What follows belongs to an exercise in optimizing a design on an open flow for small area and a short achievable clock period; a production flow would make more cautious choices. Where RTL was checked, it was by simulation tests only, not by an equivalence proof against the original. Not every run is shown, and edits may drop behaviour that the tests do not exercise. The RTL of run 5 was laid out without a check of its function. Power figures rest on the tool's default switching activity, not on a simulated workload.

$ cat run.sh
#!/bin/bash
# synth_recipe.tcl (not shown) runs the flow's synth.tcl, then flattens the netlist and writes it again
# the make line also repeats each setting of config.mk as NAME=value (left out here)
make -C /OpenROAD-flow-scripts/flow DESIGN_CONFIG=/design/flow/config.mk WORK_HOME=/design/flow/orfs CLKGATE_MAP_FILE= SYNTH_SCRIPT=/design/flow/synth_recipe.tcl finish
$ cat config.mk
export PLATFORM = sky130hd
export DESIGN_NAME = CPU
export DESIGN_NICKNAME = CPU
export VERILOG_FILES = /design/flow/design.v
export SDC_FILE = /design/flow/constraint.sdc
export NUM_CORES = 4
export LEC_CHECK = 0
export CAP_MARGIN = 20
export CORE_MARGIN = 2
export CORE_UTILIZATION = 40
export SLEW_MARGIN = 20
$ cat constraint.sdc
create_clock -name core_clock -period 7.0 [get_ports {clk}]
set_input_delay 1.4000 -clock core_clock [delete_from_list [all_inputs] [get_ports {clk}]]
set_output_delay 1.4000 -clock core_clock [all_outputs]
set_load 0.01 [all_outputs]
$ cat design.v
`timescale 1ns/1ns
module CPU(clk, rst, imem_addr, imem_data, dmem_addr, dmem_wdata, dmem_we, dmem_rdata);
input clk, rst;
output [31:0] imem_addr;
input  [31:0] imem_data;
output [31:0] dmem_addr;
output [31:0] dmem_wdata;
output        dmem_we;
input  [31:0] dmem_rdata;
integer i;
reg  [31:2] PC;
reg         stall;           
reg  [31:0] InstrD;
reg  [31:2] PCPlus4D;
reg         RegWriteE, MemtoRegE, MemWriteE, BranchE;
reg         opArithE, opSubE, opAndE, opOrE, opSltE;
reg         aRE, aME, aWE;           
reg         bIE, bRE, bME, bWE;      
reg         sRE, sME, sWE;           
reg  [4:0]  WriteRegE;
reg  [31:0] RD1E, RD2E;
reg  [15:0] ImmE;
reg  [31:2] PCBranchE;
reg         RegWriteM, MemtoRegM, MemWriteM, PCSrcM;
reg  [4:0]  WriteRegM;
reg  [31:0] ALUOutM, WDataM;
reg  [31:2] PCBranchM;
reg         RegWriteW;
reg  [4:0]  WriteRegW;
reg  [31:0] ResultW;
reg  [1023:0] rf;
wire [31:2] PCPlus4F = PC + 30'd1;
wire [31:2] PCNext   = PCSrcM ? PCBranchM : PCPlus4F;
wire [5:0]  opD = InstrD[31:26];
wire [5:0]  fnD = InstrD[5:0];
wire [4:0]  rsD = InstrD[25:21];
wire [4:0]  rtD = InstrD[20:16];
wire [4:0]  rdD = InstrD[15:11];
wire isR   = (opD == 6'b000000);
wire isLW  = (opD == 6'b100011);
wire isSW  = (opD == 6'b101011);
wire isADDI= (opD == 6'b001000);
wire isBEQ = (opD == 6'b000100);
wire RegWriteD = ~(isSW | isBEQ);
wire RegDstD   = ~(isLW | isADDI);
wire ALUSrcD   = isLW | isSW | isADDI;
wire fAdd = isR & (fnD == 6'b100000);
wire fOr  = isR & (fnD == 6'b100101);
wire fAnd = isR & (fnD == 6'b100100);
wire fSlt = isR & (fnD == 6'b101010);
wire opAddD = fAdd | ALUSrcD;
wire opSubD = ~(opAddD | fOr | fAnd | fSlt);
wire [4:0] WriteRegD = RegDstD ? rdD : rtD;
wire rsnz = (rsD != 5'd0);
wire fwdAM = rsnz & RegWriteE & (WriteRegE == rsD);
wire fwdAW = rsnz & RegWriteM & (WriteRegM == rsD) & ~fwdAM;
wire fwdBM = rsnz & RegWriteE & (WriteRegE == rtD);
wire fwdBW = rsnz & RegWriteM & (WriteRegM == rtD) & ~fwdBM;
wire stallNext = ~stall & isLW & ((rtD == imem_data[25:21]) | (rtD == imem_data[20:16]));
reg [31:0] rdA, rdB;
always @(*) begin
  rdA = 32'd0;
  rdB = 32'd0;
  for (i = 0; i < 32; i = i + 1) begin
    rdA = rdA | ({32{rsD == i}} & rf[i*32 +: 32]);
    rdB = rdB | ({32{rtD == i}} & rf[i*32 +: 32]);
  end
end
wire bypA = RegWriteW & (WriteRegW == rsD);
wire bypB = RegWriteW & (WriteRegW == rtD);
wire [31:0] RD1D = bypA ? ResultW : rdA;
wire [31:0] RD2D = bypB ? ResultW : rdB;
wire [31:2] PCBranchD = PCPlus4D + {{14{InstrD[15]}}, InstrD[15:0]};
wire [31:0] ImmX = {{16{ImmE[15]}}, ImmE};
wire [31:0] srcA = ({32{aRE}} & RD1E) | ({32{aME}} & ALUOutM) | ({32{aWE}} & ResultW);
wire [31:0] srcB = ({32{bIE}} & ImmX) | ({32{bRE}} & RD2E) | ({32{bME}} & ALUOutM) | ({32{bWE}} & ResultW);
wire [31:0] sdat = ({32{sRE}} & RD2E) | ({32{sME}} & ALUOutM) | ({32{sWE}} & ResultW);
wire        inv  = opSubE | opSltE;
wire [33:0] sumx = {1'b0, srcA, 1'b1} + {1'b0, srcB ^ {32{inv}}, inv};
wire [31:0] sum  = sumx[32:1];
wire        ltu  = ~sumx[33];
wire [31:0] aluY = ({32{opArithE}} & sum) | ({32{opAndE}} & (srcA & srcB)) |
                   ({32{opOrE}} & (srcA | srcB)) | {31'd0, opSltE & ltu};
wire        eqAB = (srcA == srcB);
wire [31:0] ResultM = MemtoRegM ? dmem_rdata : ALUOutM;
wire [31:0] WDataE  = (WriteRegE == WriteRegM) ? ResultM : sdat;
assign imem_addr  = {PC, 2'b00};
assign dmem_addr  = ALUOutM;
assign dmem_wdata = WDataM;
assign dmem_we    = MemWriteM;
always @(posedge clk) begin
  if (rst) begin
    PC <= 30'd0;
    stall <= 1'b0;
    InstrD <= 32'd0;
  end else begin
    stall <= stallNext;
    if (!stall) begin
      PC <= PCNext;
      InstrD <= imem_data;
    end
  end
end
always @(posedge clk) begin
  if (!stall) PCPlus4D <= PCPlus4F;
end
always @(posedge clk) begin
  if (rst | stall) begin
    RegWriteE <= 1'b0; MemtoRegE <= 1'b0; MemWriteE <= 1'b0; BranchE <= 1'b0;
    opArithE <= 1'b0; opSubE <= 1'b0; opAndE <= 1'b0; opOrE <= 1'b0; opSltE <= 1'b0;
    aRE <= 1'b0; aME <= 1'b0; aWE <= 1'b0;
    bIE <= 1'b0; bRE <= 1'b0; bME <= 1'b0; bWE <= 1'b0;
    sRE <= 1'b0; sME <= 1'b0; sWE <= 1'b0;
    WriteRegE <= 5'd0;
  end else begin
    RegWriteE <= RegWriteD; MemtoRegE <= isLW; MemWriteE <= isSW; BranchE <= isBEQ;
    opArithE <= opAddD | opSubD; opSubE <= opSubD; opAndE <= fAnd; opOrE <= fOr; opSltE <= fSlt;
    aRE <= ~(fwdAM | fwdAW); aME <= fwdAM; aWE <= fwdAW;
    bIE <= ALUSrcD;
    bRE <= ~ALUSrcD & ~(fwdBM | fwdBW); bME <= ~ALUSrcD & fwdBM; bWE <= ~ALUSrcD & fwdBW;
    sRE <= ~(fwdBM | fwdBW); sME <= fwdBM; sWE <= fwdBW;
    WriteRegE <= WriteRegD;
  end
end
always @(posedge clk) begin
  RD1E <= RD1D;
  RD2E <= RD2D;
  ImmE <= InstrD[15:0];
  PCBranchE <= PCBranchD;
end
always @(posedge clk) begin
  if (rst) begin
    RegWriteM <= 1'b0; MemtoRegM <= 1'b0; MemWriteM <= 1'b0; PCSrcM <= 1'b0;
    WriteRegM <= 5'd0; ALUOutM <= 32'd0; WDataM <= 32'd0;
    RegWriteW <= 1'b0;
  end else begin
    RegWriteM <= RegWriteE; MemtoRegM <= MemtoRegE; MemWriteM <= MemWriteE;
    PCSrcM <= BranchE & eqAB;
    WriteRegM <= WriteRegE; ALUOutM <= aluY; WDataM <= WDataE;
    RegWriteW <= RegWriteM;
  end
end
always @(posedge clk) begin
  PCBranchM <= PCBranchE;
  WriteRegW <= WriteRegM;
  ResultW <= ResultM;
end
wire [31:0] rfWD = rst ? 32'd0 : ResultW;
genvar g;
generate
  for (g = 0; g < 32; g = g + 1) begin : rfw
    always @(posedge clk)
      if (rst | (RegWriteW & (WriteRegW == g)))
        rf[g*32 +: 32] <= rfWD;
  end
endgenerate
endmodule
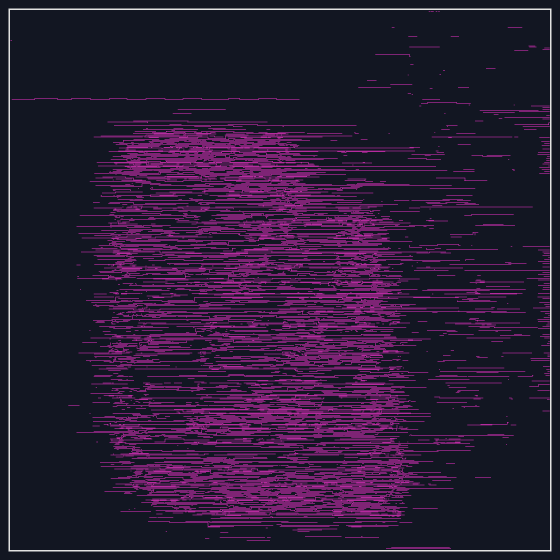
run_1/layer_met3.png
longest straight run	228 microns
wire length on this layer	48.4 mm
share of all routed wire	18%

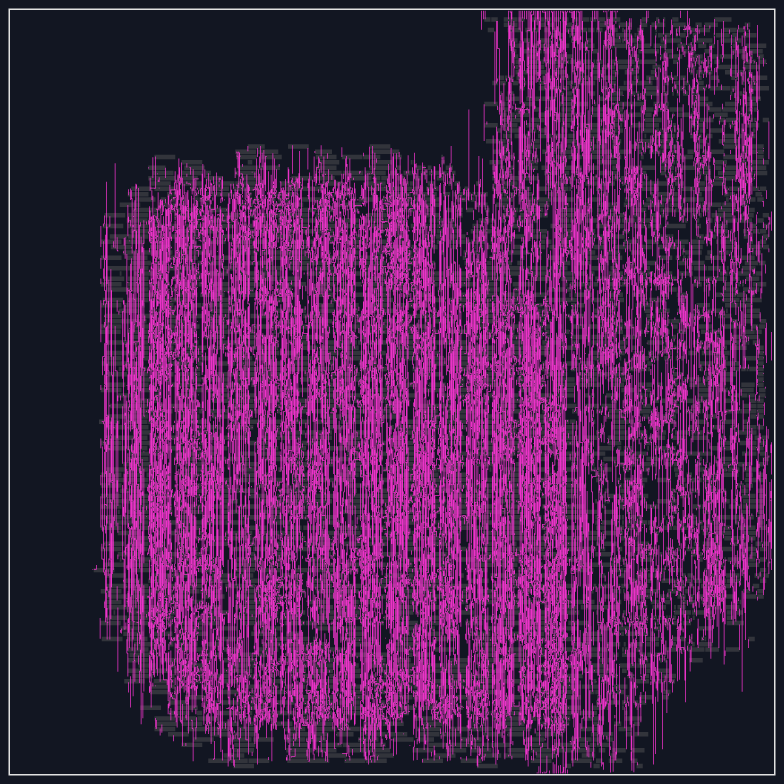
run_1/layer_met2.png
Cells faint in the background.
nets with wire on the layer	4227
main direction	vertical
longest straight run	143 microns
wire length on this layer	112 mm
share of all routed wire	41%

==> notes.md, run 1 <==
Outcome
The flow ran to the end and the layout has no timing, DRC or antenna violations.

Clocking
The longest clock path from root to sink contains 3 buffers. Once the clock tree was built, the setup fixing pass inserted 0 buffers. For this design, the CTS-stage hold fixing added 0 buffers. Clock-pin slew was measured on the worst setup and hold paths at 0.06 ns.

Place
The number of buffer cells added on primary ports is 160.

Hold path
Along the worst hold path, the cell count comes to 0.

Power
The worst IR drop on VDD is 0.178 mV. For this design the total switching power over the nets is 5.57 mW. The sequential share of power is 50.0%.

The design draws 20.6 mW. The portion of total power attributed to the clock network is 38.5%. In this run the static leakage power is ~25 nW.

Setup path
The worst register-to-register path begins at bIE. The worst setup path startpoint is bIE. The critical path contains buffers and inverters numbering 0 combined. Counting buffers and inverters, the worst setup path is 12 cells deep.

Routing
Dividing the detail-routed via count by the number of cells gives 7.21. For this block, the routed nets add up to 274 mm of wire. The post-route antenna net violation count is 0.

Yosys
Counting distinct cell types in the post-synthesis netlist gives 68. The total of warnings raised by yosys is 1. The leading register cell type out of synthesis is edfxtp_1. The arithmetic-cell share of the synthesized area counting full adders, half adders and majority gates is around 2.6%. A synthesized cell averages roughly 13 sq um. After synthesis, the cell types taking the most area are edfxtp_1, dfxtp_1, a22oi_1. Summed over all instances, the cell type with the most area after synthesis is edfxtp_1.

The cell area after technology mapping is 0.0603 sq mm.

STA
The maximum frequency from static timing analysis is 218 MHz. The pin slew with the least headroom to its limit is 1.32 ns. Adding up every negative setup slack in the final design gives 0 ns.

Die
The initial cell density of the core is 40.3%. The die extent in x is 392 microns. The area of the core region is about 0.15 sq mm. In this run the count of I/O pins placed on the die edge is about 160.

Final layout
The post-synthesis to final-layout area growth is 16.7%.

Global routing
Global routing finished with a remaining overflow of 0. The maximum number of pins on one net before global-route repair is 83.
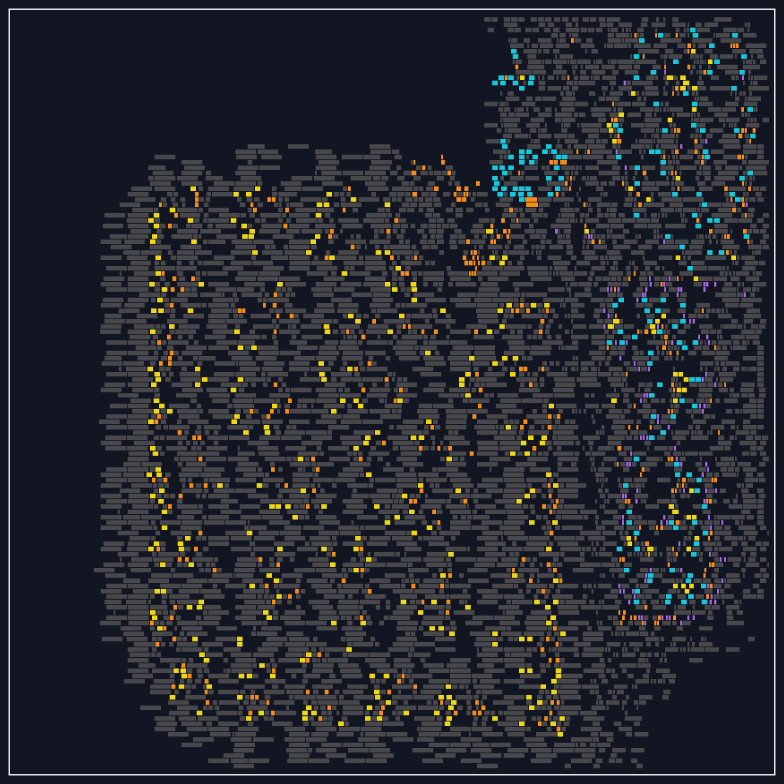
run_1/logic_types.png
family	color	cells	most used
inverters	purple	118	inv_1
AND-OR and OR-AND gates	yellow	321	a22o_1
XOR/XNOR gates	cyan	161	xnor2_1
NAND gates	orange	398	nand4_1

-- run 1: layout make-up --
class	instances	area [sq um]	area share (%)
Inverter	118	444	0.631
Tap cell	2016	2520	3.58
Antenna cell	6	15.0	0.0213
Multi-Input combinational cell	2833	21100	30.0
Sequential cell	1392	38400	54.5
Clock buffer	184	3950	5.61
Timing Repair Buffer	345	3070	4.36
Clock inverter	80	875	1.24
-- run 1: sequential cells by signal (all words and copies together), names as in the netlist, 5 cells and up --
register	cells
WDataM	32
PC	30
RD1E	32
WriteRegM	5
rf	1024
ImmE	16
PCPlus4D	30
WriteRegE	5
ALUOutM	32
PCBranchM	30
ResultW	32
PCBranchE	30
InstrD	32
RD2E	32
WriteRegW	5
-- run 1: routing by layer --
layer | vias to the layer above | wire [microns] | GRT usage (%)
met1 | 23977 | 91500 | 41.6
met3 | 1555 | 48400 | 16.7
met5 | - | 471 | 1.12
met4 | 24 | 21500 | 20.9
li1 | 19255 | - | -
met2 | 5497 | 112000 | 49.7
-- run 1: power by group through the flow --
stage	clock network [mW]	registers, mW	logic, mW
after floorplan	0	10.2	1.20
after global placement	0	10.4	2.22
after detailed placement	0	10.4	2.23
after CTS	7.93	10.3	2.24
after global routing	8.26	10.3	2.45
final	7.94	10.3	2.37
-- run 1: cells in the final DEF, fill, tap and decap left out, drive strengths merged, types with 6 or more instances in the layout --
master and n:
nor3 81, inv 124, nand3b 6, diode 6
clkbuf 185, and3 22, nand4 175, nand3 85
a22oi 548, nor2 348, nand2 113, o21a 11
clkdlybuf4s50 159, o31ai 7, nor4 24, nor2b 54
nand2b 19, edfxtp 1054, a211oi 35, a222oi 91
o211ai 7, mux2 32, o21ai 51, bufinv 14
a221oi 272, mux2i 47, buf 185, xor2 65
ha 126, a22o 268, a21o 28, xnor2 96
a31oi 10, a21oi 146, clkinv 55, dfxtp 338
-- run 1: worst reg2reg max path: stages, from the launching register on --
cell and delay, ns:
dfxtp_1 0.81, nand2_1 0.72, nand3_1 0.36, xnor2_1 0.10, ha_1 0.38, a21oi_1 0.27, nand2_1 0.11, a221oi_1 0.59
o311ai_1 0.25, a41oi_1 0.39, nor2b_1 0.08, o21ai_0 0.27, a31o_2 0.19
-- run 1: per-stage QoR --
stage	instance area, sq um	hold WS (ns)
global placement	65400	0.310
CTS	70300	0.322
floorplan	60400	0.310
finish	70400	0.323
detailed placement	65500	0.312
global route	70400	0.330
run_1/layout.png
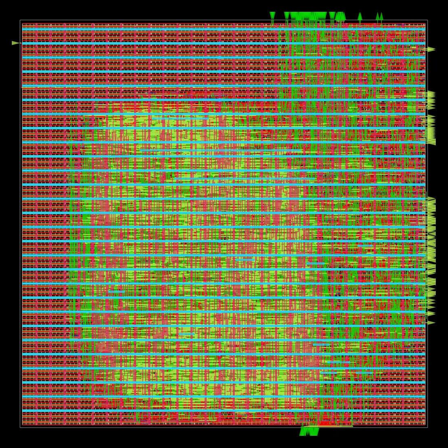

==> inputs of run 2 (changes only) <==
--- a/config.mk
+++ b/config.mk
@@ -7,2 +7,3 @@
 export LEC_CHECK = 0
+export ABC_CLOCK_PERIOD_IN_PS = 3000
 export CAP_MARGIN = 20
@@ -10,2 +11,4 @@
 export CORE_UTILIZATION = 40
+export SETUP_SLACK_MARGIN = 4.0
 export SLEW_MARGIN = 20
+export TNS_END_PERCENT = 5
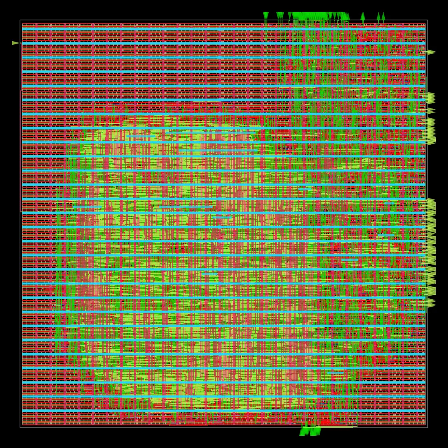
run_2/layout.png
design area: 0.0730 sq mm
I/O pins: 163
final core occ: 48.7%
Total Wirelength: 281 mm
die boundary height: 392 microns

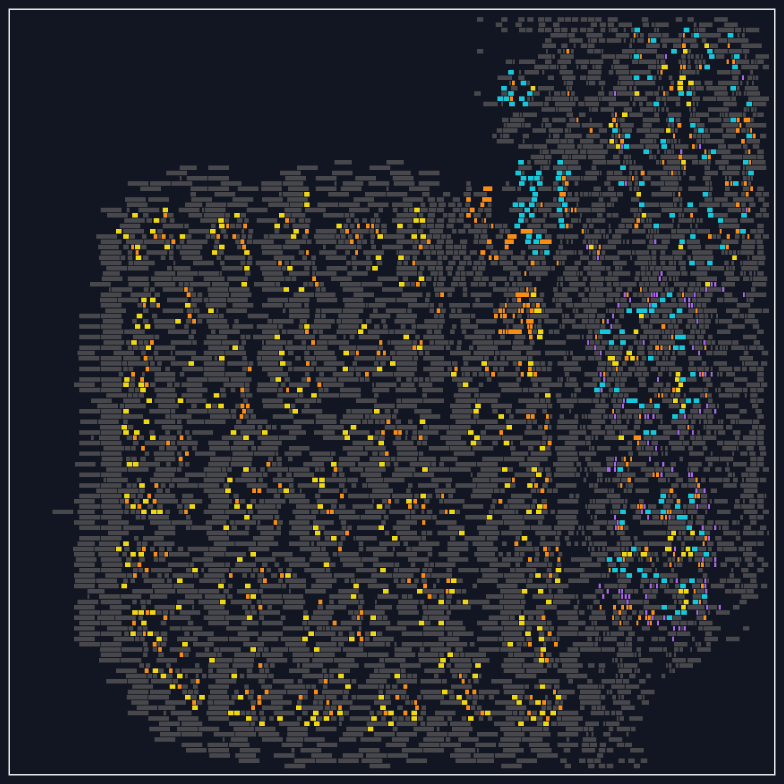
run_2/logic_types.png
family	color	cells	most used
XOR/XNOR gates	cyan	161	xnor2_1
AND-OR and OR-AND gates	yellow	321	a22o_1
NAND gates	orange	398	nand4_1
inverters	purple	118	inv_1

==> run 2 against run 1 <==
Core utilization grew 1.7 points. Wire length grew 2.6%. Design area grew 3.6%. Register-to-register slack improved by 0.83 ns. Largest cell class unchanged. Count of clock-buffer cells in the layout down 2. Worst hold slack about the same. Worst setup slack improved by 0.83 ns. Critical path depth is 2 higher. Synthesized area stayed put. Global-route usage grew 0.78 points. Cell count is 2.5% higher.
==> notes.md, run 2 <==
Outcome
The flow ran to the end and the layout has no timing, DRC or antenna violations.

Routing
The post-route antenna net violation count was 0 (unchanged). The detailed-route vias per instance was 7.20 (-0.23%). Across all layers, the routed design uses roughly 50000 vias.

Setup path
The most numerous cell type found on the critical path is a311oi_2. The number of buffer and inverter stages on the critical path is 3 (+3). Grouping stages by cell kind, the critical path spends the most delay in compound AO/OA/AOI/OAI gates. In this design, the stage delay of the slowest critical-path cell is roughly 0.47 ns.

Die
The die extent in x is 392 microns (unchanged). The area of the core region is 0.150 sq mm (unchanged). The initial cell density of the core is 40.3% (unchanged).

Power
The static power due to leakage is 26.6 nW (+4.6%). The worst IR drop on VDD is 0.240 mV (+34%). The sequential share of power was 48.8% (-1.2 points). The portion of total power attributed to the clock network is 38.2% (-0.3 points). Combinational cells account for 13.0% of the total power. The total power came to 21.1 mW (+2.3%). The switching power is 5.81 mW (+4.3%).

Place
Detailed placement ended at an HPWL of 158 mm. The placed cell area was 0.0657 sq mm (+0.35%). The number of buffer cells added on primary ports is 160 (unchanged). At the placement stage, the worst setup path has a slack of approximately 2.3 ns.

Yosys
Sorting the synthesized cells by area gives the leading types as edfxtp_1, dfxtp_1, a22oi_1. The post-synthesis average cell area is 12.9 sq um (unchanged). Of the synthesized area, sequential elements account for between 60% and 70%. Counting flops and latches in the post-synthesis netlist gives 1392. After Yosys synthesis, and, or, nand and nor cells account for 7.69% of the synthesized area. The number of different library cells in the post-synthesis netlist is 68 (unchanged). The synthesized netlist devotes between 10% and 20% of its cell area to compound gates. Of the post-synthesis cell area, the part taken by muxes is 1.38%. The arithmetic-cell share of the synthesized area counting full adders, half adders and majority gates was 2.65% (unchanged). For this run, the leading register cell type out of synthesis is edfxtp_1. The library cell with the highest instance count after synthesis is edfxtp_1.

In this run, synthesis inferred 1054 flip-flops with an integrated enable. The total of warnings raised by yosys is 1 (unchanged). The library cell with the largest summed area after synthesis is edfxtp_1. The cell area after technology mapping is 0.0603 sq mm (unchanged).

Final layout
Leaving out fill and tap cells, the most frequent cell in the layout is edfxtp_1. The flip-flop count of the largest register after layout is 1024 (unchanged). The post-synthesis to final-layout area growth is 20.9%. Leaving out fill and tap cells, the most frequent cells in the layout are edfxtp_1, a22oi_1, dfxtp_1. Ranked by flip-flop count, first place goes to rf.

Clocking
CTS built an H-tree with a depth of 4. The number of buffers on the longest clock path is 3 (unchanged). The clock transition at the registers of the reported paths is 0.06 ns (about the same).

The post-cts hold buffer count is 0 (unchanged).

STA
The maximum frequency from static timing analysis was 266 MHz (+22%). Clock skew on the completed layout was measured at approximately 0.043 ns. The aggregate negative setup slack came to 0 ns (unchanged). Setup repair after global routing could not meet its margin everywhere. The routed design could run at a clock period as short as between 3 and 4 ns. The pin slew with the least headroom to its limit is 1.30 ns (-0.0192 ns).

Global routing
For this run, the total global-route usage over all layers was measured as a little over a third. The maximum number of pins on one net before global-route repair came to 74 (-11%). The overall overflow remaining after global route is 0 (unchanged).
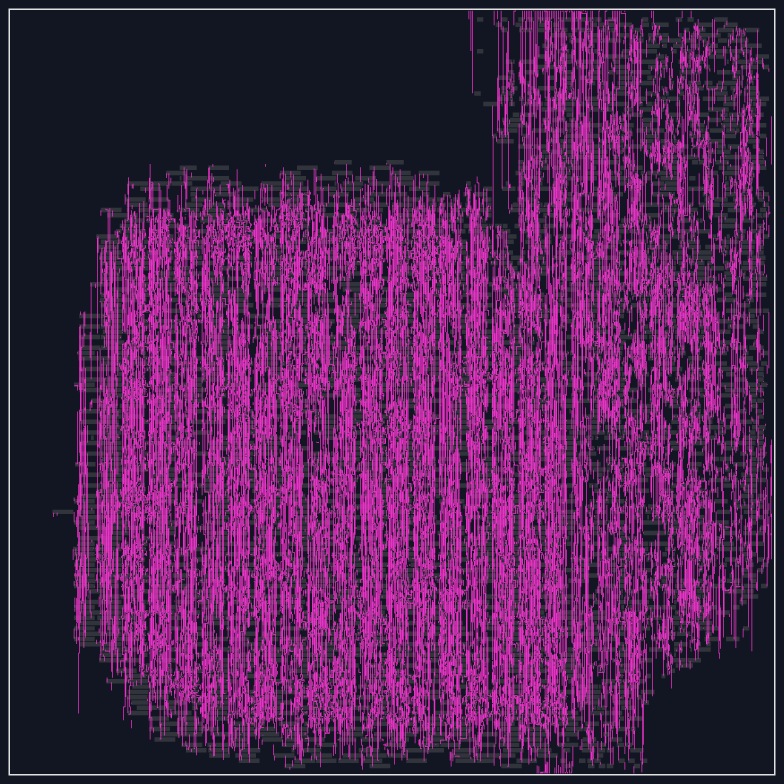
run_2/layer_met2.png
Cells faint in the background.
share of all routed wire	41%
longest straight run	106 microns
wire length on this layer	116 mm

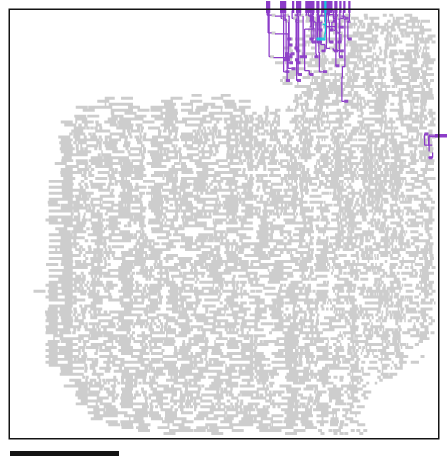
run_2/io_fan.png
Bar = 100 microns.
port	color	bits	direction	edge	end cells	buffers	wire
`imem_data`	purple	32	input	30 top, 2 right	42	32	1410 microns
`dmem_we`	cyan	1	output	top	1	1	31.2 microns

[run 2: cell counts after synthesis]
No cell type changed its count.
[run 2: layout make-up]
cell class,instances,area [sq um]
Clock inverter,84,992
Fill cell,12862,76800
Timing Repair Buffer,511,4700
Multi-Input combinational cell,2834,21900
Tap cell,2016,2520
Antenna cell,14,35.0
Inverter,118,445
Clock buffer,182,3920
Sequential cell,1392,38500
[run 2: path summary, 6_finish.rpt]
kind	startpoint	end	slack, ns	cells after the start
hold / removal	PCBranchE[23]	PCBranchM[23]	0.32	0
setup / recovery	aME	ALUOutM[31]	3.24	14
hold reg to reg	PCBranchE[23]	PCBranchM[23]	0.32	0
setup reg to reg	aME	ALUOutM[31]	3.24	14
[run 2: timing repair]
item / in CTS / in global routing
pin swaps: 95 / 42
endpoints found under the setup margin: 763 / 893
resized for setup: 173 / 42
buffers inserted: 123 / 25
gates cloned: 5 / 0
[run 2: power by group through the flow]
| stage | clock (mW) | sequential, mW | combinational, mW |
|---|---|---|---|
| global placement | 0 | 10.4 | 2.24 |
| finish | 8.05 | 10.3 | 2.74 |
| floorplan | 0 | 10.2 | 1.20 |
| detailed placement | 0 | 10.4 | 2.26 |
| global route | 8.36 | 10.3 | 2.82 |
| CTS | 8.04 | 10.3 | 2.53 |
[run 2: kinds of logic after synthesis]
group	after synthesis
AO/OA/AOI/OAI	1510
XOR/XNOR	161
adder cells (fa/ha/maj)	127
buffers and inverters	441
flip-flops	1392
multiplexers	79
other	1
AND/OR/NAND/NOR	954
[run 2: metal layers]
layer / track usage [%] / share of wire [%] / vias up
met2: 51.0 / 41 / 5429
met3: 17.3 / 17 / 1613
li1: - / - / 19627
met5: 0.478 / 0.12 / -
met4: 22.2 / 8.2 / 24
met1: 42.0 / 33 / 24774
[run 2: stage by stage]
| step | hold slack [ns] | utilization, % | instances |
|---|---|---|---|
| floorplan | 0.310 | - | 4666 |
| detailed placement | 0.312 | 43.9 | 6718 |
| CTS | 0.324 | 48.4 | 7112 |
| global placement | 0.310 | 43.8 | 6714 |
| finish | 0.323 | 48.7 | 7151 |
| global route | 0.328 | 48.7 | 7138 |
run_2/layer_met3.png
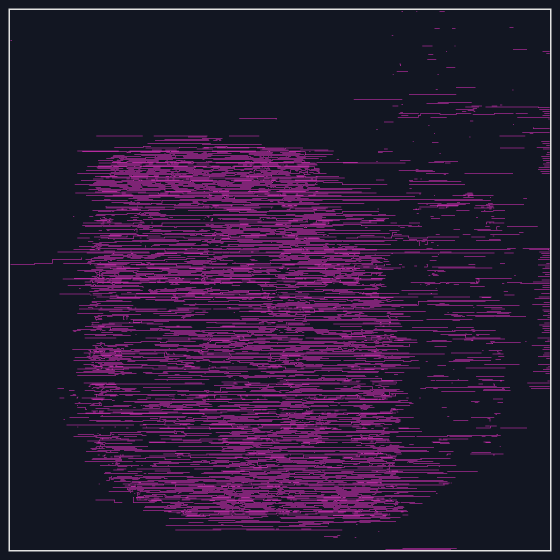

==> inputs of run 3 (changes only) <==
--- a/config.mk
+++ b/config.mk
@@ -10,3 +10,4 @@
 export CORE_MARGIN = 2
-export CORE_UTILIZATION = 40
+export CORE_UTILIZATION = 60
+export CTS_BUF_LIST = sky130_fd_sc_hd__clkbuf_4 sky130_fd_sc_hd__clkbuf_8
 export SETUP_SLACK_MARGIN = 4.0
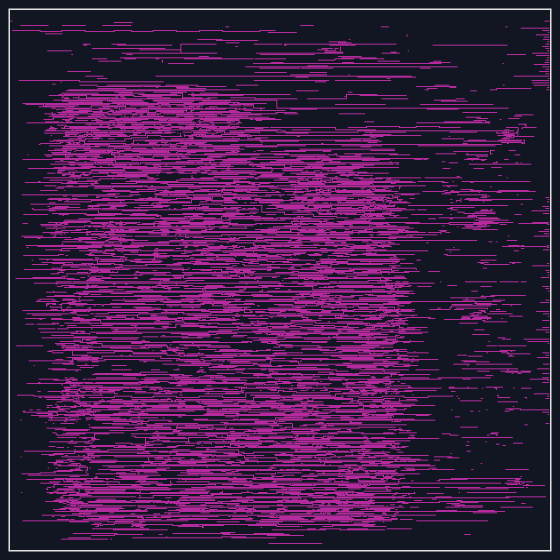
run_3/layer_met3.png
nets with wire on the layer	1056
main direction	horizontal
share of all routed wire	19%
wire length on this layer	51.7 mm
longest straight run	210 microns

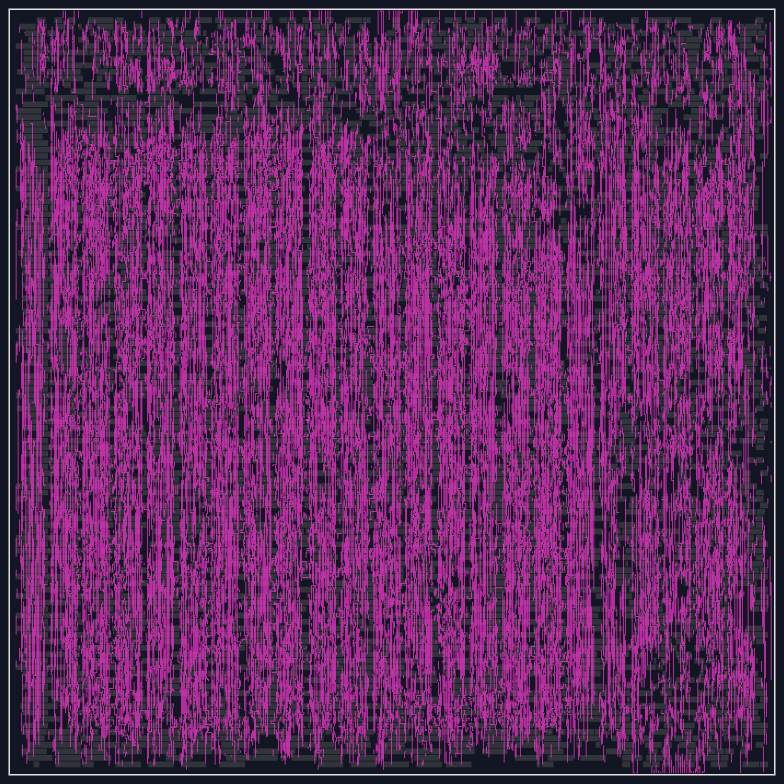
run_3/layer_met2.png
Cells faint in the background.
wire length on this layer	105 mm
share of all routed wire	39%
nets with wire on the layer	4522

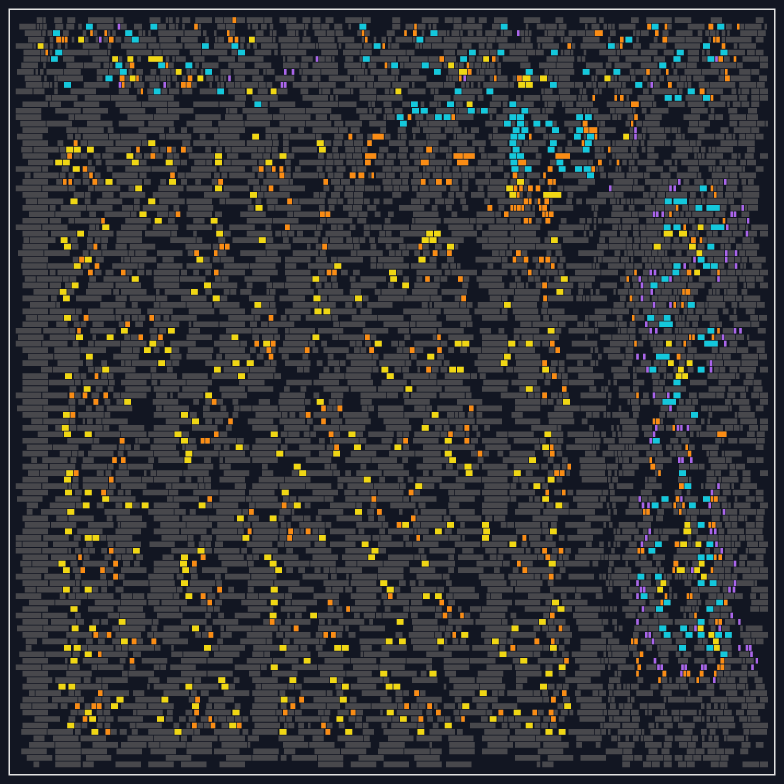
run_3/logic_types.png
family	color	cells	most used	where
NAND gates	orange	398	nand4_1	all over the die
XOR/XNOR gates	cyan	161	xnor2_1	all over the die
AND-OR and OR-AND gates	yellow	321	a22o_1	all over the die
inverters	purple	118	inv_1	a column on the right

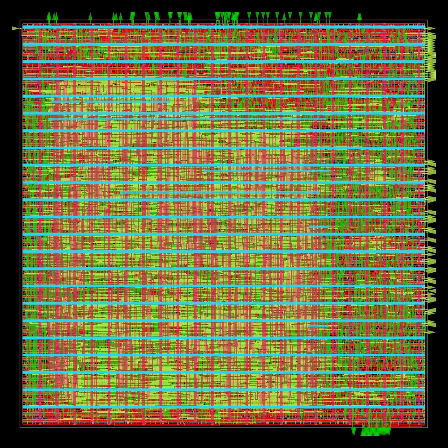
run_3/layout.png
Total Wirelength: 269 mm
die boundary width: 321 microns
area of the die: 0.103 sq mm

==> run 3 against run 2 <==
Still clean on timing, DRC and antenna. Total power is 5.8% lower. Clock skew increased by 0.025 ns. Count of clock-buffer cells in the layout is 118 higher. Via count is 2.2% higher. Sequential share of layout area is 1.3 points higher. Synthesized cell count stayed put. Sequential power about the same. Die area fell by 33%. Critical path depth grew 1. Critical endpoint is now ALUOutM[0]. Largest cell class unchanged.
==> notes.md, run 3 <==
Final layout
In the layout the commonest cells are edfxtp_1, a22oi_1, buf_4. Relative to the synthesized area, the layout overhead comes to 18.0%. The flip-flop count of the largest register after layout was 1024 (unchanged). The final-layout fill cell count was 6957 (-46%). The register cell area after layout came to 0.0385 sq mm (about the same). The cell area after layout is 0.0712 sq mm (-2.4%). The largest register by flop count is rf.

Global routing
The global routing met2 resource utilization is 68.6% (+18 points). The met1 layer usage reported by global route was 63.2% (+21 points). The global-route met3 utilization came to 27.8% (+11 points). The global-route usage over all layers was 51.0% (+16 points). The maximum number of pins on one net before global-route repair is 67 (-9.5%). The global routing stage identified its most utilized layer as met2. The overall overflow remaining after global route came to 0 (unchanged).

Die
The area of the core region is 0.0999 sq mm (-33%). The number of I/O pins came to 163 (unchanged). The initial cell density of the core came to 60.4% (+20 points).

Clocking
The post-cts hold buffer count was 0 (unchanged). The clock transition at the registers of the reported paths came to 0.07 ns (about the same). The H-tree depth was 4 (unchanged).

The number of buffers on the longest clock path is 3 (unchanged).

Routing
The post-route antenna net violation count is 0 (unchanged). The vias after detailed routing is 52576 (+2.2%). The detailed-route vias per instance was 8.02 (+11%).

STA
The hold violation total from the final report is 0. Setup repair after global routing could not meet its margin everywhere. The total count of max-transition violations in the final report was 0. The maximum frequency from static timing analysis is 267 MHz (+0.41%). The aggregate negative setup slack is 0 ns (unchanged). The pin slew with the least headroom to its limit is 1.35 ns (+0.0421 ns). The final clock skew came to 0.0680 ns (+0.0250 ns).

Place
The pre-CTS setup slack is 2.03 ns (-0.310 ns). The number of buffer cells added on primary ports is 160 (unchanged). The instance count after placement with tap cells included was 5983 (-11%). The total half-perimeter wirelength after legalization and detailed placement was 146 mm (-7.5%). The placed cell area was 0.0646 sq mm (-1.7%).

Yosys
The cell area after technology mapping came to 0.0603 sq mm (unchanged). The number of synthesized flops with an enable pin is 1054 (unchanged). The library cell with the highest instance count after synthesis is edfxtp_1. The part of the Yosys area used for sequential elements was 63.7% (unchanged). The post-synthesis average cell area came to 12.9 sq um (unchanged). The biggest area contributor in the post-synthesis netlist is edfxtp_1. The post-synthesis register bit count was 1392 (unchanged).

Ranked by total cell area, the synthesized netlist is headed by edfxtp_1, dfxtp_1, a22oi_1. The total of warnings raised by yosys is 1 (unchanged). In the synthesized netlist the dominant register cell turns out to be edfxtp_1. The number of different library cells in the post-synthesis netlist is 68 (unchanged).

Hold path
The worst hold path begins at PCBranchE[27]. The path type of the worst min-delay path is reg2reg. The endpoint of the worst hold-timing path is PCBranchM[27]. The instance count along the most critical hold path came to 0 (unchanged).

Setup path
By startpoint and endpoint, the worst setup path is classified as reg2reg. The endpoint of the lowest-slack register-to-register path is ALUOutM[0]. In this run the critical register-to-register path is launched from aME. The register-to-register setup slack is 3.26 ns (+0.02 ns).

Power
The worst IR drop on VDD is 0.227 mV (-5.3%). The static power due to leakage came to 26.4 nW (-0.75%).

Outcome
The flow ran to the end and the layout has no timing, DRC or antenna violations.
[run 3: power breakdown]
part           leakage, nW  internal, mW  switching [mW]
sequential            13.7          9.74           0.535
combinational         10.4         0.968            1.72
clock                 2.28          3.57            3.33
total                 26.4          14.3            5.59
[run 3: cell families (layout without fill, tap and decap cells)]
kind of cell	after synthesis	after routing	share of synthesized area (%)
buffers and inverters	441	1018	2.76
other	1	19	0.00621
AND/OR/NAND/NOR	954	954	7.69
adder cells (fa/ha/maj)	127	127	2.65
multiplexers	79	79	1.38
flip-flops	1392	1392	63.7
AO/OA/AOI/OAI	1510	1510	19.5
XOR/XNOR	161	161	2.34
[run 3: worst max-delay path by stage]
| stage | start | to | slack (ns) | cells past startpoint |
|---|---|---|---|---|
| 2_1_floorplan | WriteRegW[3] | rf[896] | 3.22 | 3 |
| 6_report | aME | ALUOutM[0] | 3.26 | 15 |
| 4_1_cts | aME | ALUOutM[31] | 3.42 | 13 |
| 3_3_place_gp | bRE | ALUOutM[0] | 2.00 | 15 |
| 3_5_place_dp | bRE | ALUOutM[0] | 2.03 | 15 |
| 5_1_grt | bRE | ALUOutM[27] | 3.23 | 15 |
[run 3: worst max-delay path: stages, from the launching register on]
cell	delay, ns
dfxtp_4	0.35
buf_12	0.15
a222oi_1	0.43
inv_1	0.17
ha_4	0.29
a21o_1	0.18
a21o_1	0.18
a221oi_2	0.31
a21boi_2	0.15
a221oi_2	0.28
buf_4	0.18
o311ai_4	0.09
a41oi_2	0.30
nor2b_1	0.09
o21ai_2	0.31
a31o_2	0.21
[run 3: through the flow]
step | utilization, % | hold WS (ns) | total power, mW
floorplan | - | 0.310 | 11.4
global placement | 64.7 | 0.311 | 12.6
detailed placement | 64.7 | 0.312 | 12.6
CTS | 70.6 | 0.322 | 19.5
global route | 71.3 | 0.329 | 20.3
finish | 71.3 | 0.320 | 19.9
[run 3: layer usage]
metal	vias to the layer above	routed length (microns)
met5	-	583
met4	14	23900
met3	1836	51700
met2	6143	105000
met1	24814	88100
li1	19769	-
[run 3: cell type report]
class,count,share of cell area [%]
tap,1298,2.28
sequential,1392,54.0
clock inverter,90,0.808
inverter,118,0.622
antenna,17,0.0597
multi-input combinational,2833,30.7
timing repair buffer,510,6.27
clock buffer,300,5.20
[run 3: timing repair]
action                     in CTS  in global routing
gates cloned                    2                  0
pin swaps                      74                 71
resized for setup             133                 78
buffers inserted              120                 46
setup endpoints to repair     344                451
run_3/io_fan.png
Bar = 100 microns.
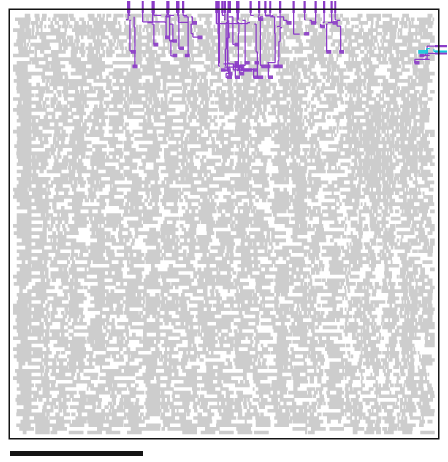

==> inputs of run 4 (changes only) <==
--- a/design.v
+++ b/design.v
@@ -1 +1,30 @@
+`timescale 1ns/1ns
+module add32(a, b, ci, s, co);
+input  [31:0] a, b;
+input         ci;
+output reg [31:0] s;
+output reg        co;
+reg [31:0] p, g, gn, pn;
+integer l, i, j;
+always @(*) begin
+  p = a ^ b;
+  g = a & b;
+  g[0] = (a[0] & b[0]) | (a[0] & ci) | (b[0] & ci);
+  for (l = 0; l < 5; l = l + 1) begin
+    gn = g;
+    pn = p;
+    for (i = 0; i < 32; i = i + 1) begin
+      if ((i >> l) & 1) begin
+        j = ((i >> l) << l) - 1;
+        gn[i] = g[i] | (p[i] & g[j]);
+        pn[i] = p[i] & p[j];
+      end
+    end
+    g = gn;
+    p = pn;
+  end
+  s  = (a ^ b) ^ {g[30:0], ci};
+  co = g[31];
+end
+endmodule
 `timescale 1ns/1ns
@@ -16,5 +45,5 @@
 reg         opArithE, opSubE, opAndE, opOrE, opSltE;
-reg         aRE, aME, aWE;           
-reg         bIE, bRE, bME, bWE;      
-reg         sRE, sME, sWE;           
+reg         aRE, aME;                
+reg         bIE, bRE, bME;           
+reg         sRE, sME;                
 reg  [4:0]  WriteRegE;
@@ -68,15 +97,17 @@
 end
+wire [31:0] ResultM;
 wire bypA = RegWriteW & (WriteRegW == rsD);
 wire bypB = RegWriteW & (WriteRegW == rtD);
-wire [31:0] RD1D = bypA ? ResultW : rdA;
-wire [31:0] RD2D = bypB ? ResultW : rdB;
+wire [31:0] RD1D = fwdAW ? ResultM : bypA ? ResultW : rdA;
+wire [31:0] RD2D = fwdBW ? ResultM : bypB ? ResultW : rdB;
 wire [31:2] PCBranchD = PCPlus4D + {{14{InstrD[15]}}, InstrD[15:0]};
 wire [31:0] ImmX = {{16{ImmE[15]}}, ImmE};
-wire [31:0] srcA = ({32{aRE}} & RD1E) | ({32{aME}} & ALUOutM) | ({32{aWE}} & ResultW);
-wire [31:0] srcB = ({32{bIE}} & ImmX) | ({32{bRE}} & RD2E) | ({32{bME}} & ALUOutM) | ({32{bWE}} & ResultW);
-wire [31:0] sdat = ({32{sRE}} & RD2E) | ({32{sME}} & ALUOutM) | ({32{sWE}} & ResultW);
+wire [31:0] srcA = ({32{aRE}} & RD1E) | ({32{aME}} & ALUOutM);
+wire [31:0] srcB = ({32{bIE}} & ImmX) | ({32{bRE}} & RD2E) | ({32{bME}} & ALUOutM);
+wire [31:0] sdat = ({32{sRE}} & RD2E) | ({32{sME}} & ALUOutM);
 wire        inv  = opSubE | opSltE;
-wire [33:0] sumx = {1'b0, srcA, 1'b1} + {1'b0, srcB ^ {32{inv}}, inv};
-wire [31:0] sum  = sumx[32:1];
-wire        ltu  = ~sumx[33];
+wire [31:0] sum;
+wire        cout;
+add32 adder(.a(srcA), .b(srcB ^ {32{inv}}), .ci(inv), .s(sum), .co(cout));
+wire        ltu  = ~cout;
 wire [31:0] aluY = ({32{opArithE}} & sum) | ({32{opAndE}} & (srcA & srcB)) |
@@ -84,3 +115,3 @@
 wire        eqAB = (srcA == srcB);
-wire [31:0] ResultM = MemtoRegM ? dmem_rdata : ALUOutM;
+assign ResultM = MemtoRegM ? dmem_rdata : ALUOutM;
 wire [31:0] WDataE  = (WriteRegE == WriteRegM) ? ResultM : sdat;
@@ -110,5 +141,5 @@
     opArithE <= 1'b0; opSubE <= 1'b0; opAndE <= 1'b0; opOrE <= 1'b0; opSltE <= 1'b0;
-    aRE <= 1'b0; aME <= 1'b0; aWE <= 1'b0;
-    bIE <= 1'b0; bRE <= 1'b0; bME <= 1'b0; bWE <= 1'b0;
-    sRE <= 1'b0; sME <= 1'b0; sWE <= 1'b0;
+    aRE <= 1'b0; aME <= 1'b0;
+    bIE <= 1'b0; bRE <= 1'b0; bME <= 1'b0;
+    sRE <= 1'b0; sME <= 1'b0;
     WriteRegE <= 5'd0;
@@ -117,6 +148,6 @@
     opArithE <= opAddD | opSubD; opSubE <= opSubD; opAndE <= fAnd; opOrE <= fOr; opSltE <= fSlt;
-    aRE <= ~(fwdAM | fwdAW); aME <= fwdAM; aWE <= fwdAW;
+    aRE <= ~fwdAM; aME <= fwdAM;
     bIE <= ALUSrcD;
-    bRE <= ~ALUSrcD & ~(fwdBM | fwdBW); bME <= ~ALUSrcD & fwdBM; bWE <= ~ALUSrcD & fwdBW;
-    sRE <= ~(fwdBM | fwdBW); sME <= fwdBM; sWE <= fwdBW;
+    bRE <= ~ALUSrcD & ~fwdBM; bME <= ~ALUSrcD & fwdBM;
+    sRE <= ~fwdBM; sME <= fwdBM;
     WriteRegE <= WriteRegD;
--- a/config.mk
+++ b/config.mk
@@ -7,7 +7,5 @@
 export LEC_CHECK = 0
-export ABC_CLOCK_PERIOD_IN_PS = 3000
 export CAP_MARGIN = 20
 export CORE_MARGIN = 2
-export CORE_UTILIZATION = 60
-export CTS_BUF_LIST = sky130_fd_sc_hd__clkbuf_4 sky130_fd_sc_hd__clkbuf_8
+export CORE_UTILIZATION = 40
 export SETUP_SLACK_MARGIN = 4.0
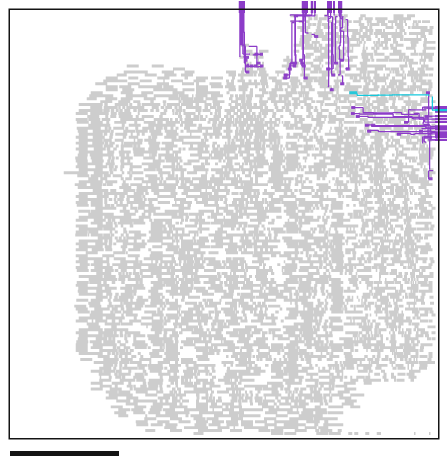
run_4/io_fan.png
Bar = 100 microns.
port	color	bits	direction	edge	end cells	buffers	wire
`imem_data`	purple	32	input	18 top, 14 right	42	32	1910 microns
`dmem_we`	cyan	1	output	right	1	1	86.1 microns

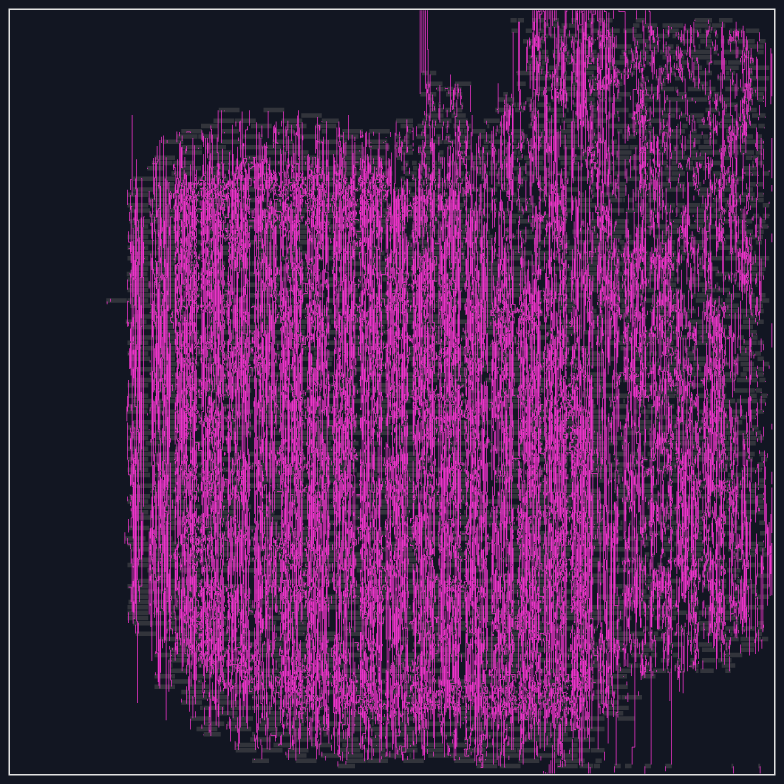
run_4/layer_met2.png
Cells faint in the background.
main direction	vertical
longest straight run	146 microns

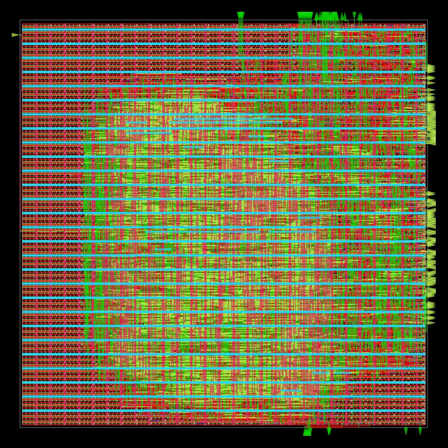
run_4/layout.png
final core occ: 48.1%
die boundary width: 393 microns
number of placement rows: 142
non-filler cells, final: 7047
Total Wirelength: 277 mm

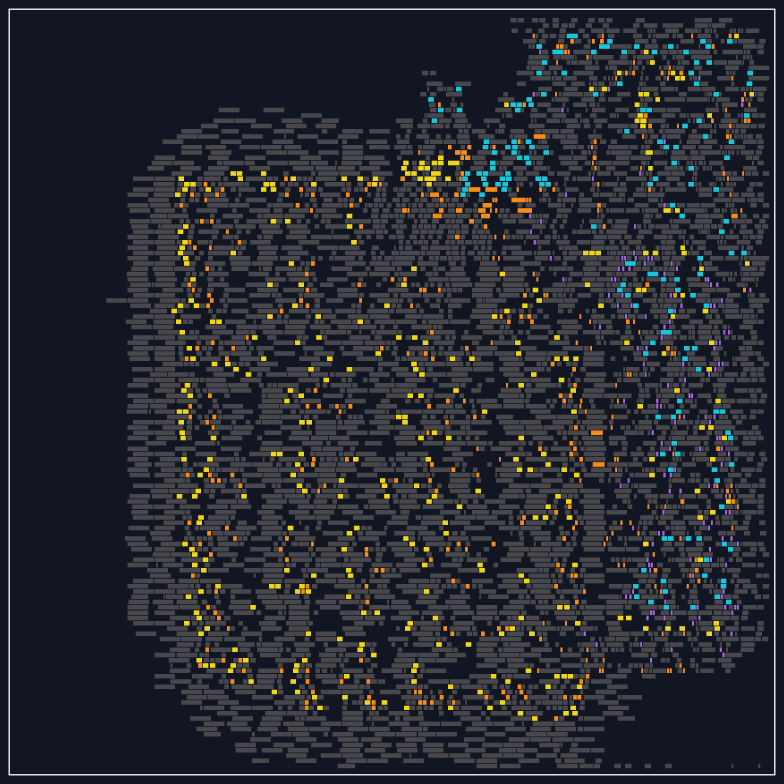
run_4/logic_types.png
family	color	cells	most used
AND-OR and OR-AND gates	yellow	344	a22o_1
NAND gates	orange	386	nand4_1
inverters	purple	149	inv_1
XOR/XNOR gates	cyan	154	xor2_1

==> run 4 against run 3 <==
Still clean on timing, DRC and antenna. Via count shrank 3.5%. Core utilization shrank 23 points. Cell count grew 7.5%. Synthesized area grew 0.21%. Design area grew 1.2%. Clock power grew about 10%. Register-to-register slack gained 0.24 ns. Count of clock-buffer cells in the layout shrank 113. First-iteration DRC count shrank 7.4%. Worst setup slack gained 0.24 ns. Fmax grew 6.8%. Critical path type unchanged. Critical endpoint is now PCSrcM.
==> notes.md, run 4 <==
Power
The sequential share of power was 50.4% (-1.3 points). The power consumed by sequential cells is 10.3 mW (about the same). The power drawn by the combinational cells was 2.49 mW (-7.4%).

The switching portion of total power came to 27.4% (-0.76 points). The static power due to leakage is 26.1 nW (-1.1%). The internal power component is 14.8 mW (+3.8%). The switching power is 5.58 mW (about the same).

The power dissipated in the clock network is 7.61 mW (+10%).

Setup path
The register-to-register setup slack is 3.49 ns (+0.24 ns). The type of the worst setup path is reg2reg.

Routing
The detailed-route vias per instance came to 7.20 (-10%).

Place
The number of buffer cells added on primary ports is 160 (unchanged).

Die
The initial cell density of the core is 40.3% (-20 points). The area of the core region was 0.150 sq mm (+50%).

Clocking
The clock transition at the registers of the reported paths came to 0.06 ns (about the same). The post-cts hold buffer count is 0 (unchanged). The number of buffers on the longest clock path was 3 (unchanged).

Yosys
The post-synthesis register bit count was 1389 (-0.22%).

STA
The total count of max-transition violations in the final report came to 0 (unchanged). The maximum frequency from static timing analysis is 285 MHz (+6.8%). The aggregate negative setup slack came to 0 ns (unchanged). The hold violation total from the final report is 0 (unchanged).

Global routing
The global routing met2 resource utilization is 48.9% (-20 points). The overall overflow remaining after global route is 0 (unchanged).

Outcome
The flow ran to the end and the layout has no timing, DRC or antenna violations.

Final layout
From synthesis to final layout, the design area changed by 19.2%. Ranked by flip-flop count, first place goes to rf.
## run 4: worst paths after layout
| check | start | end | depth (start not counted) |
|---|---|---|---|
| max | bME | PCSrcM | 18 |
| min | PCBranchE[4] | PCBranchM[4] | 0 |
| max reg2reg | bME | PCSrcM | 18 |
| min reg2reg | PCBranchE[4] | PCBranchM[4] | 0 |
## run 4: layout make-up
cell class / instances / area, sq um
Tap cell: 2016 / 2520
Multi-Input combinational cell: 2770 / 21800
Fill cell: 13045 / 77900
Antenna cell: 10 / 25.0
Clock inverter: 69 / 652
Timing Repair Buffer: 457 / 4250
Clock buffer: 187 / 3900
Inverter: 149 / 559
Sequential cell: 1389 / 38400
## run 4: cells by family (layout without fill, tap and decap cells)
group / Yosys count / after routing / share of synthesized area, %
AND/OR/NAND/NOR: 833 / 836 / 7.01
other: 1 / 12 / 0.00620
AO/OA/AOI/OAI: 1571 / 1571 / 20.1
adder cells (fa/ha/maj): 130 / 130 / 2.76
flip-flops: 1389 / 1389 / 63.4
buffers and inverters: 479 / 862 / 3.17
multiplexers: 77 / 77 / 1.28
XOR/XNOR: 154 / 154 / 2.27
## run 4: routing by layer
layer	wire length, microns	share of wire [%]
met1	93500	34
met2	112000	40
met3	46900	17
met4	23900	8.7
met5	557	0.20
## run 4: repair_timing
item,CTS,global route
endpoints found under the setup margin,221,325
gates resized for setup,124,85
buffers inserted,84,40
cloned,4,2
pin swaps,45,38
## run 4: metrics by stage
step	hold WS (ns)	area [sq um]	util (%)	worst slack, ns	total power, mW
floorplan	0.310	60600	-	3.64	11.4
CTS	0.323	71300	47.6	3.59	20.2
global route	0.329	72100	48.1	3.42	20.8
detailed placement	0.312	65400	43.6	2.63	12.6
finish	0.322	72100	48.1	3.49	20.4
global placement	0.310	65400	43.6	2.51	12.5
## run 4: critical path, cell delays in order, from the launching register on
cell and delay (ns):
dfxtp_4 0.39, buf_16 0.17, buf_4 0.13, a222oi_1 0.36
buf_4 0.19, buf_4 0.09, buf_4 0.10, buf_4 0.10
buf_4 0.10, buf_4 0.09, buf_4 0.09, buf_4 0.09
buf_4 0.10, inv_1 0.03, ha_1 0.30, nor4_2 0.26
and4_1 0.36, nand4_1 0.22, nor4_1 0.22
run_4/layer_met3.png
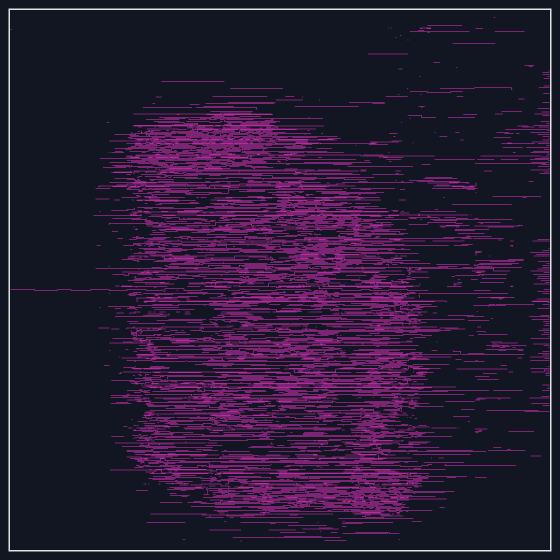

==> run 5: a larger rewrite; changed files in full <==
==> design.v <==
`timescale 1ns/1ns
module alu32(a,b,f,shamt,y,zero);
parameter n = 32;
input [n-1:0] a,b;
input [3:0] f;
input [4:0] shamt;
output reg[n-1:0] y;
output zero;
wire Cout;
wire Cin;
assign Cin = (f == 4'b0001)? 1'b1:1'b0;
wire [n-1:0] adderOut;
assign zero = (y == 0)? 1:0;
always @ (a,b,f,shamt) begin
case(f)
4'b0000:
y = a + b;
4'b0001:
y = a - b;
4'b0010:
y = a & b;
4'b0011:
y = a | b;
4'b0100:
y = a ^ b;
4'b0101:
y = a << shamt;
4'b0110:
y = a >> shamt;
4'b0111:
y = a << shamt;
4'b1000:
y = a >>> shamt;
4'b1001:
y = (a < b)? (1) : (0);
default:
y = 0;
endcase
end
endmodule
`timescale 1ns/1ns
module hazard(
input [4:0] rsD, rtD, rsE, rtE,
input [4:0] writeregM, writeregW,
input regwriteM, regwriteW, regwriteE,
input memtoregE,
output reg [1:0] forwardaE, forwardbE,
output reg stallF, stallD, flushE
);
always @(*) begin 
    forwardaE <= 0;
    forwardbE <= 0;
         stallF <=        (memtoregE && ((rtE==rsD)||(rtE==rtD)) && regwriteE);
         stallD <=        (memtoregE && ((rtE==rsD)||(rtE==rtD)) && regwriteE);
         flushE <=        (memtoregE && ((rtE==rsD)||(rtE==rtD)) && regwriteE);
        if ((rsE != 0) && regwriteM && (writeregM == rsE))
                forwardaE <= 2'b10;
        else if((rsE != 0)&&regwriteW && (writeregW == rsE))
                forwardaE <= 2'b01;
        if((rsE != 0) && regwriteM && (writeregM == rtE))
                forwardbE <= 2'b10;
        else if((rsE != 0) && regwriteW && (writeregW == rtE))
                forwardbE <= 2'b01;
end 
endmodule
`timescale 1ns/1ns
module ControlUnit(RegWrite, RegDst, ALUSrc, ALUControl, Branch, MemWrite, MemtoReg, op, Funct,jump);
output reg RegWrite, RegDst, ALUSrc, Branch, MemWrite, MemtoReg,jump;
output reg[3:0] ALUControl;
input [5:0] Funct, op;
always @(*) begin 
		ALUControl	<= 4'b0001;
		ALUSrc		<= 1'b0;
		Branch	    <= 1'b0;
		MemWrite	<= 1'b0;
		MemtoReg	<= 1'b0;
		RegDst		<= 1'b1;
		RegWrite	<= 1'b1;
        jump        <= 1'b0;
		case (op)
		    6'b000000: begin
	        	ALUSrc		<= 1'b0;
	        	Branch	    <= 1'b0;
	        	MemWrite	<= 1'b0;
	        	MemtoReg	<= 1'b0;
	        	RegDst		<= 1'b1;
	        	RegWrite	<= 1'b1;
		    case(Funct)
		    6'b100000:  
		    ALUControl	<= 4'b0000;
            6'b100101:  
            ALUControl	<= 4'b0011;
            6'b100100: 
            ALUControl	<= 4'b0010;
            6'b100010:  
            ALUControl	<= 4'b0001;
            6'b101010: 
            ALUControl	<= 4'b1001;
		    endcase
		    end 
			6'b100011: begin	 
				MemWrite    <= 1'b0;
				RegDst      <= 1'b0;
				MemtoReg    <= 1'b1;
				ALUControl  <= 4'b0;
				ALUSrc      <= 1'b1;
			end
			6'b101011: begin	 
				MemWrite     <= 1'b1;
				ALUControl   <= 4'b0;
				ALUSrc       <= 1'b1;
				RegWrite     <= 1'b0;
			end
			6'b001000: begin	 
				RegDst       <= 1'b0;
				ALUControl   <= 4'b0;
				ALUSrc       <= 1'b1;
			end
			6'b000100: begin	 
			    Branch    <= 1'b1;
				RegWrite  <= 1'b0;
			end
		    6'b000010: begin	 
                jump      <= 1'b1;
			end
		endcase
	end
endmodule
`timescale 1ns/1ns
module datapath( 
   zero_flg, pc, mem_data_addr, data_to_mem, Op, Funct, MemWriteOUT,
   clk, rst, mem_to_reg_ctrl, pc_src_ctrl, alu_src_ctrl, reg_dst_ctrl, branch_ctrl,
   reg_write_en, jump_ctrl, alu_func_ctrl, instr, data_from_mem, mem_write_ctrl
   );
   input          clk;
   input 	      rst;
   input          mem_to_reg_ctrl,mem_write_ctrl,branch_ctrl;
   input 	      pc_src_ctrl;
   input          alu_src_ctrl;
   input          reg_dst_ctrl;
   input          reg_write_en;
   input 	      jump_ctrl;
   input  [3:0]   alu_func_ctrl;
   output         zero_flg;
   output [31:0]  pc;
   input  [31:0]  instr;
   output [31:0]  mem_data_addr, data_to_mem;
   input  [31:0]  data_from_mem;
   output [5:0]   Op, Funct;
   output MemWriteOUT;
   assign MemWriteOUT = MemWriteM;
   assign zero_flg = ZeroM;
   wire [31:0] 	 PC_Next_dp;
   wire [31:0] 	 PC_F_dp;
   wire [31:0] 	 PCPlus4_F_dp;
    assign PCPlus4_F_dp = PC_F_dp + 4;
    assign PC_Next_dp = (PCSrcM)? PCBranchM : PCPlus4_F_dp;  
    reg [31:0] PC_Reg;
    assign PC_F_dp = PC_Reg;
    assign pc = PC_Reg;
    reg [31:0] InstrD, PCPlus4D;
    reg [31:0] rf [0:31];
   assign Op = InstrD[31:26];
   assign Funct = InstrD[5:0];
    wire [4:0] A1, A2, Rt_D, Rd_D;
    wire [15:0] Imm_before_D;
    wire [31:0] SignImmD;
    wire [31:0] RD1, RD2;
    assign A1 = InstrD[25:21];
    assign A2 = InstrD[20:16];
    assign Imm_before_D = InstrD[15:0];
    assign Rt_D = InstrD[20:16];
    assign Rd_D = InstrD[15:11];
    assign SignImmD = {{16{Imm_before_D[15]}}, Imm_before_D[15:0]};
    reg RegWriteE, MemtoRegE, MemWriteE, BranchE, ALUSrcE, RegDstE;
    reg [3:0] ALUControlE;
    reg [31:0] RD1_E, RD2_E, SignImmE, PCPlus4E;
    reg [4:0] Rt_E, Rd_E, Rs_E;
    wire   ZFlag_E_dp;
    wire [31:0] srcAE, srcBE, shifted_Immediate_E, PCBranchE, ALU_Result;
    wire [4:0] WriteRegE;
    reg [31:0] srcA_after1, srcB_after1, writeDataE;
    assign srcAE = RD1_E;
    assign srcBE = (ALUSrcE)? SignImmE : srcB_after1;
    assign shifted_Immediate_E = (SignImmE << 2);
    assign PCBranchE = shifted_Immediate_E + PCPlus4E;
    assign WriteRegE = (RegDstE)? Rd_E : Rt_E;
    always@(*) begin 
    case(forwardaE)  
    2'b00:  srcA_after1 <= srcAE;
    2'b01:  srcA_after1 <= ResultW;
    2'b10:  srcA_after1 <= ALUOutM;
    default:  srcA_after1 <= srcAE;
    endcase
    case(forwardbE)  
    2'b00:  begin 
    srcB_after1 <= RD2_E;
    writeDataE <= RD2_E;
    end 
    2'b01: begin
    srcB_after1 <= ResultW;
    writeDataE <= ResultW;
    end 
    2'b10: begin
    srcB_after1 <= ALUOutM;
    writeDataE <= ALUOutM;
    end 
    default: begin
    srcB_after1 <= RD2_E;
    writeDataE <= RD2_E;
    end 
    endcase
    end 
    alu32 alu(.a(srcA_after1),.b(srcBE),.f(ALUControlE),.shamt(5'b0),.y(ALU_Result),.zero(ZFlag_E_dp));
    reg RegWriteM, MemtoRegM, MemWriteM, BranchM, ZeroM;
    reg [31:0] ALUOutM, WriteDataM, PCBranchM;
    reg [4:0] WriteRegM;
    wire PCSrcM;
    assign mem_data_addr =  ALUOutM;
    assign data_to_mem = (WriteRegM == WriteRegW)? ResultW : WriteDataM;
    assign PCSrcM = (BranchM & ZeroM);
    reg RegWriteW, MemtoRegW;
    reg [31:0] ALUOutW, ReadDataW;
    reg [4:0] WriteRegW;
    wire [31:0] ResultW;
    assign ResultW = (MemtoRegW) ? ReadDataW : ALUOutW;
    wire [1:0] forwardaE, forwardbE;
    wire stallF, stallD, flushE;
    hazard hz(
    .rsD(A1), .rtD(Rt_D), .rsE(Rs_E), .rtE(Rt_E),
    .writeregM(WriteRegM), .writeregW(WriteRegW),
    .regwriteM(RegWriteM), .regwriteW(RegWriteW), .regwriteE(RegWriteE),
    .memtoregE(MemtoRegE),
    .forwardaE(forwardaE), .forwardbE(forwardbE),
    .stallF(stallF), .stallD(stallD), .flushE(flushE)
    );
    reg[31:0] rd1_reg, rd2_reg;
        integer i;
    always @(negedge clk) begin 
    if(rst) begin 
     for (i = 0 ; i < 32; i = i + 1)
        rf[i] <= 0;
    end
    else begin 
     if (RegWriteW) begin 
        rf[WriteRegW] <= ResultW;
        end 
    end 
    end 
    always @(posedge clk)begin
    if(rst)begin
     PC_Reg <= 0;
     InstrD <= 0 ;
     PCPlus4D <= 0 ;
     RegWriteE <= 0 ;
     MemtoRegE <= 0 ;
     MemWriteE<= 0 ;
     BranchE<= 0 ;
     ALUSrcE<= 0 ;
     RegDstE<= 0 ;
     ALUControlE<= 0 ;
     RD1_E<= 0 ;
     RD2_E<= 0 ;
     SignImmE<= 0 ;
     PCPlus4E<= 0 ;
     Rt_E<= 0 ;
     Rd_E<= 0 ;
     Rs_E <= 0;
     RegWriteM <= 0 ;
     MemtoRegM<= 0 ;
     MemWriteM<= 0 ;
     BranchM<= 0 ;
     ZeroM<= 0 ;
     ALUOutM<= 0 ;
     WriteDataM<= 0 ;
     PCBranchM<= 0 ;
     WriteRegM<= 0 ;
     RegWriteW <= 0 ;
     MemtoRegW <= 0 ;
     ALUOutW <= 0 ; 
     ReadDataW <= 0 ;
     WriteRegW <= 0 ;
   end
    else begin 
    if(!stallF) begin 
     PC_Reg <= PC_Next_dp;
     end 
    if(!stallD) begin 
     InstrD <= instr ;
     PCPlus4D <= PCPlus4_F_dp ;
    end 
    if(!flushE) begin 
     RegWriteE <= reg_write_en ;
     MemtoRegE <= mem_to_reg_ctrl ;
     MemWriteE<= mem_write_ctrl ;
     BranchE<= branch_ctrl ;
     ALUSrcE<= alu_src_ctrl ;
     RegDstE<= reg_dst_ctrl ;
     ALUControlE<= alu_func_ctrl ;
     SignImmE<= SignImmD ;
     PCPlus4E<= PCPlus4D ;
     Rt_E  <= Rt_D ;
     Rd_E  <= Rd_D ;
     Rs_E  <= A1 ;
     RD1_E <= rf[A1] ;
     RD2_E <= rf[A2];
     end 
     else begin 
     RegWriteE <= 0 ;
     MemtoRegE <= 0 ;
     MemWriteE<= 0 ;
     BranchE<= 0 ;
     ALUSrcE<= 0 ;
     RegDstE<= 0 ;
     ALUControlE<= 0 ;
     RD1_E<= 0 ;
     RD2_E<= 0 ;
     SignImmE<= 0 ;
     PCPlus4E<= 0 ;
     Rt_E<= 0 ;
     Rd_E<= 0 ;
     Rs_E <= 0;
     end 
     RegWriteM <= RegWriteE ;
     MemtoRegM<= MemtoRegE ;
     MemWriteM<= MemWriteE ;
     BranchM<= BranchE ;
     ZeroM<= ZFlag_E_dp ;
     ALUOutM<= ALU_Result ;
     WriteDataM<= writeDataE ;
     PCBranchM<= PCBranchE ;
     WriteRegM<= WriteRegE ;
     RegWriteW <= RegWriteM ;
     MemtoRegW <= MemtoRegM ;
     ALUOutW <= ALUOutM ; 
     ReadDataW <= data_from_mem ;
     WriteRegW <= WriteRegM ;
    end 
    end
endmodule  
`timescale 1ns/1ns
module CPU(clk, rst, imem_addr, imem_data, dmem_addr, dmem_wdata, dmem_we, dmem_rdata);
input clk, rst;
output [31:0] imem_addr;
input  [31:0] imem_data;
output [31:0] dmem_addr;
output [31:0] dmem_wdata;
output        dmem_we;
input  [31:0] dmem_rdata;
wire [31:0] data_from_mem;
wire [31:0] instruction;
wire RegWrite, RegDst, ALUSrc, Branch, MemWrite, MemtoReg,jump;
wire [3:0] ALUControl;
wire [5:0] Funct, op;
wire MemWriteOut;
wire [31:0]  pc;
wire [31:0]  mem_data_addr, data_to_mem;
wire zero_unused;
datapath dp(
   .zero_flg(zero_unused),
   .pc(pc), .mem_data_addr(mem_data_addr), .data_to_mem(data_to_mem), .Op(op), .Funct(Funct),.MemWriteOUT(MemWriteOut),
   .clk(clk), .rst(rst), .mem_to_reg_ctrl(MemtoReg), .pc_src_ctrl(1'b0), .alu_src_ctrl(ALUSrc), .reg_dst_ctrl(RegDst), .branch_ctrl(Branch),
   .reg_write_en(RegWrite), .jump_ctrl(jump), .alu_func_ctrl(ALUControl),
   .instr(instruction), .data_from_mem(data_from_mem), .mem_write_ctrl(MemWrite)
   );
ControlUnit cu(.RegWrite(RegWrite), .RegDst(RegDst), .ALUSrc(ALUSrc), .ALUControl(ALUControl),
.Branch(Branch), .MemWrite(MemWrite), .MemtoReg(MemtoReg), .op(op), .Funct(Funct),.jump(jump));
assign imem_addr   = pc;
assign instruction = imem_data;
assign dmem_addr     = mem_data_addr;
assign dmem_wdata    = data_to_mem;
assign dmem_we       = MemWriteOut;
assign data_from_mem = dmem_rdata;
endmodule
==> config.mk <==
export PLATFORM = sky130hd
export DESIGN_NAME = CPU
export DESIGN_NICKNAME = CPU
export VERILOG_FILES = /design/flow/design.v
export SDC_FILE = /design/flow/constraint.sdc
export NUM_CORES = 4
export LEC_CHECK = 0
export CAP_MARGIN = 20
export CORE_MARGIN = 2
export CORE_UTILIZATION = 40
export SLEW_MARGIN = 20
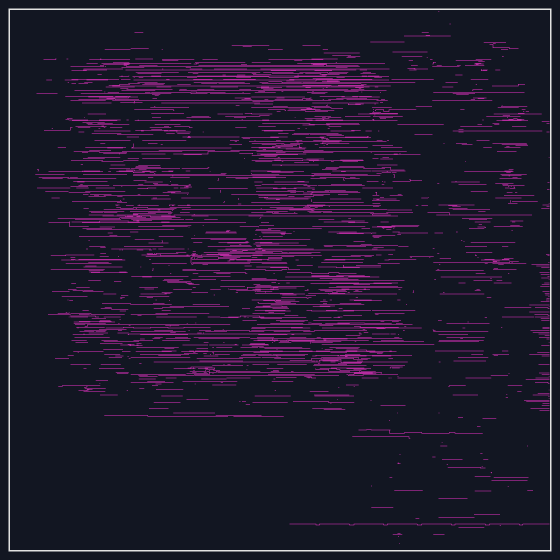
run_5/layer_met3.png
share of all routed wire	12%
longest straight run	210 microns
nets with wire on the layer	728
wire length on this layer	28.5 mm
main direction	horizontal

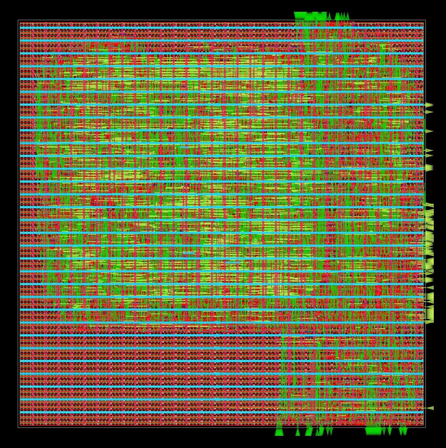
run_5/layout.png
final core occ: 48.4%
number of placement rows: 157
non-filler cells, final: 9462
design area: 0.0883 sq mm
Total Wirelength: 246 mm

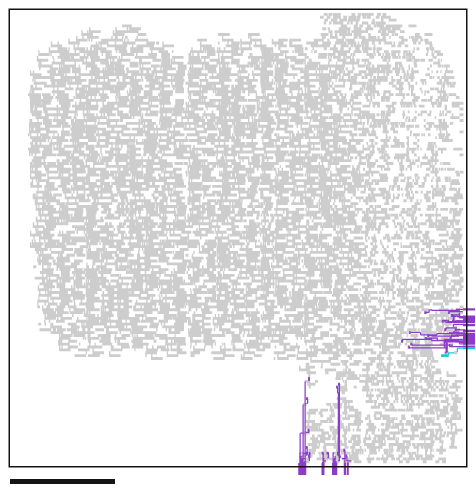
run_5/io_fan.png
Bar = 100 microns.
port	color	bits	direction	edge	end cells	buffers	wire
`imem_data`	purple	32	input	17 right, 15 bottom	32	32	1090 microns
`dmem_we`	cyan	1	output	right	1	1	17.9 microns

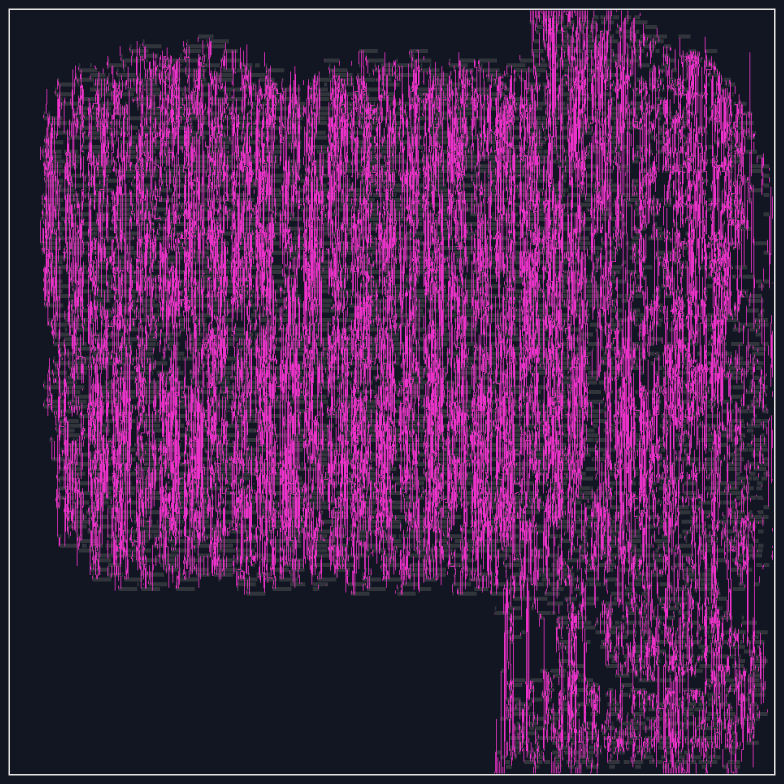
run_5/layer_met2.png
Cells faint in the background.
main direction	vertical
share of all routed wire	47%
wire length on this layer	115 mm
longest straight run	103 microns

==> run 5 against run 4 <==
Worst setup slack got worse by 3.1 ns. First-iteration DRC count fell by 40%. Worst hold slack improved by 0.11 ns. Largest cell class unchanged. Synthesized cell count rose by 28%.
==> notes.md, run 5 <==
Outcome
The run finished with no timing, DRC or antenna violations.

Power
The sequential share of power was 39.7% (-11 points). The static power due to leakage is 34.3 nW (+31%). The switching power is 7.86 mW (+41%). The internal power component came to 16.7 mW (+13%). The total power is 24.6 mW (+20%).

Setup path
The type of the worst setup path is reg2reg. In this run the critical register-to-register path is captured at dp.ZeroM. The most critical setup path has its endpoint at dp.ZeroM. Tracing the worst setup path back leads to its startpoint at dp.Rs_E[0]. The critical path goes through or4_4 > o21ai_0 > or4_4 > buf_4 > nor2_1 > a21oi_1 > o21ai_0 > o21a_1 > inv_1 > ha_1 > nand2b_1 > nand2_1 > nor4_1 > o2111ai_1 > a311o_1 > a21o_1 > a21oi_1 > nand4_1 > nor4_1 > buf_4 > nand4_1 > nor2_1. The origin of the critical flop-to-flop path is dp.Rs_E[0]. The register-to-register setup slack is 0.39 ns (-3.10 ns). The cell with the biggest individual delay on the critical path is or4_4. The delay of the slowest critical-path stage came to 0.58 ns (+0.19 ns).

Die
The die extent in x came to 433 microns (+10%). The initial cell density of the core is 40.2% (-0.12 points).

Global routing
The overall overflow remaining after global route is 0 (unchanged).

STA
The hold violation total from the final report is 0 (unchanged). The final setup slack of the worst path is 0.395 ns (-3.10 ns). The maximum frequency from static timing analysis is 151 MHz (-47%).

Clocking
The clock transition at the registers of the reported paths is 0.06 ns (about the same). The number of buffers on the longest clock path is 3 (unchanged).

Place
The number of buffer cells added on primary ports is 162 (+1.3%).

Final layout
Compared with the post-synthesis result, the final layout area differs by 20.3%.

Yosys
The post-synthesis register bit count is 1428 (+2.8%).

Routing
The detailed-route vias per instance was 5.82 (-19%).
[run 5: worst min-delay path by stage]
stage,end,cells past startpoint,slack [ns],from
after floorplan,dp.BranchM,1,0.41,dp.BranchE
after global placement,dp.PCBranchM[0],1,0.42,dp.PCPlus4E[0]
after detailed placement,dp.MemtoRegW,1,0.42,dp.MemtoRegM
after CTS,dp.PCPlus4E[9],1,0.43,dp.PCPlus4D[9]
after global routing,dp.PCPlus4E[9],1,0.45,dp.PCPlus4D[9]
final,dp.BranchM,1,0.43,dp.BranchE
[run 5: metal layers]
metal,share of wire (%),GRT usage (%),vias up
met5,0.013,0,-
met4,3.6,12.0,6
met3,12,8.22,504
met2,47,40.5,3130
met1,38,33.6,27577
li1,-,-,23885
[run 5: repair_timing]
action / 4_1_cts / 5_1_grt
resized for setup: 0 / 1
setup buffers: 0 / 0
setup endpoints to repair: 0 / 1
[run 5: critical path: cells and delay by family, from the launching register on]
kind / cells / cell delay (ns)
AOI/OAI and AO/OA: 8 / 2.32
adders and majority gates: 1 / 0.28
buffers and inverters: 3 / 0.72
DFF: 1 / 0.35
and+or+nand+nor: 10 / 2.83
[run 5: logic make-up after synthesis]
kind of cell | share of synthesized area [%]
mux | 21.8
flops | 52.9
xor+xnor | 1.23
compound gates | 5.95
buf+inv | 3.47
fa+ha+maj | 2.30
simple gates | 12.4
[run 5: layout make-up]
class | instances | area (sq um) | share of cell area, %
Inverter | 111 | 417 | 0.472
Clock buffer | 182 | 4260 | 4.83
Sequential cell | 1428 | 38900 | 44.0
Timing Repair Buffer | 377 | 4020 | 4.55
Tap cell | 2385 | 2980 | 3.38
Clock inverter | 1140 | 5100 | 5.77
Multi-Input combinational cell | 3839 | 32700 | 37.0
[run 5: power by group through the flow]
stage / Clock [mW] / Sequential, mW / Combinational [mW]
final: 11.2 / 9.76 / 3.65
after global placement: 0.865 / 9.86 / 3.56
after detailed placement: 0.865 / 9.88 / 3.57
after CTS: 11.4 / 9.75 / 3.59
after global routing: 12.1 / 9.78 / 3.84
after floorplan: 0.865 / 9.73 / 2.20

-- port drivers added, routing unchanged --
In the flow no input, the clock included, has a driving cell. The finished layouts below were timed again as built, in two steps.
Step 1 assumes that a clkbuf_16 drives the clock port and a buf_2 every other input.
Step 2, shift: input delay + t, output delay - t, t = (earliest + latest rising clock arrival at the registers) / 2. This alone moves slack from input paths to output paths.
a / b / c = ideal ports / drivers / drivers and shift; a / b = the first two.
run	t, ns	setup WS [ns]	worst setup path after step 2	latest minus earliest clock arrival (ns)
run 1	0.865	2.412 / 2.412 / 1.842	input to register	0.050 / 0.049
run 2	0.887	3.241 / 3.241 / 2.889	input to register	0.064 / 0.063
run 3	1.001	3.256 / 3.256 / 2.602	input to register	0.075 / 0.074
run 4	0.879	3.494 / 3.494 / 2.958	input to register	0.035 / 0.035
After both steps every run listed still meets setup and hold. For run 3, which loses most, drivers alone change the setup slack by 0.000 ns; drivers and shift together by -0.654 ns.
